Background: an optimization exercise with open tools, aiming at small area, a short achievable clock period and few clock cycles. Do not read the settings as production practice.
Function was checked by simulation only, so behaviour that the tests miss may differ from the original.
Power figures rest on the tool's default switching activity, not on a simulated workload.

### Routed metal, one color a layer

Scale bar: 100 µm.
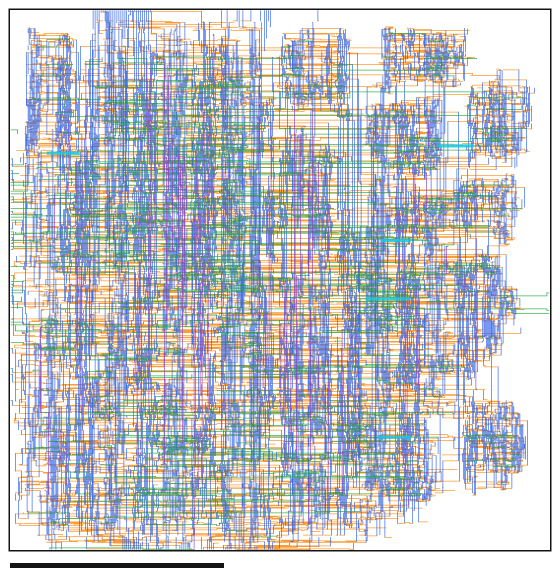
### Clock wiring as the flow saved it

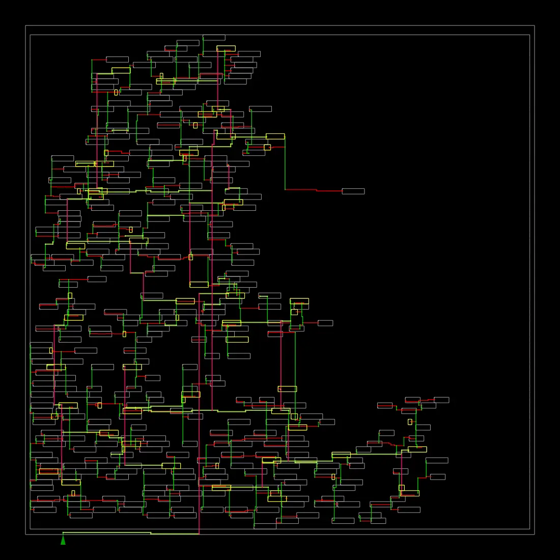
$ cat flow/config.mk
export PLATFORM = sky130hd
export DESIGN_NAME = IOTDF
export DESIGN_NICKNAME = IOTDF
export VERILOG_FILES = /design/flow/design.v
export SDC_FILE = /design/flow/constraint.sdc
export NUM_CORES = 4
export LEC_CHECK = 0
export CAP_MARGIN = 20
export CORE_MARGIN = 2
export CORE_UTILIZATION = 40
export SLEW_MARGIN = 20
$ cat flow/constraint.sdc
create_clock -name core_clock -period 9.0 [get_ports {clk}]
set_input_delay 1.8000 -clock core_clock [delete_from_list [all_inputs] [get_ports {clk}]]
set_output_delay 1.8000 -clock core_clock [all_outputs]
set_load 0.01 [all_outputs]
$ cat flow/design.v
module LUT(
input   [5:0] S0_in,
input   [5:0] S1_in,
input   [5:0] S2_in,
input   [5:0] S3_in,
input   [5:0] S4_in,
input   [5:0] S5_in,
input   [5:0] S6_in,
input   [5:0] S7_in,
output  [3:0] S0_out,
output  [3:0] S1_out,
output  [3:0] S2_out,
output  [3:0] S3_out,
output  [3:0] S4_out,
output  [3:0] S5_out,
output  [3:0] S6_out,
output  [3:0] S7_out);
reg     [3:0] S0_out_r;
reg     [3:0] S1_out_r;
reg     [3:0] S2_out_r;
reg     [3:0] S3_out_r;
reg     [3:0] S4_out_r;
reg     [3:0] S5_out_r;
reg     [3:0] S6_out_r;
reg     [3:0] S7_out_r;
assign S0_out = S0_out_r;
assign S1_out = S1_out_r;
assign S2_out = S2_out_r;
assign S3_out = S3_out_r;
assign S4_out = S4_out_r;
assign S5_out = S5_out_r;
assign S6_out = S6_out_r;
assign S7_out = S7_out_r;
always @(*) begin
	case(S0_in[4:1])
		0: begin
			if({S0_in[5] ,S0_in[0]} == 2'b00) begin
				S0_out_r = 14;
			end
			else if({S0_in[5] ,S0_in[0]} == 2'b01) begin
				S0_out_r = 0;
			end
			else if({S0_in[5] ,S0_in[0]} == 2'b10) begin
				S0_out_r = 4;
			end
			else begin
				S0_out_r = 15;
			end
		end
		1: begin
			if({S0_in[5] ,S0_in[0]} == 2'b00) begin
				S0_out_r = 4;
			end
			else if({S0_in[5] ,S0_in[0]} == 2'b01) begin
				S0_out_r = 15;
			end
			else if({S0_in[5] ,S0_in[0]} == 2'b10) begin
				S0_out_r = 1;
			end
			else begin
				S0_out_r = 12;
			end
		end
		2: begin
			if({S0_in[5] ,S0_in[0]} == 2'b00) begin
				S0_out_r = 13;
			end
			else if({S0_in[5] ,S0_in[0]} == 2'b01) begin
				S0_out_r = 7;
			end
			else if({S0_in[5] ,S0_in[0]} == 2'b10) begin
				S0_out_r = 14;
			end
			else begin
				S0_out_r = 8;
			end
		end
		3: begin
			if({S0_in[5] ,S0_in[0]} == 2'b00) begin
				S0_out_r = 1;
			end
			else if({S0_in[5] ,S0_in[0]} == 2'b01) begin
				S0_out_r = 4;
			end
			else if({S0_in[5] ,S0_in[0]} == 2'b10) begin
				S0_out_r = 8;
			end
			else begin
				S0_out_r = 2;
			end
		end
		4: begin
			if({S0_in[5] ,S0_in[0]} == 2'b00) begin
				S0_out_r = 2;
			end
			else if({S0_in[5] ,S0_in[0]} == 2'b01) begin
				S0_out_r = 14;
			end
			else if({S0_in[5] ,S0_in[0]} == 2'b10) begin
				S0_out_r = 13;
			end
			else begin
				S0_out_r = 4;
			end
		end
		5: begin
			if({S0_in[5] ,S0_in[0]} == 2'b00) begin
				S0_out_r = 15;
			end
			else if({S0_in[5] ,S0_in[0]} == 2'b01) begin
				S0_out_r = 2;
			end
			else if({S0_in[5] ,S0_in[0]} == 2'b10) begin
				S0_out_r = 6;
			end
			else begin
				S0_out_r = 9;
			end
		end
		6: begin
			if({S0_in[5] ,S0_in[0]} == 2'b00) begin
				S0_out_r = 11;
			end
			else if({S0_in[5] ,S0_in[0]} == 2'b01) begin
				S0_out_r = 13;
			end
			else if({S0_in[5] ,S0_in[0]} == 2'b10) begin
				S0_out_r = 2;
			end
			else begin
				S0_out_r = 1;
			end
		end
		7: begin
			if({S0_in[5] ,S0_in[0]} == 2'b00) begin
				S0_out_r = 8;
			end
			else if({S0_in[5] ,S0_in[0]} == 2'b01) begin
				S0_out_r = 1;
			end
			else if({S0_in[5] ,S0_in[0]} == 2'b10) begin
				S0_out_r = 11;
			end
			else begin
				S0_out_r = 7;
			end
		end
		8: begin
			if({S0_in[5] ,S0_in[0]} == 2'b00) begin
				S0_out_r = 3;
			end
			else if({S0_in[5] ,S0_in[0]} == 2'b01) begin
				S0_out_r = 10;
			end
			else if({S0_in[5] ,S0_in[0]} == 2'b10) begin
				S0_out_r = 15;
			end
			else begin
				S0_out_r = 5;
			end
		end
		9: begin
			if({S0_in[5] ,S0_in[0]} == 2'b00) begin
				S0_out_r = 10;
			end
			else if({S0_in[5] ,S0_in[0]} == 2'b01) begin
				S0_out_r = 6;
			end
			else if({S0_in[5] ,S0_in[0]} == 2'b10) begin
				S0_out_r = 12;
			end
			else begin
				S0_out_r = 11;
			end
		end
		10: begin
			if({S0_in[5] ,S0_in[0]} == 2'b00) begin
				S0_out_r = 6;
			end
			else if({S0_in[5] ,S0_in[0]} == 2'b01) begin
				S0_out_r = 12;
			end
			else if({S0_in[5] ,S0_in[0]} == 2'b10) begin
				S0_out_r = 9;
			end
			else begin
				S0_out_r = 3;
			end
		end
		11: begin
			if({S0_in[5] ,S0_in[0]} == 2'b00) begin
				S0_out_r = 12;
			end
			else if({S0_in[5] ,S0_in[0]} == 2'b01) begin
				S0_out_r = 11;
			end
			else if({S0_in[5] ,S0_in[0]} == 2'b10) begin
				S0_out_r = 7;
			end
			else begin
				S0_out_r = 14;
			end
		end
		12: begin
			if({S0_in[5] ,S0_in[0]} == 2'b00) begin
				S0_out_r = 5;
			end
			else if({S0_in[5] ,S0_in[0]} == 2'b01) begin
				S0_out_r = 9;
			end
			else if({S0_in[5] ,S0_in[0]} == 2'b10) begin
				S0_out_r = 3;
			end
			else begin
				S0_out_r = 10;
			end
		end
		13: begin
			if({S0_in[5] ,S0_in[0]} == 2'b00) begin
				S0_out_r = 9;
			end
			else if({S0_in[5] ,S0_in[0]} == 2'b01) begin
				S0_out_r = 5;
			end
			else if({S0_in[5] ,S0_in[0]} == 2'b10) begin
				S0_out_r = 10;
			end
			else begin
				S0_out_r = 0;
			end
		end
		14: begin
			if({S0_in[5] ,S0_in[0]} == 2'b00) begin
				S0_out_r = 0;
			end
			else if({S0_in[5] ,S0_in[0]} == 2'b01) begin
				S0_out_r = 3;
			end
			else if({S0_in[5] ,S0_in[0]} == 2'b10) begin
				S0_out_r = 5;
			end
			else begin
				S0_out_r = 6;
			end
		end
		15: begin
			if({S0_in[5] ,S0_in[0]} == 2'b00) begin
				S0_out_r = 7;
			end
			else if({S0_in[5] ,S0_in[0]} == 2'b01) begin
				S0_out_r = 8;
			end
			else if({S0_in[5] ,S0_in[0]} == 2'b10) begin
				S0_out_r = 0;
			end
			else begin
				S0_out_r = 13;
			end
		end
		default: begin
			S0_out_r = 0;
		end
	endcase
end
always @(*) begin
	case(S1_in[4:1])
		0: begin
			if({S1_in[5] ,S1_in[0]} == 2'b00) begin
				S1_out_r = 15;
			end
			else if({S1_in[5] ,S1_in[0]} == 2'b01) begin
				S1_out_r = 3;
			end
			else if({S1_in[5] ,S1_in[0]} == 2'b10) begin
				S1_out_r = 0;
			end
			else begin
				S1_out_r = 13;
			end
		end
		1: begin
			if({S1_in[5] ,S1_in[0]} == 2'b00) begin
				S1_out_r = 1;
			end
			else if({S1_in[5] ,S1_in[0]} == 2'b01) begin
				S1_out_r = 13;
			end
			else if({S1_in[5] ,S1_in[0]} == 2'b10) begin
				S1_out_r = 14;
			end
			else begin
				S1_out_r = 8;
			end
		end
		2: begin
			if({S1_in[5] ,S1_in[0]} == 2'b00) begin
				S1_out_r = 8;
			end
			else if({S1_in[5] ,S1_in[0]} == 2'b01) begin
				S1_out_r = 4;
			end
			else if({S1_in[5] ,S1_in[0]} == 2'b10) begin
				S1_out_r = 7;
			end
			else begin
				S1_out_r = 10;
			end
		end
		3: begin
			if({S1_in[5] ,S1_in[0]} == 2'b00) begin
				S1_out_r = 14;
			end
			else if({S1_in[5] ,S1_in[0]} == 2'b01) begin
				S1_out_r = 7;
			end
			else if({S1_in[5] ,S1_in[0]} == 2'b10) begin
				S1_out_r = 11;
			end
			else begin
				S1_out_r = 1;
			end
		end
		4: begin
			if({S1_in[5] ,S1_in[0]} == 2'b00) begin
				S1_out_r = 6;
			end
			else if({S1_in[5] ,S1_in[0]} == 2'b01) begin
				S1_out_r = 15;
			end
			else if({S1_in[5] ,S1_in[0]} == 2'b10) begin
				S1_out_r = 10;
			end
			else begin
				S1_out_r = 3;
			end
		end
		5: begin
			if({S1_in[5] ,S1_in[0]} == 2'b00) begin
				S1_out_r = 11;
			end
			else if({S1_in[5] ,S1_in[0]} == 2'b01) begin
				S1_out_r = 2;
			end
			else if({S1_in[5] ,S1_in[0]} == 2'b10) begin
				S1_out_r = 4;
			end
			else begin
				S1_out_r = 15;
			end
		end
		6: begin
			if({S1_in[5] ,S1_in[0]} == 2'b00) begin
				S1_out_r = 3;
			end
			else if({S1_in[5] ,S1_in[0]} == 2'b01) begin
				S1_out_r = 8;
			end
			else if({S1_in[5] ,S1_in[0]} == 2'b10) begin
				S1_out_r = 13;
			end
			else begin
				S1_out_r = 4;
			end
		end
		7: begin
			if({S1_in[5] ,S1_in[0]} == 2'b00) begin
				S1_out_r = 4;
			end
			else if({S1_in[5] ,S1_in[0]} == 2'b01) begin
				S1_out_r = 14;
			end
			else if({S1_in[5] ,S1_in[0]} == 2'b10) begin
				S1_out_r = 1;
			end
			else begin
				S1_out_r = 2;
			end
		end
		8: begin
			if({S1_in[5] ,S1_in[0]} == 2'b00) begin
				S1_out_r = 9;
			end
			else if({S1_in[5] ,S1_in[0]} == 2'b01) begin
				S1_out_r = 12;
			end
			else if({S1_in[5] ,S1_in[0]} == 2'b10) begin
				S1_out_r = 5;
			end
			else begin
				S1_out_r = 11;
			end
		end
		9: begin
			if({S1_in[5] ,S1_in[0]} == 2'b00) begin
				S1_out_r = 7;
			end
			else if({S1_in[5] ,S1_in[0]} == 2'b01) begin
				S1_out_r = 0;
			end
			else if({S1_in[5] ,S1_in[0]} == 2'b10) begin
				S1_out_r = 8;
			end
			else begin
				S1_out_r = 6;
			end
		end
		10: begin
			if({S1_in[5] ,S1_in[0]} == 2'b00) begin
				S1_out_r = 2;
			end
			else if({S1_in[5] ,S1_in[0]} == 2'b01) begin
				S1_out_r = 1;
			end
			else if({S1_in[5] ,S1_in[0]} == 2'b10) begin
				S1_out_r = 12;
			end
			else begin
				S1_out_r = 7;
			end
		end
		11: begin
			if({S1_in[5] ,S1_in[0]} == 2'b00) begin
				S1_out_r = 13;
			end
			else if({S1_in[5] ,S1_in[0]} == 2'b01) begin
				S1_out_r = 10;
			end
			else if({S1_in[5] ,S1_in[0]} == 2'b10) begin
				S1_out_r = 6;
			end
			else begin
				S1_out_r = 12;
			end
		end
		12: begin
			if({S1_in[5] ,S1_in[0]} == 2'b00) begin
				S1_out_r = 12;
			end
			else if({S1_in[5] ,S1_in[0]} == 2'b01) begin
				S1_out_r = 6;
			end
			else if({S1_in[5] ,S1_in[0]} == 2'b10) begin
				S1_out_r = 9;
			end
			else begin
				S1_out_r = 0;
			end
		end
		13: begin
			if({S1_in[5] ,S1_in[0]} == 2'b00) begin
				S1_out_r = 0;
			end
			else if({S1_in[5] ,S1_in[0]} == 2'b01) begin
				S1_out_r = 9;
			end
			else if({S1_in[5] ,S1_in[0]} == 2'b10) begin
				S1_out_r = 3;
			end
			else begin
				S1_out_r = 5;
			end
		end
		14: begin
			if({S1_in[5] ,S1_in[0]} == 2'b00) begin
				S1_out_r = 5;
			end
			else if({S1_in[5] ,S1_in[0]} == 2'b01) begin
				S1_out_r = 11;
			end
			else if({S1_in[5] ,S1_in[0]} == 2'b10) begin
				S1_out_r = 2;
			end
			else begin
				S1_out_r = 14;
			end
		end
		15: begin
			if({S1_in[5] ,S1_in[0]} == 2'b00) begin
				S1_out_r = 10;
			end
			else if({S1_in[5] ,S1_in[0]} == 2'b01) begin
				S1_out_r = 5;
			end
			else if({S1_in[5] ,S1_in[0]} == 2'b10) begin
				S1_out_r = 15;
			end
			else begin
				S1_out_r = 9;
			end
		end
		default: begin
			S1_out_r = 0;
		end
	endcase
end
always @(*) begin
	case(S2_in[4:1])
		0: begin
			if({S2_in[5] ,S2_in[0]} == 2'b00) begin
				S2_out_r = 10;
			end
			else if({S2_in[5] ,S2_in[0]} == 2'b01) begin
				S2_out_r = 13;
			end
			else if({S2_in[5] ,S2_in[0]} == 2'b10) begin
				S2_out_r = 13;
			end
			else begin
				S2_out_r = 1;
			end
		end
		1: begin
			if({S2_in[5] ,S2_in[0]} == 2'b00) begin
				S2_out_r = 0;
			end
			else if({S2_in[5] ,S2_in[0]} == 2'b01) begin
				S2_out_r = 7;
			end
			else if({S2_in[5] ,S2_in[0]} == 2'b10) begin
				S2_out_r = 6;
			end
			else begin
				S2_out_r = 10;
			end
		end
		2: begin
			if({S2_in[5] ,S2_in[0]} == 2'b00) begin
				S2_out_r = 9;
			end
			else if({S2_in[5] ,S2_in[0]} == 2'b01) begin
				S2_out_r = 0;
			end
			else if({S2_in[5] ,S2_in[0]} == 2'b10) begin
				S2_out_r = 4;
			end
			else begin
				S2_out_r = 13;
			end
		end
		3: begin
			if({S2_in[5] ,S2_in[0]} == 2'b00) begin
				S2_out_r = 14;
			end
			else if({S2_in[5] ,S2_in[0]} == 2'b01) begin
				S2_out_r = 9;
			end
			else if({S2_in[5] ,S2_in[0]} == 2'b10) begin
				S2_out_r = 9;
			end
			else begin
				S2_out_r = 0;
			end
		end
		4: begin
			if({S2_in[5] ,S2_in[0]} == 2'b00) begin
				S2_out_r = 6;
			end
			else if({S2_in[5] ,S2_in[0]} == 2'b01) begin
				S2_out_r = 3;
			end
			else if({S2_in[5] ,S2_in[0]} == 2'b10) begin
				S2_out_r = 8;
			end
			else begin
				S2_out_r = 6;
			end
		end
		5: begin
			if({S2_in[5] ,S2_in[0]} == 2'b00) begin
				S2_out_r = 3;
			end
			else if({S2_in[5] ,S2_in[0]} == 2'b01) begin
				S2_out_r = 4;
			end
			else if({S2_in[5] ,S2_in[0]} == 2'b10) begin
				S2_out_r = 15;
			end
			else begin
				S2_out_r = 9;
			end
		end
		6: begin
			if({S2_in[5] ,S2_in[0]} == 2'b00) begin
				S2_out_r = 15;
			end
			else if({S2_in[5] ,S2_in[0]} == 2'b01) begin
				S2_out_r = 6;
			end
			else if({S2_in[5] ,S2_in[0]} == 2'b10) begin
				S2_out_r = 3;
			end
			else begin
				S2_out_r = 8;
			end
		end
		7: begin
			if({S2_in[5] ,S2_in[0]} == 2'b00) begin
				S2_out_r = 5;
			end
			else if({S2_in[5] ,S2_in[0]} == 2'b01) begin
				S2_out_r = 10;
			end
			else if({S2_in[5] ,S2_in[0]} == 2'b10) begin
				S2_out_r = 0;
			end
			else begin
				S2_out_r = 7;
			end
		end
		8: begin
			if({S2_in[5] ,S2_in[0]} == 2'b00) begin
				S2_out_r = 1;
			end
			else if({S2_in[5] ,S2_in[0]} == 2'b01) begin
				S2_out_r = 2;
			end
			else if({S2_in[5] ,S2_in[0]} == 2'b10) begin
				S2_out_r = 11;
			end
			else begin
				S2_out_r = 4;
			end
		end
		9: begin
			if({S2_in[5] ,S2_in[0]} == 2'b00) begin
				S2_out_r = 13;
			end
			else if({S2_in[5] ,S2_in[0]} == 2'b01) begin
				S2_out_r = 8;
			end
			else if({S2_in[5] ,S2_in[0]} == 2'b10) begin
				S2_out_r = 1;
			end
			else begin
				S2_out_r = 15;
			end
		end
		10: begin
			if({S2_in[5] ,S2_in[0]} == 2'b00) begin
				S2_out_r = 12;
			end
			else if({S2_in[5] ,S2_in[0]} == 2'b01) begin
				S2_out_r = 5;
			end
			else if({S2_in[5] ,S2_in[0]} == 2'b10) begin
				S2_out_r = 2;
			end
			else begin
				S2_out_r = 14;
			end
		end
		11: begin
			if({S2_in[5] ,S2_in[0]} == 2'b00) begin
				S2_out_r = 7;
			end
			else if({S2_in[5] ,S2_in[0]} == 2'b01) begin
				S2_out_r = 14;
			end
			else if({S2_in[5] ,S2_in[0]} == 2'b10) begin
				S2_out_r = 12;
			end
			else begin
				S2_out_r = 3;
			end
		end
		12: begin
			if({S2_in[5] ,S2_in[0]} == 2'b00) begin
				S2_out_r = 11;
			end
			else if({S2_in[5] ,S2_in[0]} == 2'b01) begin
				S2_out_r = 12;
			end
			else if({S2_in[5] ,S2_in[0]} == 2'b10) begin
				S2_out_r = 5;
			end
			else begin
				S2_out_r = 11;
			end
		end
		13: begin
			if({S2_in[5] ,S2_in[0]} == 2'b00) begin
				S2_out_r = 4;
			end
			else if({S2_in[5] ,S2_in[0]} == 2'b01) begin
				S2_out_r = 11;
			end
			else if({S2_in[5] ,S2_in[0]} == 2'b10) begin
				S2_out_r = 10;
			end
			else begin
				S2_out_r = 5;
			end
		end
		14: begin
			if({S2_in[5] ,S2_in[0]} == 2'b00) begin
				S2_out_r = 2;
			end
			else if({S2_in[5] ,S2_in[0]} == 2'b01) begin
				S2_out_r = 15;
			end
			else if({S2_in[5] ,S2_in[0]} == 2'b10) begin
				S2_out_r = 14;
			end
			else begin
				S2_out_r = 2;
			end
		end
		15: begin
			if({S2_in[5] ,S2_in[0]} == 2'b00) begin
				S2_out_r = 8;
			end
			else if({S2_in[5] ,S2_in[0]} == 2'b01) begin
				S2_out_r = 1;
			end
			else if({S2_in[5] ,S2_in[0]} == 2'b10) begin
				S2_out_r = 7;
			end
			else begin
				S2_out_r = 12;
			end
		end
		default: begin
			S2_out_r = 0;
		end
	endcase
end
always @(*) begin
	case(S3_in[4:1])
		0: begin
			if({S3_in[5] ,S3_in[0]} == 2'b00) begin
				S3_out_r = 7;
			end
			else if({S3_in[5] ,S3_in[0]} == 2'b01) begin
				S3_out_r = 13;
			end
			else if({S3_in[5] ,S3_in[0]} == 2'b10) begin
				S3_out_r = 10;
			end
			else begin
				S3_out_r = 3;
			end
		end
		1: begin
			if({S3_in[5] ,S3_in[0]} == 2'b00) begin
				S3_out_r = 13;
			end
			else if({S3_in[5] ,S3_in[0]} == 2'b01) begin
				S3_out_r = 8;
			end
			else if({S3_in[5] ,S3_in[0]} == 2'b10) begin
				S3_out_r = 6;
			end
			else begin
				S3_out_r = 15;
			end
		end
		2: begin
			if({S3_in[5] ,S3_in[0]} == 2'b00) begin
				S3_out_r = 14;
			end
			else if({S3_in[5] ,S3_in[0]} == 2'b01) begin
				S3_out_r = 11;
			end
			else if({S3_in[5] ,S3_in[0]} == 2'b10) begin
				S3_out_r = 9;
			end
			else begin
				S3_out_r = 0;
			end
		end
		3: begin
			if({S3_in[5] ,S3_in[0]} == 2'b00) begin
				S3_out_r = 3;
			end
			else if({S3_in[5] ,S3_in[0]} == 2'b01) begin
				S3_out_r = 5;
			end
			else if({S3_in[5] ,S3_in[0]} == 2'b10) begin
				S3_out_r = 0;
			end
			else begin
				S3_out_r = 6;
			end
		end
		4: begin
			if({S3_in[5] ,S3_in[0]} == 2'b00) begin
				S3_out_r = 0;
			end
			else if({S3_in[5] ,S3_in[0]} == 2'b01) begin
				S3_out_r = 6;
			end
			else if({S3_in[5] ,S3_in[0]} == 2'b10) begin
				S3_out_r = 12;
			end
			else begin
				S3_out_r = 10;
			end
		end
		5: begin
			if({S3_in[5] ,S3_in[0]} == 2'b00) begin
				S3_out_r = 6;
			end
			else if({S3_in[5] ,S3_in[0]} == 2'b01) begin
				S3_out_r = 15;
			end
			else if({S3_in[5] ,S3_in[0]} == 2'b10) begin
				S3_out_r = 11;
			end
			else begin
				S3_out_r = 1;
			end
		end
		6: begin
			if({S3_in[5] ,S3_in[0]} == 2'b00) begin
				S3_out_r = 9;
			end
			else if({S3_in[5] ,S3_in[0]} == 2'b01) begin
				S3_out_r = 0;
			end
			else if({S3_in[5] ,S3_in[0]} == 2'b10) begin
				S3_out_r = 7;
			end
			else begin
				S3_out_r = 13;
			end
		end
		7: begin
			if({S3_in[5] ,S3_in[0]} == 2'b00) begin
				S3_out_r = 10;
			end
			else if({S3_in[5] ,S3_in[0]} == 2'b01) begin
				S3_out_r = 3;
			end
			else if({S3_in[5] ,S3_in[0]} == 2'b10) begin
				S3_out_r = 13;
			end
			else begin
				S3_out_r = 8;
			end
		end
		8: begin
			if({S3_in[5] ,S3_in[0]} == 2'b00) begin
				S3_out_r = 1;
			end
			else if({S3_in[5] ,S3_in[0]} == 2'b01) begin
				S3_out_r = 4;
			end
			else if({S3_in[5] ,S3_in[0]} == 2'b10) begin
				S3_out_r = 15;
			end
			else begin
				S3_out_r = 9;
			end
		end
		9: begin
			if({S3_in[5] ,S3_in[0]} == 2'b00) begin
				S3_out_r = 2;
			end
			else if({S3_in[5] ,S3_in[0]} == 2'b01) begin
				S3_out_r = 7;
			end
			else if({S3_in[5] ,S3_in[0]} == 2'b10) begin
				S3_out_r = 1;
			end
			else begin
				S3_out_r = 4;
			end
		end
		10: begin
			if({S3_in[5] ,S3_in[0]} == 2'b00) begin
				S3_out_r = 8;
			end
			else if({S3_in[5] ,S3_in[0]} == 2'b01) begin
				S3_out_r = 2;
			end
			else if({S3_in[5] ,S3_in[0]} == 2'b10) begin
				S3_out_r = 3;
			end
			else begin
				S3_out_r = 5;
			end
		end
		11: begin
			if({S3_in[5] ,S3_in[0]} == 2'b00) begin
				S3_out_r = 5;
			end
			else if({S3_in[5] ,S3_in[0]} == 2'b01) begin
				S3_out_r = 12;
			end
			else if({S3_in[5] ,S3_in[0]} == 2'b10) begin
				S3_out_r = 14;
			end
			else begin
				S3_out_r = 11;
			end
		end
		12: begin
			if({S3_in[5] ,S3_in[0]} == 2'b00) begin
				S3_out_r = 11;
			end
			else if({S3_in[5] ,S3_in[0]} == 2'b01) begin
				S3_out_r = 1;
			end
			else if({S3_in[5] ,S3_in[0]} == 2'b10) begin
				S3_out_r = 5;
			end
			else begin
				S3_out_r = 12;
			end
		end
		13: begin
			if({S3_in[5] ,S3_in[0]} == 2'b00) begin
				S3_out_r = 12;
			end
			else if({S3_in[5] ,S3_in[0]} == 2'b01) begin
				S3_out_r = 10;
			end
			else if({S3_in[5] ,S3_in[0]} == 2'b10) begin
				S3_out_r = 2;
			end
			else begin
				S3_out_r = 7;
			end
		end
		14: begin
			if({S3_in[5] ,S3_in[0]} == 2'b00) begin
				S3_out_r = 4;
			end
			else if({S3_in[5] ,S3_in[0]} == 2'b01) begin
				S3_out_r = 14;
			end
			else if({S3_in[5] ,S3_in[0]} == 2'b10) begin
				S3_out_r = 8;
			end
			else begin
				S3_out_r = 2;
			end
		end
		15: begin
			if({S3_in[5] ,S3_in[0]} == 2'b00) begin
				S3_out_r = 15;
			end
			else if({S3_in[5] ,S3_in[0]} == 2'b01) begin
				S3_out_r = 9;
			end
			else if({S3_in[5] ,S3_in[0]} == 2'b10) begin
				S3_out_r = 4;
			end
			else begin
				S3_out_r = 14;
			end
		end
		default: begin
			S3_out_r = 0;
		end
	endcase
end
always @(*) begin
	case(S4_in[4:1])
		0: begin
			if({S4_in[5] ,S4_in[0]} == 2'b00) begin
				S4_out_r = 2;
			end
			else if({S4_in[5] ,S4_in[0]} == 2'b01) begin
				S4_out_r = 14;
			end
			else if({S4_in[5] ,S4_in[0]} == 2'b10) begin
				S4_out_r = 4;
			end
			else begin
				S4_out_r = 11;
			end
		end
		1: begin
			if({S4_in[5] ,S4_in[0]} == 2'b00) begin
				S4_out_r = 12;
			end
			else if({S4_in[5] ,S4_in[0]} == 2'b01) begin
				S4_out_r = 11;
			end
			else if({S4_in[5] ,S4_in[0]} == 2'b10) begin
				S4_out_r = 2;
			end
			else begin
				S4_out_r = 8;
			end
		end
		2: begin
			if({S4_in[5] ,S4_in[0]} == 2'b00) begin
				S4_out_r = 4;
			end
			else if({S4_in[5] ,S4_in[0]} == 2'b01) begin
				S4_out_r = 2;
			end
			else if({S4_in[5] ,S4_in[0]} == 2'b10) begin
				S4_out_r = 1;
			end
			else begin
				S4_out_r = 12;
			end
		end
		3: begin
			if({S4_in[5] ,S4_in[0]} == 2'b00) begin
				S4_out_r = 1;
			end
			else if({S4_in[5] ,S4_in[0]} == 2'b01) begin
				S4_out_r = 12;
			end
			else if({S4_in[5] ,S4_in[0]} == 2'b10) begin
				S4_out_r = 11;
			end
			else begin
				S4_out_r = 7;
			end
		end
		4: begin
			if({S4_in[5] ,S4_in[0]} == 2'b00) begin
				S4_out_r = 7;
			end
			else if({S4_in[5] ,S4_in[0]} == 2'b01) begin
				S4_out_r = 4;
			end
			else if({S4_in[5] ,S4_in[0]} == 2'b10) begin
				S4_out_r = 10;
			end
			else begin
				S4_out_r = 1;
			end
		end
		5: begin
			if({S4_in[5] ,S4_in[0]} == 2'b00) begin
				S4_out_r = 10;
			end
			else if({S4_in[5] ,S4_in[0]} == 2'b01) begin
				S4_out_r = 7;
			end
			else if({S4_in[5] ,S4_in[0]} == 2'b10) begin
				S4_out_r = 13;
			end
			else begin
				S4_out_r = 14;
			end
		end
		6: begin
			if({S4_in[5] ,S4_in[0]} == 2'b00) begin
				S4_out_r = 11;
			end
			else if({S4_in[5] ,S4_in[0]} == 2'b01) begin
				S4_out_r = 13;
			end
			else if({S4_in[5] ,S4_in[0]} == 2'b10) begin
				S4_out_r = 7;
			end
			else begin
				S4_out_r = 2;
			end
		end
		7: begin
			if({S4_in[5] ,S4_in[0]} == 2'b00) begin
				S4_out_r = 6;
			end
			else if({S4_in[5] ,S4_in[0]} == 2'b01) begin
				S4_out_r = 1;
			end
			else if({S4_in[5] ,S4_in[0]} == 2'b10) begin
				S4_out_r = 8;
			end
			else begin
				S4_out_r = 13;
			end
		end
		8: begin
			if({S4_in[5] ,S4_in[0]} == 2'b00) begin
				S4_out_r = 8;
			end
			else if({S4_in[5] ,S4_in[0]} == 2'b01) begin
				S4_out_r = 5;
			end
			else if({S4_in[5] ,S4_in[0]} == 2'b10) begin
				S4_out_r = 15;
			end
			else begin
				S4_out_r = 6;
			end
		end
		9: begin
			if({S4_in[5] ,S4_in[0]} == 2'b00) begin
				S4_out_r = 5;
			end
			else if({S4_in[5] ,S4_in[0]} == 2'b01) begin
				S4_out_r = 0;
			end
			else if({S4_in[5] ,S4_in[0]} == 2'b10) begin
				S4_out_r = 9;
			end
			else begin
				S4_out_r = 15;
			end
		end
		10: begin
			if({S4_in[5] ,S4_in[0]} == 2'b00) begin
				S4_out_r = 3;
			end
			else if({S4_in[5] ,S4_in[0]} == 2'b01) begin
				S4_out_r = 15;
			end
			else if({S4_in[5] ,S4_in[0]} == 2'b10) begin
				S4_out_r = 12;
			end
			else begin
				S4_out_r = 0;
			end
		end
		11: begin
			if({S4_in[5] ,S4_in[0]} == 2'b00) begin
				S4_out_r = 15;
			end
			else if({S4_in[5] ,S4_in[0]} == 2'b01) begin
				S4_out_r = 10;
			end
			else if({S4_in[5] ,S4_in[0]} == 2'b10) begin
				S4_out_r = 5;
			end
			else begin
				S4_out_r = 9;
			end
		end
		12: begin
			if({S4_in[5] ,S4_in[0]} == 2'b00) begin
				S4_out_r = 13;
			end
			else if({S4_in[5] ,S4_in[0]} == 2'b01) begin
				S4_out_r = 3;
			end
			else if({S4_in[5] ,S4_in[0]} == 2'b10) begin
				S4_out_r = 6;
			end
			else begin
				S4_out_r = 10;
			end
		end
		13: begin
			if({S4_in[5] ,S4_in[0]} == 2'b00) begin
				S4_out_r = 0;
			end
			else if({S4_in[5] ,S4_in[0]} == 2'b01) begin
				S4_out_r = 9;
			end
			else if({S4_in[5] ,S4_in[0]} == 2'b10) begin
				S4_out_r = 3;
			end
			else begin
				S4_out_r = 4;
			end
		end
		14: begin
			if({S4_in[5] ,S4_in[0]} == 2'b00) begin
				S4_out_r = 14;
			end
			else if({S4_in[5] ,S4_in[0]} == 2'b01) begin
				S4_out_r = 8;
			end
			else if({S4_in[5] ,S4_in[0]} == 2'b10) begin
				S4_out_r = 0;
			end
			else begin
				S4_out_r = 5;
			end
		end
		15: begin
			if({S4_in[5] ,S4_in[0]} == 2'b00) begin
				S4_out_r = 9;
			end
			else if({S4_in[5] ,S4_in[0]} == 2'b01) begin
				S4_out_r = 6;
			end
			else if({S4_in[5] ,S4_in[0]} == 2'b10) begin
				S4_out_r = 14;
			end
			else begin
				S4_out_r = 3;
			end
		end
		default: begin
			S4_out_r = 0;
		end
	endcase
end
always @(*) begin
	case(S5_in[4:1])
		0: begin
			if({S5_in[5] ,S5_in[0]} == 2'b00) begin
				S5_out_r = 12;
			end
			else if({S5_in[5] ,S5_in[0]} == 2'b01) begin
				S5_out_r = 10;
			end
			else if({S5_in[5] ,S5_in[0]} == 2'b10) begin
				S5_out_r = 9;
			end
			else begin
				S5_out_r = 4;
			end
		end
		1: begin
			if({S5_in[5] ,S5_in[0]} == 2'b00) begin
				S5_out_r = 1;
			end
			else if({S5_in[5] ,S5_in[0]} == 2'b01) begin
				S5_out_r = 15;
			end
			else if({S5_in[5] ,S5_in[0]} == 2'b10) begin
				S5_out_r = 14;
			end
			else begin
				S5_out_r = 3;
			end
		end
		2: begin
			if({S5_in[5] ,S5_in[0]} == 2'b00) begin
				S5_out_r = 10;
			end
			else if({S5_in[5] ,S5_in[0]} == 2'b01) begin
				S5_out_r = 4;
			end
			else if({S5_in[5] ,S5_in[0]} == 2'b10) begin
				S5_out_r = 15;
			end
			else begin
				S5_out_r = 2;
			end
		end
		3: begin
			if({S5_in[5] ,S5_in[0]} == 2'b00) begin
				S5_out_r = 15;
			end
			else if({S5_in[5] ,S5_in[0]} == 2'b01) begin
				S5_out_r = 2;
			end
			else if({S5_in[5] ,S5_in[0]} == 2'b10) begin
				S5_out_r = 5;
			end
			else begin
				S5_out_r = 12;
			end
		end
		4: begin
			if({S5_in[5] ,S5_in[0]} == 2'b00) begin
				S5_out_r = 9;
			end
			else if({S5_in[5] ,S5_in[0]} == 2'b01) begin
				S5_out_r = 7;
			end
			else if({S5_in[5] ,S5_in[0]} == 2'b10) begin
				S5_out_r = 2;
			end
			else begin
				S5_out_r = 9;
			end
		end
		5: begin
			if({S5_in[5] ,S5_in[0]} == 2'b00) begin
				S5_out_r = 2;
			end
			else if({S5_in[5] ,S5_in[0]} == 2'b01) begin
				S5_out_r = 12;
			end
			else if({S5_in[5] ,S5_in[0]} == 2'b10) begin
				S5_out_r = 8;
			end
			else begin
				S5_out_r = 5;
			end
		end
		6: begin
			if({S5_in[5] ,S5_in[0]} == 2'b00) begin
				S5_out_r = 6;
			end
			else if({S5_in[5] ,S5_in[0]} == 2'b01) begin
				S5_out_r = 9;
			end
			else if({S5_in[5] ,S5_in[0]} == 2'b10) begin
				S5_out_r = 12;
			end
			else begin
				S5_out_r = 15;
			end
		end
		7: begin
			if({S5_in[5] ,S5_in[0]} == 2'b00) begin
				S5_out_r = 8;
			end
			else if({S5_in[5] ,S5_in[0]} == 2'b01) begin
				S5_out_r = 5;
			end
			else if({S5_in[5] ,S5_in[0]} == 2'b10) begin
				S5_out_r = 3;
			end
			else begin
				S5_out_r = 10;
			end
		end
		8: begin
			if({S5_in[5] ,S5_in[0]} == 2'b00) begin
				S5_out_r = 0;
			end
			else if({S5_in[5] ,S5_in[0]} == 2'b01) begin
				S5_out_r = 6;
			end
			else if({S5_in[5] ,S5_in[0]} == 2'b10) begin
				S5_out_r = 7;
			end
			else begin
				S5_out_r = 11;
			end
		end
		9: begin
			if({S5_in[5] ,S5_in[0]} == 2'b00) begin
				S5_out_r = 13;
			end
			else if({S5_in[5] ,S5_in[0]} == 2'b01) begin
				S5_out_r = 1;
			end
			else if({S5_in[5] ,S5_in[0]} == 2'b10) begin
				S5_out_r = 0;
			end
			else begin
				S5_out_r = 14;
			end
		end
		10: begin
			if({S5_in[5] ,S5_in[0]} == 2'b00) begin
				S5_out_r = 3;
			end
			else if({S5_in[5] ,S5_in[0]} == 2'b01) begin
				S5_out_r = 13;
			end
			else if({S5_in[5] ,S5_in[0]} == 2'b10) begin
				S5_out_r = 4;
			end
			else begin
				S5_out_r = 1;
			end
		end
		11: begin
			if({S5_in[5] ,S5_in[0]} == 2'b00) begin
				S5_out_r = 4;
			end
			else if({S5_in[5] ,S5_in[0]} == 2'b01) begin
				S5_out_r = 14;
			end
			else if({S5_in[5] ,S5_in[0]} == 2'b10) begin
				S5_out_r = 10;
			end
			else begin
				S5_out_r = 7;
			end
		end
		12: begin
			if({S5_in[5] ,S5_in[0]} == 2'b00) begin
				S5_out_r = 14;
			end
			else if({S5_in[5] ,S5_in[0]} == 2'b01) begin
				S5_out_r = 0;
			end
			else if({S5_in[5] ,S5_in[0]} == 2'b10) begin
				S5_out_r = 1;
			end
			else begin
				S5_out_r = 6;
			end
		end
		13: begin
			if({S5_in[5] ,S5_in[0]} == 2'b00) begin
				S5_out_r = 7;
			end
			else if({S5_in[5] ,S5_in[0]} == 2'b01) begin
				S5_out_r = 11;
			end
			else if({S5_in[5] ,S5_in[0]} == 2'b10) begin
				S5_out_r = 13;
			end
			else begin
				S5_out_r = 0;
			end
		end
		14: begin
			if({S5_in[5] ,S5_in[0]} == 2'b00) begin
				S5_out_r = 5;
			end
			else if({S5_in[5] ,S5_in[0]} == 2'b01) begin
				S5_out_r = 3;
			end
			else if({S5_in[5] ,S5_in[0]} == 2'b10) begin
				S5_out_r = 11;
			end
			else begin
				S5_out_r = 8;
			end
		end
		15: begin
			if({S5_in[5] ,S5_in[0]} == 2'b00) begin
				S5_out_r = 11;
			end
			else if({S5_in[5] ,S5_in[0]} == 2'b01) begin
				S5_out_r = 8;
			end
			else if({S5_in[5] ,S5_in[0]} == 2'b10) begin
				S5_out_r = 6;
			end
			else begin
				S5_out_r = 13;
			end
		end
		default: begin
			S5_out_r = 0;
		end
	endcase
end
always @(*) begin
	case(S6_in[4:1])
		0: begin
			if({S6_in[5] ,S6_in[0]} == 2'b00) begin
				S6_out_r = 4;
			end
			else if({S6_in[5] ,S6_in[0]} == 2'b01) begin
				S6_out_r = 13;
			end
			else if({S6_in[5] ,S6_in[0]} == 2'b10) begin
				S6_out_r = 1;
			end
			else begin
				S6_out_r = 6;
			end
		end
		1: begin
			if({S6_in[5] ,S6_in[0]} == 2'b00) begin
				S6_out_r = 11;
			end
			else if({S6_in[5] ,S6_in[0]} == 2'b01) begin
				S6_out_r = 0;
			end
			else if({S6_in[5] ,S6_in[0]} == 2'b10) begin
				S6_out_r = 4;
			end
			else begin
				S6_out_r = 11;
			end
		end
		2: begin
			if({S6_in[5] ,S6_in[0]} == 2'b00) begin
				S6_out_r = 2;
			end
			else if({S6_in[5] ,S6_in[0]} == 2'b01) begin
				S6_out_r = 11;
			end
			else if({S6_in[5] ,S6_in[0]} == 2'b10) begin
				S6_out_r = 11;
			end
			else begin
				S6_out_r = 13;
			end
		end
		3: begin
			if({S6_in[5] ,S6_in[0]} == 2'b00) begin
				S6_out_r = 14;
			end
			else if({S6_in[5] ,S6_in[0]} == 2'b01) begin
				S6_out_r = 7;
			end
			else if({S6_in[5] ,S6_in[0]} == 2'b10) begin
				S6_out_r = 13;
			end
			else begin
				S6_out_r = 8;
			end
		end
		4: begin
			if({S6_in[5] ,S6_in[0]} == 2'b00) begin
				S6_out_r = 15;
			end
			else if({S6_in[5] ,S6_in[0]} == 2'b01) begin
				S6_out_r = 4;
			end
			else if({S6_in[5] ,S6_in[0]} == 2'b10) begin
				S6_out_r = 12;
			end
			else begin
				S6_out_r = 1;
			end
		end
		5: begin
			if({S6_in[5] ,S6_in[0]} == 2'b00) begin
				S6_out_r = 0;
			end
			else if({S6_in[5] ,S6_in[0]} == 2'b01) begin
				S6_out_r = 9;
			end
			else if({S6_in[5] ,S6_in[0]} == 2'b10) begin
				S6_out_r = 3;
			end
			else begin
				S6_out_r = 4;
			end
		end
		6: begin
			if({S6_in[5] ,S6_in[0]} == 2'b00) begin
				S6_out_r = 8;
			end
			else if({S6_in[5] ,S6_in[0]} == 2'b01) begin
				S6_out_r = 1;
			end
			else if({S6_in[5] ,S6_in[0]} == 2'b10) begin
				S6_out_r = 7;
			end
			else begin
				S6_out_r = 10;
			end
		end
		7: begin
			if({S6_in[5] ,S6_in[0]} == 2'b00) begin
				S6_out_r = 13;
			end
			else if({S6_in[5] ,S6_in[0]} == 2'b01) begin
				S6_out_r = 10;
			end
			else if({S6_in[5] ,S6_in[0]} == 2'b10) begin
				S6_out_r = 14;
			end
			else begin
				S6_out_r = 7;
			end
		end
		8: begin
			if({S6_in[5] ,S6_in[0]} == 2'b00) begin
				S6_out_r = 3;
			end
			else if({S6_in[5] ,S6_in[0]} == 2'b01) begin
				S6_out_r = 14;
			end
			else if({S6_in[5] ,S6_in[0]} == 2'b10) begin
				S6_out_r = 10;
			end
			else begin
				S6_out_r = 9;
			end
		end
		9: begin
			if({S6_in[5] ,S6_in[0]} == 2'b00) begin
				S6_out_r = 12;
			end
			else if({S6_in[5] ,S6_in[0]} == 2'b01) begin
				S6_out_r = 3;
			end
			else if({S6_in[5] ,S6_in[0]} == 2'b10) begin
				S6_out_r = 15;
			end
			else begin
				S6_out_r = 5;
			end
		end
		10: begin
			if({S6_in[5] ,S6_in[0]} == 2'b00) begin
				S6_out_r = 9;
			end
			else if({S6_in[5] ,S6_in[0]} == 2'b01) begin
				S6_out_r = 5;
			end
			else if({S6_in[5] ,S6_in[0]} == 2'b10) begin
				S6_out_r = 6;
			end
			else begin
				S6_out_r = 0;
			end
		end
		11: begin
			if({S6_in[5] ,S6_in[0]} == 2'b00) begin
				S6_out_r = 7;
			end
			else if({S6_in[5] ,S6_in[0]} == 2'b01) begin
				S6_out_r = 12;
			end
			else if({S6_in[5] ,S6_in[0]} == 2'b10) begin
				S6_out_r = 8;
			end
			else begin
				S6_out_r = 15;
			end
		end
		12: begin
			if({S6_in[5] ,S6_in[0]} == 2'b00) begin
				S6_out_r = 5;
			end
			else if({S6_in[5] ,S6_in[0]} == 2'b01) begin
				S6_out_r = 2;
			end
			else if({S6_in[5] ,S6_in[0]} == 2'b10) begin
				S6_out_r = 0;
			end
			else begin
				S6_out_r = 14;
			end
		end
		13: begin
			if({S6_in[5] ,S6_in[0]} == 2'b00) begin
				S6_out_r = 10;
			end
			else if({S6_in[5] ,S6_in[0]} == 2'b01) begin
				S6_out_r = 15;
			end
			else if({S6_in[5] ,S6_in[0]} == 2'b10) begin
				S6_out_r = 5;
			end
			else begin
				S6_out_r = 2;
			end
		end
		14: begin
			if({S6_in[5] ,S6_in[0]} == 2'b00) begin
				S6_out_r = 6;
			end
			else if({S6_in[5] ,S6_in[0]} == 2'b01) begin
				S6_out_r = 8;
			end
			else if({S6_in[5] ,S6_in[0]} == 2'b10) begin
				S6_out_r = 9;
			end
			else begin
				S6_out_r = 3;
			end
		end
		15: begin
			if({S6_in[5] ,S6_in[0]} == 2'b00) begin
				S6_out_r = 1;
			end
			else if({S6_in[5] ,S6_in[0]} == 2'b01) begin
				S6_out_r = 6;
			end
			else if({S6_in[5] ,S6_in[0]} == 2'b10) begin
				S6_out_r = 2;
			end
			else begin
				S6_out_r = 12;
			end
		end
		default: begin
			S6_out_r = 0;
		end
	endcase
end
always @(*) begin
	case(S7_in[4:1])
		0: begin
			if({S7_in[5] ,S7_in[0]} == 2'b00) begin
				S7_out_r = 13;
			end
			else if({S7_in[5] ,S7_in[0]} == 2'b01) begin
				S7_out_r = 1;
			end
			else if({S7_in[5] ,S7_in[0]} == 2'b10) begin
				S7_out_r = 7;
			end
			else begin
				S7_out_r = 2;
			end
		end
		1: begin
			if({S7_in[5] ,S7_in[0]} == 2'b00) begin
				S7_out_r = 2;
			end
			else if({S7_in[5] ,S7_in[0]} == 2'b01) begin
				S7_out_r = 15;
			end
			else if({S7_in[5] ,S7_in[0]} == 2'b10) begin
				S7_out_r = 11;
			end
			else begin
				S7_out_r = 1;
			end
		end
		2: begin
			if({S7_in[5] ,S7_in[0]} == 2'b00) begin
				S7_out_r = 8;
			end
			else if({S7_in[5] ,S7_in[0]} == 2'b01) begin
				S7_out_r = 13;
			end
			else if({S7_in[5] ,S7_in[0]} == 2'b10) begin
				S7_out_r = 4;
			end
			else begin
				S7_out_r = 14;
			end
		end
		3: begin
			if({S7_in[5] ,S7_in[0]} == 2'b00) begin
				S7_out_r = 4;
			end
			else if({S7_in[5] ,S7_in[0]} == 2'b01) begin
				S7_out_r = 8;
			end
			else if({S7_in[5] ,S7_in[0]} == 2'b10) begin
				S7_out_r = 1;
			end
			else begin
				S7_out_r = 7;
			end
		end
		4: begin
			if({S7_in[5] ,S7_in[0]} == 2'b00) begin
				S7_out_r = 6;
			end
			else if({S7_in[5] ,S7_in[0]} == 2'b01) begin
				S7_out_r = 10;
			end
			else if({S7_in[5] ,S7_in[0]} == 2'b10) begin
				S7_out_r = 9;
			end
			else begin
				S7_out_r = 4;
			end
		end
		5: begin
			if({S7_in[5] ,S7_in[0]} == 2'b00) begin
				S7_out_r = 15;
			end
			else if({S7_in[5] ,S7_in[0]} == 2'b01) begin
				S7_out_r = 3;
			end
			else if({S7_in[5] ,S7_in[0]} == 2'b10) begin
				S7_out_r = 12;
			end
			else begin
				S7_out_r = 10;
			end
		end
		6: begin
			if({S7_in[5] ,S7_in[0]} == 2'b00) begin
				S7_out_r = 11;
			end
			else if({S7_in[5] ,S7_in[0]} == 2'b01) begin
				S7_out_r = 7;
			end
			else if({S7_in[5] ,S7_in[0]} == 2'b10) begin
				S7_out_r = 14;
			end
			else begin
				S7_out_r = 8;
			end
		end
		7: begin
			if({S7_in[5] ,S7_in[0]} == 2'b00) begin
				S7_out_r = 1;
			end
			else if({S7_in[5] ,S7_in[0]} == 2'b01) begin
				S7_out_r = 4;
			end
			else if({S7_in[5] ,S7_in[0]} == 2'b10) begin
				S7_out_r = 2;
			end
			else begin
				S7_out_r = 13;
			end
		end
		8: begin
			if({S7_in[5] ,S7_in[0]} == 2'b00) begin
				S7_out_r = 10;
			end
			else if({S7_in[5] ,S7_in[0]} == 2'b01) begin
				S7_out_r = 12;
			end
			else if({S7_in[5] ,S7_in[0]} == 2'b10) begin
				S7_out_r = 0;
			end
			else begin
				S7_out_r = 15;
			end
		end
		9: begin
			if({S7_in[5] ,S7_in[0]} == 2'b00) begin
				S7_out_r = 9;
			end
			else if({S7_in[5] ,S7_in[0]} == 2'b01) begin
				S7_out_r = 5;
			end
			else if({S7_in[5] ,S7_in[0]} == 2'b10) begin
				S7_out_r = 6;
			end
			else begin
				S7_out_r = 12;
			end
		end
		10: begin
			if({S7_in[5] ,S7_in[0]} == 2'b00) begin
				S7_out_r = 3;
			end
			else if({S7_in[5] ,S7_in[0]} == 2'b01) begin
				S7_out_r = 6;
			end
			else if({S7_in[5] ,S7_in[0]} == 2'b10) begin
				S7_out_r = 10;
			end
			else begin
				S7_out_r = 9;
			end
		end
		11: begin
			if({S7_in[5] ,S7_in[0]} == 2'b00) begin
				S7_out_r = 14;
			end
			else if({S7_in[5] ,S7_in[0]} == 2'b01) begin
				S7_out_r = 11;
			end
			else if({S7_in[5] ,S7_in[0]} == 2'b10) begin
				S7_out_r = 13;
			end
			else begin
				S7_out_r = 0;
			end
		end
		12: begin
			if({S7_in[5] ,S7_in[0]} == 2'b00) begin
				S7_out_r = 5;
			end
			else if({S7_in[5] ,S7_in[0]} == 2'b01) begin
				S7_out_r = 0;
			end
			else if({S7_in[5] ,S7_in[0]} == 2'b10) begin
				S7_out_r = 15;
			end
			else begin
				S7_out_r = 3;
			end
		end
		13: begin
			if({S7_in[5] ,S7_in[0]} == 2'b00) begin
				S7_out_r = 0;
			end
			else if({S7_in[5] ,S7_in[0]} == 2'b01) begin
				S7_out_r = 14;
			end
			else if({S7_in[5] ,S7_in[0]} == 2'b10) begin
				S7_out_r = 3;
			end
			else begin
				S7_out_r = 5;
			end
		end
		14: begin
			if({S7_in[5] ,S7_in[0]} == 2'b00) begin
				S7_out_r = 12;
			end
			else if({S7_in[5] ,S7_in[0]} == 2'b01) begin
				S7_out_r = 9;
			end
			else if({S7_in[5] ,S7_in[0]} == 2'b10) begin
				S7_out_r = 5;
			end
			else begin
				S7_out_r = 6;
			end
		end
		15: begin
			if({S7_in[5] ,S7_in[0]} == 2'b00) begin
				S7_out_r = 7;
			end
			else if({S7_in[5] ,S7_in[0]} == 2'b01) begin
				S7_out_r = 2;
			end
			else if({S7_in[5] ,S7_in[0]} == 2'b10) begin
				S7_out_r = 8;
			end
			else begin
				S7_out_r = 11;
			end
		end
		default: begin
			S7_out_r = 0;
		end
	endcase
end
endmodule
module KEY(
input          clk,
input   [63:0] key_in,
input    [1:0] func,
input    [1:0] key_sel,
output  [47:0] key_out);
wire    [55:0] cip_key;
wire    [55:0] key_in_shift;
wire    [55:0] key_shift_l_1;
wire    [55:0] key_shift_l_2;
wire    [55:0] key_shift_r_1;
wire    [55:0] key_shift_r_2;
reg     [55:0] key_pc2_in;
wire    [47:0] key;
reg     [55:0] key_buff;
assign key_out = key;
assign cip_key = {key_in[7]  ,key_in[15] ,key_in[23] ,key_in[31]
				 ,key_in[39] ,key_in[47] ,key_in[55] ,key_in[63]
				 ,key_in[6]  ,key_in[14] ,key_in[22] ,key_in[30]
				 ,key_in[38] ,key_in[46] ,key_in[54] ,key_in[62]
				 ,key_in[5]  ,key_in[13] ,key_in[21] ,key_in[29]
				 ,key_in[37] ,key_in[45] ,key_in[53] ,key_in[61]
				 ,key_in[4]  ,key_in[12] ,key_in[20] ,key_in[28]
				 ,key_in[1]  ,key_in[9]  ,key_in[17] ,key_in[25]
				 ,key_in[33] ,key_in[41] ,key_in[49] ,key_in[57]
				 ,key_in[2]  ,key_in[10] ,key_in[18] ,key_in[26]
				 ,key_in[34] ,key_in[42] ,key_in[50] ,key_in[58]
				 ,key_in[3]  ,key_in[11] ,key_in[19] ,key_in[27]
				 ,key_in[35] ,key_in[43] ,key_in[51] ,key_in[59]
				 ,key_in[36] ,key_in[44] ,key_in[52] ,key_in[60]};
assign key_in_shift = {cip_key[54:28] ,cip_key[55]
					  ,cip_key[26:0]  ,cip_key[27]};
assign key_shift_l_1 = {key_buff[54:28] ,key_buff[55]
					   ,key_buff[26:0]  ,key_buff[27]};
assign key_shift_l_2 = {key_buff[53:28] ,key_buff[55:54]
					   ,key_buff[25:0]  ,key_buff[27:26]};
assign key_shift_r_1 = {key_buff[28] ,key_buff[55:29]
					   ,key_buff[0]  ,key_buff[27:1]};
assign key_shift_r_2 = {key_buff[29:28] ,key_buff[55:30]
					   ,key_buff[1:0]   ,key_buff[27:2]};
always @(posedge clk) begin
	key_buff <= key_pc2_in;
end
always @(*) begin
	if(func[0]) begin
		if(key_sel == 2'b00) begin
			key_pc2_in = key_in_shift;
		end
		else if(key_sel == 2'b11) begin
			key_pc2_in = key_shift_l_1;
		end
		else begin
			key_pc2_in = key_shift_l_2;
		end
	end
	else if(func[1]) begin
		if(key_sel == 2'b00) begin
			key_pc2_in = cip_key;
		end
		else if(key_sel == 2'b11) begin
			key_pc2_in = key_shift_r_1;
		end
		else begin
			key_pc2_in = key_shift_r_2;
		end
	end
	else begin
		key_pc2_in = key_buff;
	end
end
assign key = {key_pc2_in[42] ,key_pc2_in[39]
			 ,key_pc2_in[45] ,key_pc2_in[32]
			 ,key_pc2_in[55] ,key_pc2_in[51]
			 ,key_pc2_in[53] ,key_pc2_in[28]
			 ,key_pc2_in[41] ,key_pc2_in[50]
			 ,key_pc2_in[35] ,key_pc2_in[46]
			 ,key_pc2_in[33] ,key_pc2_in[37]
			 ,key_pc2_in[44] ,key_pc2_in[52]
			 ,key_pc2_in[30] ,key_pc2_in[48]
			 ,key_pc2_in[40] ,key_pc2_in[49]
			 ,key_pc2_in[29] ,key_pc2_in[36]
			 ,key_pc2_in[43] ,key_pc2_in[54]
			 ,key_pc2_in[15] ,key_pc2_in[4] 
			 ,key_pc2_in[25] ,key_pc2_in[19]
			 ,key_pc2_in[9]  ,key_pc2_in[1] 
			 ,key_pc2_in[26] ,key_pc2_in[16]
			 ,key_pc2_in[5]  ,key_pc2_in[11]
			 ,key_pc2_in[23] ,key_pc2_in[8]
			 ,key_pc2_in[12] ,key_pc2_in[7] 
			 ,key_pc2_in[17] ,key_pc2_in[0]
			 ,key_pc2_in[22] ,key_pc2_in[3] 
			 ,key_pc2_in[10] ,key_pc2_in[14]
			 ,key_pc2_in[6]  ,key_pc2_in[20]
			 ,key_pc2_in[27] ,key_pc2_in[24]};
endmodule
`timescale 1ns/10ps
module IOTDF( clk, rst, in_en, iot_in, fn_sel, busy, valid, iot_out);
input          clk;
input          rst;
input          in_en;
input  [7:0]   iot_in;
input  [2:0]   fn_sel;
output         busy;
output         valid;
output [127:0] iot_out;
localparam FN_ENC = 3'b001;
localparam FN_DEC = 3'b010;
localparam FN_CRC = 3'b011;
localparam FN_B2G = 3'b100;
localparam FN_G2B = 3'b101;
wire           fn_enc;
wire           fn_dec;
wire           fn_crc;
wire           fn_b2g;
wire           fn_g2b;
wire    [15:0] load_w;
wire    [63:0] key_in_r_out;
reg     [63:0] key_in_w;
wire    [47:0] k_w;
reg     [31:0] R_w;
wire    [31:0] R_r_out;
reg     [31:0] L_w;
wire    [31:0] L_r_out;
reg    [127:0] iot_in_buff;
reg    [127:0] iot_in_buff_w;
reg     [63:0] init_p_in;
wire    [63:0] init_p_out;
reg     [31:0] f_p_in;
wire    [31:0] f_p_out;
reg     [63:0] final_p_in;
wire    [63:0] final_p_out;
reg     [31:0] expan_in;
wire    [47:0] expan_out;
reg      [5:0] S0_in_w;
reg      [5:0] S1_in_w;
reg      [5:0] S2_in_w;
reg      [5:0] S3_in_w;
reg      [5:0] S4_in_w;
reg      [5:0] S5_in_w;
reg      [5:0] S6_in_w;
reg      [5:0] S7_in_w;
wire     [3:0] S0_out_w;
wire     [3:0] S1_out_w;
wire     [3:0] S2_out_w;
wire     [3:0] S3_out_w;
wire     [3:0] S4_out_w;
wire     [3:0] S5_out_w;
wire     [3:0] S6_out_w;
wire     [3:0] S7_out_w;
reg      [3:0] counter_state;
wire           data_converter_enable;
wire           iot_conver_buff_r_out;
reg            iot_conver_buff_w;
wire     [6:0] iot_conver_sel_sub_w;
wire     [6:0] iot_conver_sel_w;
reg    [127:0] iot_out_r;
reg    [127:0] iot_out_w;
reg            busy_r;
reg            valid_r;
reg            valid_w;
reg            valid_des_buff_r;
reg            valid_des_buff_w;
reg      [2:0] crc_xor_ina_w[0:7];
reg      [2:0] crc_xor_inb_w[0:7];
wire     [2:0] crc_xor_out_w[0:7];
reg      [2:0] crc_xor_last_ina_w[0:2];
reg      [2:0] crc_xor_last_inb_w[0:2];
wire     [2:0] crc_xor_last_out_w[0:2];
reg     [47:0] logic_xor_ina_w;
reg     [47:0] logic_xor_inb_w;
wire    [47:0] logic_xor_out_w;
reg            xor_a_w[0:7];
reg            xor_b_w[0:7];
wire           logic_xor_w[0:7];
wire    [31:0] L_R_xor_out_w;
wire    [31:0] L_R_xor_ina_w;
reg     [31:0] L_R_xor_inb_w;
always @(posedge clk or posedge rst) begin
	if (rst) begin
		counter_state <= 4'b0000;
	end
	else begin
		counter_state <= counter_state + in_en;
	end
end
assign load_w[0]  = counter_state == 0;
assign load_w[1]  = counter_state == 1;
assign load_w[2]  = counter_state == 2;
assign load_w[3]  = counter_state == 3;
assign load_w[4]  = counter_state == 4;
assign load_w[5]  = counter_state == 5;
assign load_w[6]  = counter_state == 6;
assign load_w[7]  = counter_state == 7;
assign load_w[8]  = counter_state == 8;
assign load_w[9]  = counter_state == 9;
assign load_w[10] = counter_state == 10;
assign load_w[11] = counter_state == 11;
assign load_w[12] = counter_state == 12;
assign load_w[13] = counter_state == 13;
assign load_w[14] = counter_state == 14;
assign load_w[15] = counter_state == 15;
assign iot_out = iot_out_r;
assign busy    = busy_r;
assign valid   = valid_r;
always @(posedge clk or posedge rst) begin
	if (rst) begin
		busy_r <= 1'b1;
	end
	else begin
		busy_r <= 1'b0;
	end
end
always @(posedge clk or posedge rst) begin
	if (rst) begin
		valid_r <= 1'b0;
	end
	else begin
		valid_r <= valid_w;
	end
end
always @(*) begin
	case(fn_sel)
		FN_ENC: begin
			valid_w = valid_des_buff_r & load_w[15];
		end
		FN_DEC: begin
			valid_w = valid_des_buff_r & load_w[15];
		end
		FN_CRC: begin
			valid_w = valid_des_buff_r & load_w[0];
		end
		FN_B2G: begin
			valid_w = valid_des_buff_r & load_w[0];
		end
		FN_G2B: begin
			valid_w = valid_des_buff_r & load_w[0];
		end
		default: begin
			valid_w = 1'b0;
		end
	endcase
end
always @(posedge clk or posedge rst) begin
	if (rst) begin
		valid_des_buff_r <= 1'b0;
	end
	else begin
		valid_des_buff_r <= valid_des_buff_w;
	end
end
always @(*) begin
	if((fn_dec || fn_enc) && load_w[15]) begin
		valid_des_buff_w = 1'b1;
	end
	else if((fn_crc || fn_b2g || fn_g2b) && load_w[1]) begin
		valid_des_buff_w = 1'b1;
	end
	else begin
		valid_des_buff_w = valid_des_buff_r;
	end
end
always @(posedge clk) begin
	iot_out_r <= iot_out_w;
end
always @(*) begin
	if(fn_dec || fn_enc) begin
		if(load_w[15]) begin
			iot_out_w = {key_in_w ,final_p_out};
		end
		else begin
			iot_out_w = {key_in_w ,L_w ,R_w};
		end
	end
	else if(fn_crc && load_w[0]) begin
		iot_out_w = {125'd0 ,crc_xor_last_out_w[0]};
	end
	else if(fn_b2g || fn_g2b) begin
		case(load_w)
			16'b1000_0000_0000_0000: begin
				iot_out_w = {iot_out_r[127:16] ,logic_xor_w[7] ,logic_xor_w[6] ,logic_xor_w[5]
							   ,logic_xor_w[4] ,logic_xor_w[3] ,logic_xor_w[2] ,logic_xor_w[1]
							   ,logic_xor_w[0] ,iot_out_r[7:0]};
			end
			16'b0100_0000_0000_0000: begin
				iot_out_w = {iot_out_r[127:24] ,logic_xor_w[7] ,logic_xor_w[6] ,logic_xor_w[5]
							   ,logic_xor_w[4] ,logic_xor_w[3] ,logic_xor_w[2] ,logic_xor_w[1]
							   ,logic_xor_w[0] ,iot_out_r[15:0]};
			end
			16'b0010_0000_0000_0000: begin
				iot_out_w = {iot_out_r[127:32] ,logic_xor_w[7] ,logic_xor_w[6] ,logic_xor_w[5]
							   ,logic_xor_w[4] ,logic_xor_w[3] ,logic_xor_w[2] ,logic_xor_w[1]
							   ,logic_xor_w[0] ,iot_out_r[23:0]};
			end
			16'b0001_0000_0000_0000: begin
				iot_out_w = {iot_out_r[127:40] ,logic_xor_w[7] ,logic_xor_w[6] ,logic_xor_w[5]
							   ,logic_xor_w[4] ,logic_xor_w[3] ,logic_xor_w[2] ,logic_xor_w[1]
							   ,logic_xor_w[0] ,iot_out_r[31:0]};
			end
			16'b0000_1000_0000_0000: begin
				iot_out_w = {iot_out_r[127:48] ,logic_xor_w[7] ,logic_xor_w[6] ,logic_xor_w[5]
							   ,logic_xor_w[4] ,logic_xor_w[3] ,logic_xor_w[2] ,logic_xor_w[1]
							   ,logic_xor_w[0] ,iot_out_r[39:0]};
			end
			16'b0000_0100_0000_0000: begin
				iot_out_w = {iot_out_r[127:56] ,logic_xor_w[7] ,logic_xor_w[6] ,logic_xor_w[5]
							   ,logic_xor_w[4] ,logic_xor_w[3] ,logic_xor_w[2] ,logic_xor_w[1]
							   ,logic_xor_w[0] ,iot_out_r[47:0]};
			end
			16'b0000_0010_0000_0000: begin
				iot_out_w = {iot_out_r[127:64] ,logic_xor_w[7] ,logic_xor_w[6] ,logic_xor_w[5]
							   ,logic_xor_w[4] ,logic_xor_w[3] ,logic_xor_w[2] ,logic_xor_w[1]
							   ,logic_xor_w[0] ,iot_out_r[55:0]};
			end
			16'b0000_0001_0000_0000: begin
				iot_out_w = {iot_out_r[127:72] ,logic_xor_w[7] ,logic_xor_w[6] ,logic_xor_w[5]
							   ,logic_xor_w[4] ,logic_xor_w[3] ,logic_xor_w[2] ,logic_xor_w[1]
							   ,logic_xor_w[0] ,iot_out_r[63:0]};
			end
			16'b0000_0000_1000_0000: begin
				iot_out_w = {iot_out_r[127:80] ,logic_xor_w[7] ,logic_xor_w[6] ,logic_xor_w[5]
							   ,logic_xor_w[4] ,logic_xor_w[3] ,logic_xor_w[2] ,logic_xor_w[1]
							   ,logic_xor_w[0] ,iot_out_r[71:0]};
			end
			16'b0000_0000_0100_0000: begin
				iot_out_w = {iot_out_r[127:88] ,logic_xor_w[7] ,logic_xor_w[6] ,logic_xor_w[5]
							   ,logic_xor_w[4] ,logic_xor_w[3] ,logic_xor_w[2] ,logic_xor_w[1]
							   ,logic_xor_w[0] ,iot_out_r[79:0]};
			end
			16'b0000_0000_0010_0000: begin
				iot_out_w = {iot_out_r[127:96] ,logic_xor_w[7] ,logic_xor_w[6] ,logic_xor_w[5]
							   ,logic_xor_w[4] ,logic_xor_w[3] ,logic_xor_w[2] ,logic_xor_w[1]
							   ,logic_xor_w[0] ,iot_out_r[87:0]};
			end
			16'b0000_0000_0001_0000: begin
				iot_out_w = {iot_out_r[127:104] ,logic_xor_w[7] ,logic_xor_w[6] ,logic_xor_w[5]
							    ,logic_xor_w[4] ,logic_xor_w[3] ,logic_xor_w[2] ,logic_xor_w[1]
							    ,logic_xor_w[0] ,iot_out_r[95:0]};
			end
			16'b0000_0000_0000_1000: begin
				iot_out_w = {iot_out_r[127:112] ,logic_xor_w[7] ,logic_xor_w[6] ,logic_xor_w[5]
							    ,logic_xor_w[4] ,logic_xor_w[3] ,logic_xor_w[2] ,logic_xor_w[1]
							    ,logic_xor_w[0] ,iot_out_r[103:0]};
			end
			16'b0000_0000_0000_0100: begin
				iot_out_w = {iot_out_r[127:120] ,logic_xor_w[7] ,logic_xor_w[6] ,logic_xor_w[5]
							    ,logic_xor_w[4] ,logic_xor_w[3] ,logic_xor_w[2] ,logic_xor_w[1]
							    ,logic_xor_w[0] ,iot_out_r[111:0]};
			end
			16'b0000_0000_0000_0010: begin
				iot_out_w = {iot_in_buff[7] ,logic_xor_w[6] ,logic_xor_w[5]
							,logic_xor_w[4] ,logic_xor_w[3] ,logic_xor_w[2]
							,logic_xor_w[1] ,logic_xor_w[0] ,iot_out_r[119:0]};
			end
			16'b0000_0000_0000_0001: begin
				iot_out_w = {iot_out_r[127:8] ,logic_xor_w[7] ,logic_xor_w[6] ,logic_xor_w[5]
							  ,logic_xor_w[4] ,logic_xor_w[3] ,logic_xor_w[2] ,logic_xor_w[1]
							  ,logic_xor_w[0]};
			end
			default: begin
				iot_out_w = 128'd0;
			end
		endcase
	end
	else begin
		iot_out_w = iot_out_r;
	end
end
assign fn_enc = (fn_sel == FN_ENC);
assign fn_dec = (fn_sel == FN_DEC);
assign fn_crc = (fn_sel == FN_CRC);
assign fn_b2g = (fn_sel == FN_B2G);
assign fn_g2b = (fn_sel == FN_G2B);
always @(posedge clk) begin
	iot_in_buff <= iot_in_buff_w;
end
always @(*) begin
	if((fn_dec || fn_enc) && load_w[0]) begin
		iot_in_buff_w[127:120] = iot_in;
	end
	else begin
		iot_in_buff_w[127:120] = iot_in_buff[127:120];
	end
end
always @(*) begin
	if((fn_dec || fn_enc) && load_w[1]) begin
		iot_in_buff_w[119:112] = iot_in;
	end
	else begin
		iot_in_buff_w[119:112] = iot_in_buff[119:112];
	end
end
always @(*) begin
	if((fn_dec || fn_enc) && load_w[2]) begin
		iot_in_buff_w[111:104] = iot_in;
	end
	else begin
		iot_in_buff_w[111:104] = iot_in_buff[111:104];
	end
end
always @(*) begin
	if((fn_dec || fn_enc) && load_w[3]) begin
		iot_in_buff_w[103:96] = iot_in;
	end
	else begin
		iot_in_buff_w[103:96] = iot_in_buff[103:96];
	end
end
always @(*) begin
	if((fn_dec || fn_enc) && load_w[4]) begin
		iot_in_buff_w[95:88] = iot_in;
	end
	else begin
		iot_in_buff_w[95:88] = iot_in_buff[95:88];
	end
end
always @(*) begin
	if((fn_dec || fn_enc) && load_w[5]) begin
		iot_in_buff_w[87:80] = iot_in;
	end
	else begin
		iot_in_buff_w[87:80] = iot_in_buff[87:80];
	end
end
always @(*) begin
	if((fn_dec || fn_enc) && load_w[6]) begin
		iot_in_buff_w[79:72] = iot_in;
	end
	else begin
		iot_in_buff_w[79:72] = iot_in_buff[79:72];
	end
end
always @(*) begin
	if((fn_dec || fn_enc) && load_w[7]) begin
		iot_in_buff_w[71:64] = iot_in;
	end
	else begin
		iot_in_buff_w[71:64] = iot_in_buff[71:64];
	end
end
always @(*) begin
	if((fn_dec || fn_enc) && load_w[8]) begin
		iot_in_buff_w[63:56] = iot_in;
	end
	else begin
		iot_in_buff_w[63:56] = iot_in_buff[63:56];
	end
end
always @(*) begin
	if((fn_dec || fn_enc) && load_w[9]) begin
		iot_in_buff_w[55:48] = iot_in;
	end
	else begin
		iot_in_buff_w[55:48] = iot_in_buff[55:48];
	end
end
always @(*) begin
	if((fn_dec || fn_enc) && load_w[10]) begin
		iot_in_buff_w[47:40] = iot_in;
	end
	else begin
		iot_in_buff_w[47:40] = iot_in_buff[47:40];
	end
end
always @(*) begin
	if((fn_dec || fn_enc) && load_w[11]) begin
		iot_in_buff_w[39:32] = iot_in;
	end
	else begin
		iot_in_buff_w[39:32] = iot_in_buff[39:32];
	end
end
always @(*) begin
	if((fn_dec || fn_enc) && load_w[12]) begin
		iot_in_buff_w[31:24] = iot_in;
	end
	else begin
		iot_in_buff_w[31:24] = iot_in_buff[31:24];
	end
end
always @(*) begin
	if((fn_dec || fn_enc) && load_w[13]) begin
		iot_in_buff_w[23:16] = iot_in;
	end
	else begin
		iot_in_buff_w[23:16] = iot_in_buff[23:16];
	end
end
always @(*) begin
	if((fn_dec || fn_enc) && load_w[14]) begin
		iot_in_buff_w[15:8] = iot_in;
	end
	else if(fn_crc) begin
		iot_in_buff_w[15:8] = {5'b0_0000 ,crc_xor_out_w[0]};
	end
	else if(data_converter_enable) begin
		iot_in_buff_w[15:8] = {7'b0_0000 ,iot_conver_buff_w};
	end
	else begin
		iot_in_buff_w[15:8] = iot_in_buff[15:8];
	end
end
always @(*) begin
	if((fn_dec || fn_enc) && load_w[15]) begin
		iot_in_buff_w[7:0] = iot_in;
	end
	else if(data_converter_enable) begin
		iot_in_buff_w[7:0] = iot_in;
	end
	else if(fn_crc) begin
		iot_in_buff_w[7:0] = iot_in;
	end
	else begin
		iot_in_buff_w[7:0] = iot_in_buff[7:0];
	end
end
assign logic_xor_out_w = logic_xor_ina_w ^ logic_xor_inb_w;
always @(*) begin
	if(fn_enc || fn_dec) begin
		logic_xor_ina_w = expan_out;
	end
	else if(fn_crc) begin
		logic_xor_ina_w = {15'd0 ,crc_xor_last_ina_w[2] ,crc_xor_last_ina_w[1] ,crc_xor_last_ina_w[0]
								 ,crc_xor_ina_w[7] ,crc_xor_ina_w[6] ,crc_xor_ina_w[5] ,crc_xor_ina_w[4]
								 ,crc_xor_ina_w[3] ,crc_xor_ina_w[2] ,crc_xor_ina_w[1] ,crc_xor_ina_w[0]};
	end
	else if(data_converter_enable) begin
		logic_xor_ina_w = {40'd0 ,xor_a_w[7] ,xor_a_w[6] ,xor_a_w[5] ,xor_a_w[4]
								 ,xor_a_w[3] ,xor_a_w[2] ,xor_a_w[1] ,xor_a_w[0]};
	end
	else begin
		logic_xor_ina_w = 48'd0;
	end
end
always @(*) begin
	if(fn_enc || fn_dec) begin
		logic_xor_inb_w = k_w;
	end
	else if(fn_crc) begin
		logic_xor_inb_w = {15'd0 ,crc_xor_last_inb_w[2] ,crc_xor_last_inb_w[1] ,crc_xor_last_inb_w[0]
								 ,crc_xor_inb_w[7] ,crc_xor_inb_w[6] ,crc_xor_inb_w[5] ,crc_xor_inb_w[4]
								 ,crc_xor_inb_w[3] ,crc_xor_inb_w[2] ,crc_xor_inb_w[1] ,crc_xor_inb_w[0]};
	end
	else if(data_converter_enable) begin
		logic_xor_inb_w = {40'd0 ,xor_b_w[7] ,xor_b_w[6] ,xor_b_w[5] ,xor_b_w[4]
								 ,xor_b_w[3] ,xor_b_w[2] ,xor_b_w[1] ,xor_b_w[0]};
	end
	else begin
		logic_xor_inb_w = 48'd0;
	end
end
always @(*) begin
	if((fn_dec || fn_enc) && load_w[0]) begin
		init_p_in = iot_in_buff;
	end
	else begin
		init_p_in = 64'd0;
	end
end
assign init_p_out = {init_p_in[6]  ,init_p_in[14] ,init_p_in[22] ,init_p_in[30]
					,init_p_in[38] ,init_p_in[46] ,init_p_in[54] ,init_p_in[62]
					,init_p_in[4]  ,init_p_in[12] ,init_p_in[20] ,init_p_in[28]
					,init_p_in[36] ,init_p_in[44] ,init_p_in[52] ,init_p_in[60]
					,init_p_in[2]  ,init_p_in[10] ,init_p_in[18] ,init_p_in[26]
					,init_p_in[34] ,init_p_in[42] ,init_p_in[50] ,init_p_in[58]
					,init_p_in[0]  ,init_p_in[8]  ,init_p_in[16] ,init_p_in[24]
					,init_p_in[32] ,init_p_in[40] ,init_p_in[48] ,init_p_in[56]
					,init_p_in[7]  ,init_p_in[15] ,init_p_in[23] ,init_p_in[31]
					,init_p_in[39] ,init_p_in[47] ,init_p_in[55] ,init_p_in[63]
					,init_p_in[5]  ,init_p_in[13] ,init_p_in[21] ,init_p_in[29]
					,init_p_in[37] ,init_p_in[45] ,init_p_in[53] ,init_p_in[61]
					,init_p_in[3]  ,init_p_in[11] ,init_p_in[19] ,init_p_in[27]
					,init_p_in[35] ,init_p_in[43] ,init_p_in[51] ,init_p_in[59]
					,init_p_in[1]  ,init_p_in[9]  ,init_p_in[17] ,init_p_in[25]
					,init_p_in[33] ,init_p_in[41] ,init_p_in[49] ,init_p_in[57]};
always @(*) begin
	if(fn_dec || fn_enc) begin
		f_p_in = {S0_out_w ,S1_out_w ,S2_out_w ,S3_out_w ,S4_out_w ,S5_out_w ,S6_out_w ,S7_out_w};
	end
	else begin
		f_p_in = 32'd0;
	end
end
assign f_p_out = {f_p_in[16] ,f_p_in[25] ,f_p_in[12] ,f_p_in[11]
				 ,f_p_in[3]  ,f_p_in[20] ,f_p_in[4]  ,f_p_in[15]
				 ,f_p_in[31] ,f_p_in[17] ,f_p_in[9]  ,f_p_in[6]
				 ,f_p_in[27] ,f_p_in[14] ,f_p_in[1]  ,f_p_in[22]
				 ,f_p_in[30] ,f_p_in[24] ,f_p_in[8]  ,f_p_in[18]
				 ,f_p_in[0]  ,f_p_in[5]  ,f_p_in[29] ,f_p_in[23]
				 ,f_p_in[13] ,f_p_in[19] ,f_p_in[2]  ,f_p_in[26]
				 ,f_p_in[10] ,f_p_in[21] ,f_p_in[28] ,f_p_in[7]};
always @(*) begin
	if((fn_dec || fn_enc) && load_w[15]) begin
		final_p_in = {L_w ,R_w};
	end
	else begin
		final_p_in = 64'd0;
	end
end
assign final_p_out = {final_p_in[24]  ,final_p_in[56] ,final_p_in[16] ,final_p_in[48]
					 ,final_p_in[8]   ,final_p_in[40] ,final_p_in[0]  ,final_p_in[32]
					 ,final_p_in[25]  ,final_p_in[57] ,final_p_in[17] ,final_p_in[49]
					 ,final_p_in[9]   ,final_p_in[41] ,final_p_in[1]  ,final_p_in[33]
					 ,final_p_in[26]  ,final_p_in[58] ,final_p_in[18] ,final_p_in[50]
					 ,final_p_in[10]  ,final_p_in[42] ,final_p_in[2]  ,final_p_in[34]
					 ,final_p_in[27]  ,final_p_in[59] ,final_p_in[19] ,final_p_in[51]
					 ,final_p_in[11]  ,final_p_in[43] ,final_p_in[3]  ,final_p_in[35]
					 ,final_p_in[28]  ,final_p_in[60] ,final_p_in[20] ,final_p_in[52]
					 ,final_p_in[12]  ,final_p_in[44] ,final_p_in[4]  ,final_p_in[36]
					 ,final_p_in[29]  ,final_p_in[61] ,final_p_in[21] ,final_p_in[53]
					 ,final_p_in[13]  ,final_p_in[45] ,final_p_in[5]  ,final_p_in[37]
					 ,final_p_in[30]  ,final_p_in[62] ,final_p_in[22] ,final_p_in[54]
					 ,final_p_in[14]  ,final_p_in[46] ,final_p_in[6]  ,final_p_in[38]
					 ,final_p_in[31]  ,final_p_in[63] ,final_p_in[23] ,final_p_in[55]
					 ,final_p_in[15]  ,final_p_in[47] ,final_p_in[7]  ,final_p_in[39]};
always @(*) begin
	if((fn_enc || fn_dec) && load_w[0]) begin
		expan_in = init_p_out[31:0];
	end
	else if(fn_enc || fn_dec) begin
		expan_in = R_r_out;
	end
	else begin
		expan_in = 32'd0;
	end
end
assign expan_out = {expan_in[0]  ,expan_in[31] ,expan_in[30] ,expan_in[29]
				   ,expan_in[28] ,expan_in[27] ,expan_in[28] ,expan_in[27]
				   ,expan_in[26] ,expan_in[25] ,expan_in[24] ,expan_in[23]
				   ,expan_in[24] ,expan_in[23] ,expan_in[22] ,expan_in[21]
				   ,expan_in[20] ,expan_in[19] ,expan_in[20] ,expan_in[19]
				   ,expan_in[18] ,expan_in[17] ,expan_in[16] ,expan_in[15]
				   ,expan_in[16] ,expan_in[15] ,expan_in[14] ,expan_in[13]
				   ,expan_in[12] ,expan_in[11] ,expan_in[12] ,expan_in[11]
				   ,expan_in[10] ,expan_in[9]  ,expan_in[8]  ,expan_in[7]
				   ,expan_in[8]  ,expan_in[7]  ,expan_in[6]  ,expan_in[5]
				   ,expan_in[4]  ,expan_in[3]  ,expan_in[4]  ,expan_in[3]
				   ,expan_in[2]  ,expan_in[1]  ,expan_in[0]  ,expan_in[31]};
assign key_in_r_out = iot_out_r[127:64];
always @(*) begin
	if((fn_enc || fn_dec) && load_w[0]) begin
		key_in_w = iot_in_buff[127:64];
	end
	else begin
		key_in_w = key_in_r_out;
	end
end
KEY u_KEY (
	.clk(clk),
	.key_in(key_in_w),
	.func({fn_dec ,fn_enc}),
	.key_sel({~load_w[0] ,(load_w[1] || load_w[8] || load_w[15])}),
	.key_out(k_w));
assign L_R_xor_out_w = L_R_xor_ina_w ^ L_R_xor_inb_w;
assign L_R_xor_ina_w = f_p_out;
always @(*) begin
	if((fn_enc || fn_dec) && load_w[0]) begin
		L_R_xor_inb_w = init_p_out[63:32];
	end
	else begin
		L_R_xor_inb_w = L_r_out;
	end
end
assign R_r_out = iot_out_r[31:0];
always @(*) begin
	if((fn_enc || fn_dec) && load_w[0]) begin
		R_w = L_R_xor_out_w;
	end
	else if((fn_enc || fn_dec) && (!load_w[15])) begin
		R_w = L_R_xor_out_w;
	end
	else begin
		R_w = R_r_out;
	end
end
assign L_r_out = iot_out_r[63:32];
always @(*) begin
	if((fn_enc || fn_dec) && load_w[0]) begin
		L_w = init_p_out[31:0];
	end
	else if((fn_enc || fn_dec) && load_w[15]) begin
		L_w = L_R_xor_out_w;
	end
	else if(fn_enc || fn_dec) begin
		L_w = R_r_out;
	end
	else begin
		L_w = L_r_out;
	end
end
always @(*) begin
	if(fn_enc || fn_dec) begin
		S0_in_w = logic_xor_out_w[47:42];
		S1_in_w = logic_xor_out_w[41:36];
		S2_in_w = logic_xor_out_w[35:30];
		S3_in_w = logic_xor_out_w[29:24];
		S4_in_w = logic_xor_out_w[23:18];
		S5_in_w = logic_xor_out_w[17:12];
		S6_in_w = logic_xor_out_w[11:6];
		S7_in_w = logic_xor_out_w[5:0];
	end
	else begin
		S0_in_w = 6'd0;
		S1_in_w = 6'd0;
		S2_in_w = 6'd0;
		S3_in_w = 6'd0;
		S4_in_w = 6'd0;
		S5_in_w = 6'd0;
		S6_in_w = 6'd0;
		S7_in_w = 6'd0;
	end
end
LUT u_LUT(
	.S0_in(S0_in_w),
	.S1_in(S1_in_w),
	.S2_in(S2_in_w),
	.S3_in(S3_in_w),
	.S4_in(S4_in_w),
	.S5_in(S5_in_w),
	.S6_in(S6_in_w),
	.S7_in(S7_in_w),
	.S0_out(S0_out_w),
	.S1_out(S1_out_w),
	.S2_out(S2_out_w),
	.S3_out(S3_out_w),
	.S4_out(S4_out_w),
	.S5_out(S5_out_w),
	.S6_out(S6_out_w),
	.S7_out(S7_out_w));
assign crc_xor_out_w[7] = logic_xor_out_w[23:21];
assign crc_xor_out_w[6] = logic_xor_out_w[20:18];
assign crc_xor_out_w[5] = logic_xor_out_w[17:15];
assign crc_xor_out_w[4] = logic_xor_out_w[14:12];
assign crc_xor_out_w[3] = logic_xor_out_w[11:9];
assign crc_xor_out_w[2] = logic_xor_out_w[8:6];
assign crc_xor_out_w[1] = logic_xor_out_w[5:3];
assign crc_xor_out_w[0] = logic_xor_out_w[2:0];
always @(*) begin
	if(load_w[1]) begin
		crc_xor_ina_w[7] = 3'b000;
		crc_xor_inb_w[7] = 3'b000;
	end
	else begin
		crc_xor_ina_w[7] = iot_in_buff[9:7];
		if(iot_in_buff[10]) begin
			crc_xor_inb_w[7] = 3'b011;
		end
		else begin
			crc_xor_inb_w[7] = 3'b000;
		end
	end
end
always @(*) begin
	crc_xor_ina_w[6] = {crc_xor_out_w[7][1:0] ,iot_in_buff[6]};
	if(crc_xor_out_w[7][2]) begin
		crc_xor_inb_w[6] = 3'b011;
	end
	else begin
		crc_xor_inb_w[6] = 3'b000;
	end
end
always @(*) begin
	crc_xor_ina_w[5] = {crc_xor_out_w[6][1:0] ,iot_in_buff[5]};
	if(crc_xor_out_w[6][2]) begin
		crc_xor_inb_w[5] = 3'b011;
	end
	else begin
		crc_xor_inb_w[5] = 3'b000;
	end
end
always @(*) begin
	if(load_w[1]) begin
		crc_xor_ina_w[4] = iot_in_buff[6:4];
		if(iot_in_buff[7]) begin
			crc_xor_inb_w[4] = 3'b011;
		end
		else begin
			crc_xor_inb_w[4] = 3'b000;
		end
	end
	else begin
		crc_xor_ina_w[4] = {crc_xor_out_w[5][1:0] ,iot_in_buff[4]};
		if(crc_xor_out_w[5][2]) begin
			crc_xor_inb_w[4] = 3'b011;
		end
		else begin
			crc_xor_inb_w[4] = 3'b000;
		end
	end
end
always @(*) begin
	crc_xor_ina_w[3] = {crc_xor_out_w[4][1:0] ,iot_in_buff[3]};
	if(crc_xor_out_w[4][2]) begin
		crc_xor_inb_w[3] = 3'b011;
	end
	else begin
		crc_xor_inb_w[3] = 3'b000;
	end
end
always @(*) begin
	crc_xor_ina_w[2] = {crc_xor_out_w[3][1:0] ,iot_in_buff[2]};
	if(crc_xor_out_w[3][2]) begin
		crc_xor_inb_w[2] = 3'b011;
	end
	else begin
		crc_xor_inb_w[2] = 3'b000;
	end
end
always @(*) begin
	crc_xor_ina_w[1] = {crc_xor_out_w[2][1:0] ,iot_in_buff[1]};
	if(crc_xor_out_w[2][2]) begin
		crc_xor_inb_w[1] = 3'b011;
	end
	else begin
		crc_xor_inb_w[1] = 3'b000;
	end
end
always @(*) begin
	crc_xor_ina_w[0] = {crc_xor_out_w[1][1:0] ,iot_in_buff[0]};
	if(crc_xor_out_w[1][2]) begin
		crc_xor_inb_w[0] = 3'b011;
	end
	else begin
		crc_xor_inb_w[0] = 3'b000;
	end
end
assign crc_xor_last_out_w[2] = logic_xor_out_w[32:30];
assign crc_xor_last_out_w[1] = logic_xor_out_w[29:27];
assign crc_xor_last_out_w[0] = logic_xor_out_w[26:24];
always @(*) begin
	if(load_w[0]) begin
		crc_xor_last_ina_w[2] = {crc_xor_out_w[0][1:0] ,1'b0};
		crc_xor_last_ina_w[1] = {crc_xor_last_out_w[2][1:0] ,1'b0};
		crc_xor_last_ina_w[0] = {crc_xor_last_out_w[1][1:0] ,1'b0};
	end
	else begin
		crc_xor_last_ina_w[2] = {3'b000};
		crc_xor_last_ina_w[1] = {3'b000};
		crc_xor_last_ina_w[0] = {3'b000};
	end
end
always @(*) begin
	if(load_w[0]) begin
		if(crc_xor_out_w[0][2]) begin
			crc_xor_last_inb_w[2] = 3'b011;
		end
		else begin
			crc_xor_last_inb_w[2] = 3'b000;
		end
	end
	else begin
		crc_xor_last_inb_w[2] = {3'b000};
	end
end
always @(*) begin
	if(load_w[0]) begin
		if(crc_xor_last_out_w[2][2]) begin
			crc_xor_last_inb_w[1] = 3'b011;
		end
		else begin
			crc_xor_last_inb_w[1] = 3'b000;
		end
	end
	else begin
		crc_xor_last_inb_w[1] = {3'b000};
	end
end
always @(*) begin
	if(load_w[0]) begin
		if(crc_xor_last_out_w[1][2]) begin
			crc_xor_last_inb_w[0] = 3'b011;
		end
		else begin
			crc_xor_last_inb_w[0] = 3'b000;
		end
	end
	else begin
		crc_xor_last_inb_w[0] = {3'b000};
	end
end
assign data_converter_enable = fn_b2g | fn_g2b;
assign logic_xor_w[7] = logic_xor_out_w[7];
assign logic_xor_w[6] = logic_xor_out_w[6];
assign logic_xor_w[5] = logic_xor_out_w[5];
assign logic_xor_w[4] = logic_xor_out_w[4];
assign logic_xor_w[3] = logic_xor_out_w[3];
assign logic_xor_w[2] = logic_xor_out_w[2];
assign logic_xor_w[1] = logic_xor_out_w[1];
assign logic_xor_w[0] = logic_xor_out_w[0];
always @(*) begin
	if(fn_b2g) begin
		xor_a_w[7] = iot_conver_buff_r_out;
		xor_b_w[7] = iot_in_buff[7];
	end
	else begin
		xor_a_w[7] = iot_conver_buff_r_out;
		xor_b_w[7] = iot_in_buff[7];
	end
end
always @(*) begin
	if(fn_b2g) begin
		xor_a_w[6] = iot_in_buff[7];
		xor_b_w[6] = iot_in_buff[6];
	end
	else begin
		if(load_w[1]) begin
			xor_a_w[6] = iot_in_buff[7];
		end
		else begin
			xor_a_w[6] = logic_xor_w[7];
		end
		xor_b_w[6] = iot_in_buff[6];
	end
end
always @(*) begin
	if(fn_b2g) begin
		xor_a_w[5] = iot_in_buff[6];
		xor_b_w[5] = iot_in_buff[5];
	end
	else begin
		xor_a_w[5] = logic_xor_w[6];
		xor_b_w[5] = iot_in_buff[5];
	end
end
always @(*) begin
	if(fn_b2g) begin
		xor_a_w[4] = iot_in_buff[5];
		xor_b_w[4] = iot_in_buff[4];
	end
	else begin
		xor_a_w[4] = logic_xor_w[5];
		xor_b_w[4] = iot_in_buff[4];
	end
end
always @(*) begin
	if(fn_b2g) begin
		xor_a_w[3] = iot_in_buff[4];
		xor_b_w[3] = iot_in_buff[3];
	end
	else begin
		xor_a_w[3] = logic_xor_w[4];
		xor_b_w[3] = iot_in_buff[3];
	end
end
always @(*) begin
	if(fn_b2g) begin
		xor_a_w[2] = iot_in_buff[3];
		xor_b_w[2] = iot_in_buff[2];
	end
	else begin
		xor_a_w[2] = logic_xor_w[3];
		xor_b_w[2] = iot_in_buff[2];
	end
end
always @(*) begin
	if(fn_b2g) begin
		xor_a_w[1] = iot_in_buff[2];
		xor_b_w[1] = iot_in_buff[1];
	end
	else begin
		xor_a_w[1] = logic_xor_w[2];
		xor_b_w[1] = iot_in_buff[1];
	end
end
always @(*) begin
	if(fn_b2g) begin
		xor_a_w[0] = iot_in_buff[1];
		xor_b_w[0] = iot_in_buff[0];
	end
	else begin
		xor_a_w[0] = logic_xor_w[1];
		xor_b_w[0] = iot_in_buff[0];
	end
end
assign iot_conver_buff_r_out = iot_in_buff[8];
always @(*) begin
	if(fn_b2g) begin
		iot_conver_buff_w = iot_in_buff[0];
	end
	else if(fn_g2b) begin
		iot_conver_buff_w = logic_xor_w[0];
	end
	else begin
		iot_conver_buff_w = iot_conver_buff_r_out;
	end
end
endmodule
$ cat flow/run.sh
#!/bin/bash
# synth_recipe.tcl (not shown) runs the flow's synth.tcl, then flattens the netlist and writes it again
# the make line also repeats each setting of config.mk as NAME=value (left out here)
make -C /OpenROAD-flow-scripts/flow DESIGN_CONFIG=/design/flow/config.mk WORK_HOME=/design/flow/orfs CLKGATE_MAP_FILE= SYNTH_SCRIPT=/design/flow/synth_recipe.tcl finish
==> flow_summary.toml <==
[timing]
fin_crit_sh = 0.9522
hold_violations = 0
tns_ps = 0
hold_ws_ps = 470.5
slew_headroom = 0.2088
drv_slew = 0
min_period_ps = 8570

[synth]
synth-warning-count = 9
synth_edf_count = 264
ys.flop_type = "edfxtp_1"
synth_compound_area_frac = 0.2644
synthCells = 2917
synth_top_family_by_area = "compound AO/OA/AOI/OAI gates"
yosys-top-cells-area = "edfxtp_1 32%, mux2i_1 5.9%, nand2_1 5.5%"
syn_area_um2 = 24630
yosysMostFrequentCell = "nand2_1"
synth_top_cell_area_share = 0.3219
netlist-cell-type-count = 110
synth.area.mux_share = 0.06507

[global_route]
antenna_found_initial = 6
grt_pass1_vias = 24440
grt_max_degree = 97

[final_layout]
layout-drive-gt1-share = 0.09967
multi_input_area_um2 = 14500
fin_util = 0.4724
instances_no_fill = 3836

[setup_path]
path_max_fanout = 22
reg2reg_slack_ps = 990
reg2reg_from = "counter_state[2]"
cpMostUsedCell = "buf_4"
critical_path_class = "primary input to flip-flop"
crit_path_top_delay_cell = "clkdlybuf4s50_1"
cp.required_ps = 9300
cp.buffers_inverters = 4
r2r_cells = 26
crit_family = "compound AO/OA/AOI/OAI gates"

[placed_design]
io_buffers = 143
placedCellCount = 3764
place_congestion = 1.020

[routing]
final_antenna_net_count = 0
vias = 26470
drt_iter0_markers = 4042
wl_per_cell_um = 31.48
drc = 0

[clocking]
ctsResizeCount = 0
h-tree-depth = 2
cts_tree = "yes"

[flow_run]
cap_violations = 0

[die]
rows = 90
die_height_um = 252.1
core_um2 = 60580
initial_core_util = 0.4065

[power]
leakagePower_nw = 10.54
ir_drop_mv = 0.1701

[status]
status = "no timing/DRC/antenna violations"

[min_path]
hold_start = "valid_des_buff_r"
Testbench counts, summed over its fixed seeds: cycles 15,640.
## Picture notes: 'Routed metal, one color a layer'
legend:
  cyan:
    layer: metal 5
    wire_length: 74.5 µm
  purple:
    layer: metal 4
    wire_length: 6550 µm
  green:
    layer: metal 3
    wire_length: 14800 µm
  blue:
    layer: metal 2
    wire_length: 50.0 mm
  orange:
    layer: metal 1
    wire_length: 49.3 mm
gr usage total: 0.3682
Post-Route WL: 120800 µm

## Picture notes: 'Clock wiring as the flow saved it'
CTS Sinks: 319
TritonCTS Buffers: 37
clock buffer count in the final layout: 50
sequential cell count: 319
Worst-Skew Late Latency: 570 ps

==> power breakdown <==
part           internal [mW]  leakage [nW]  switching [mW]  total [mW]
combinational           1.86          7.02            3.69        5.55
sequential              1.98          2.96           0.414        2.39
clock                  0.827         0.568           0.665        1.49
==> through the flow <==
stage | setup slack, ps | power (mW) | area (µm²)
after floorplan | 21.48 | 5.436 | 24630
after global placement | 173.2 | 7.703 | 27440
after detailed placement | -12.21 | 7.707 | 27430
after CTS | 516.7 | 9.202 | 28590
after global routing | 5.314 | 9.764 | 28610
final | 429.9 | 9.436 | 28620
==> cell type report <==
type                    count  share of cell area
diodes                      4           0.0003497
clock buffers              50             0.03515
clock inverters            17            0.005290
inverters                  52            0.006995
multi-input cells        2306              0.5066
flip-flops and latches    319              0.3167
well taps                 782             0.03419
repair buffers            306             0.09473
==> placed cells by master (no fill, tap or decap), types with 28 or more instances in the layout <==
cell type,count
nand2_1,360
nor2_1,276
edfxtp_1,264
a21oi_1,210
o21ai_0,162
buf_4,156
o22ai_1,153
mux2i_1,144
clkdlybuf4s50_1,141
nor3_1,105
nand3_1,77
xnor2_1,63
ha_1,54
a31oi_1,52
a221oi_1,52
inv_1,50
dfxtp_1,48
a211oi_1,40
clkbuf_16,38
xor2_1,36
o221ai_1,28
==> flip-flops by register name, indices dropped and copies added, names as in the netlist <==
register,flops
busy_r,1
counter_state,4
iot_in_buff,128
iot_out_r,128
u_KEY.key_buff,56
valid_des_buff_r,1
valid_r,1
==> worst max-delay path by stage <==
stage              start             to  slack, ps  cells after the start
6_report       fn_sel[1]  iot_out_r[16]        430                     27
3_3_place_gp   fn_sel[1]  iot_out_r[16]        170                     28
5_1_grt        fn_sel[1]  iot_out_r[16]          5                     28
4_1_cts        fn_sel[1]  iot_out_r[16]        520                     28
3_5_place_dp   fn_sel[1]  iot_out_r[16]        -10                     28
2_1_floorplan  fn_sel[0]   iot_out_r[2]         20                     30
==> worst reg2reg max path, cell delays in order, from the launching register on <==
cell and delay [ps]:
dfrtp_1 790, buf_4 370, or4b_1 390, nand3_2 410
and3_1 330, a211oi_1 490, nand2_1 160, xnor2_1 170
a211oi_2 320, o31ai_1 170, mux2i_1 390, nor3_1 150
nor3_2 440, a31oi_1 140, a41o_1 260, o211ai_2 300
mux2i_1 290, o21ai_1 160, ha_1 450, buf_4 200
a22o_1 200, a32oi_1 220, o2111ai_1 130, nor3_1 400
buf_4 200, xor2_1 140, o21ai_0 90
==> per-layer routing <==
layer  vias up  track usage  wire length (µm)
li1      11290            -                 -
met1     12910       0.5149             49320
met2      1904       0.5312             50020
met3       352      0.09372             14790
met4        10       0.1696              6552
met5         -            0                74
==> cells by family after synthesis <==
logic type | Yosys count
compound gates | 973
xor+xnor | 105
fa+ha+maj | 54
buf+inv | 292
flops | 319
mux | 157
other cells | 1
simple gates | 1016

separate check: timing with driven ports:
Ports are ideal in the flow. The routed layout listed here was re-timed in OpenROAD.
Step 1 sets driving cells, clkbuf_16 on the clock port and buf_2 on the other inputs (assumed; they add their load-dependent delay and slew).
Step 2 adds t to the input delays and takes it off the output delays; t is the mean of the earliest and latest rising clock arrival at the registers after step 1. Input paths then give back, and output paths get back, about the clock's delay inside the block.
Three values: no drivers, after step 1, after step 2; two values: the first two.
t (ns): 0.622
slack for setup (ns): 0.430 / 0.439 / -0.183
clock arrival spread, ns: 0.015 / 0.014
slew at the worst register clock pin (ns): 0.07 / 0.07
worst data-port slew with drivers (ns): 0.11
With both steps, setup timing fails in this run, where it was met with ideal ports. For this run, drivers alone change the setup slack by +0.009 ns; drivers and shift together by -0.613 ns.
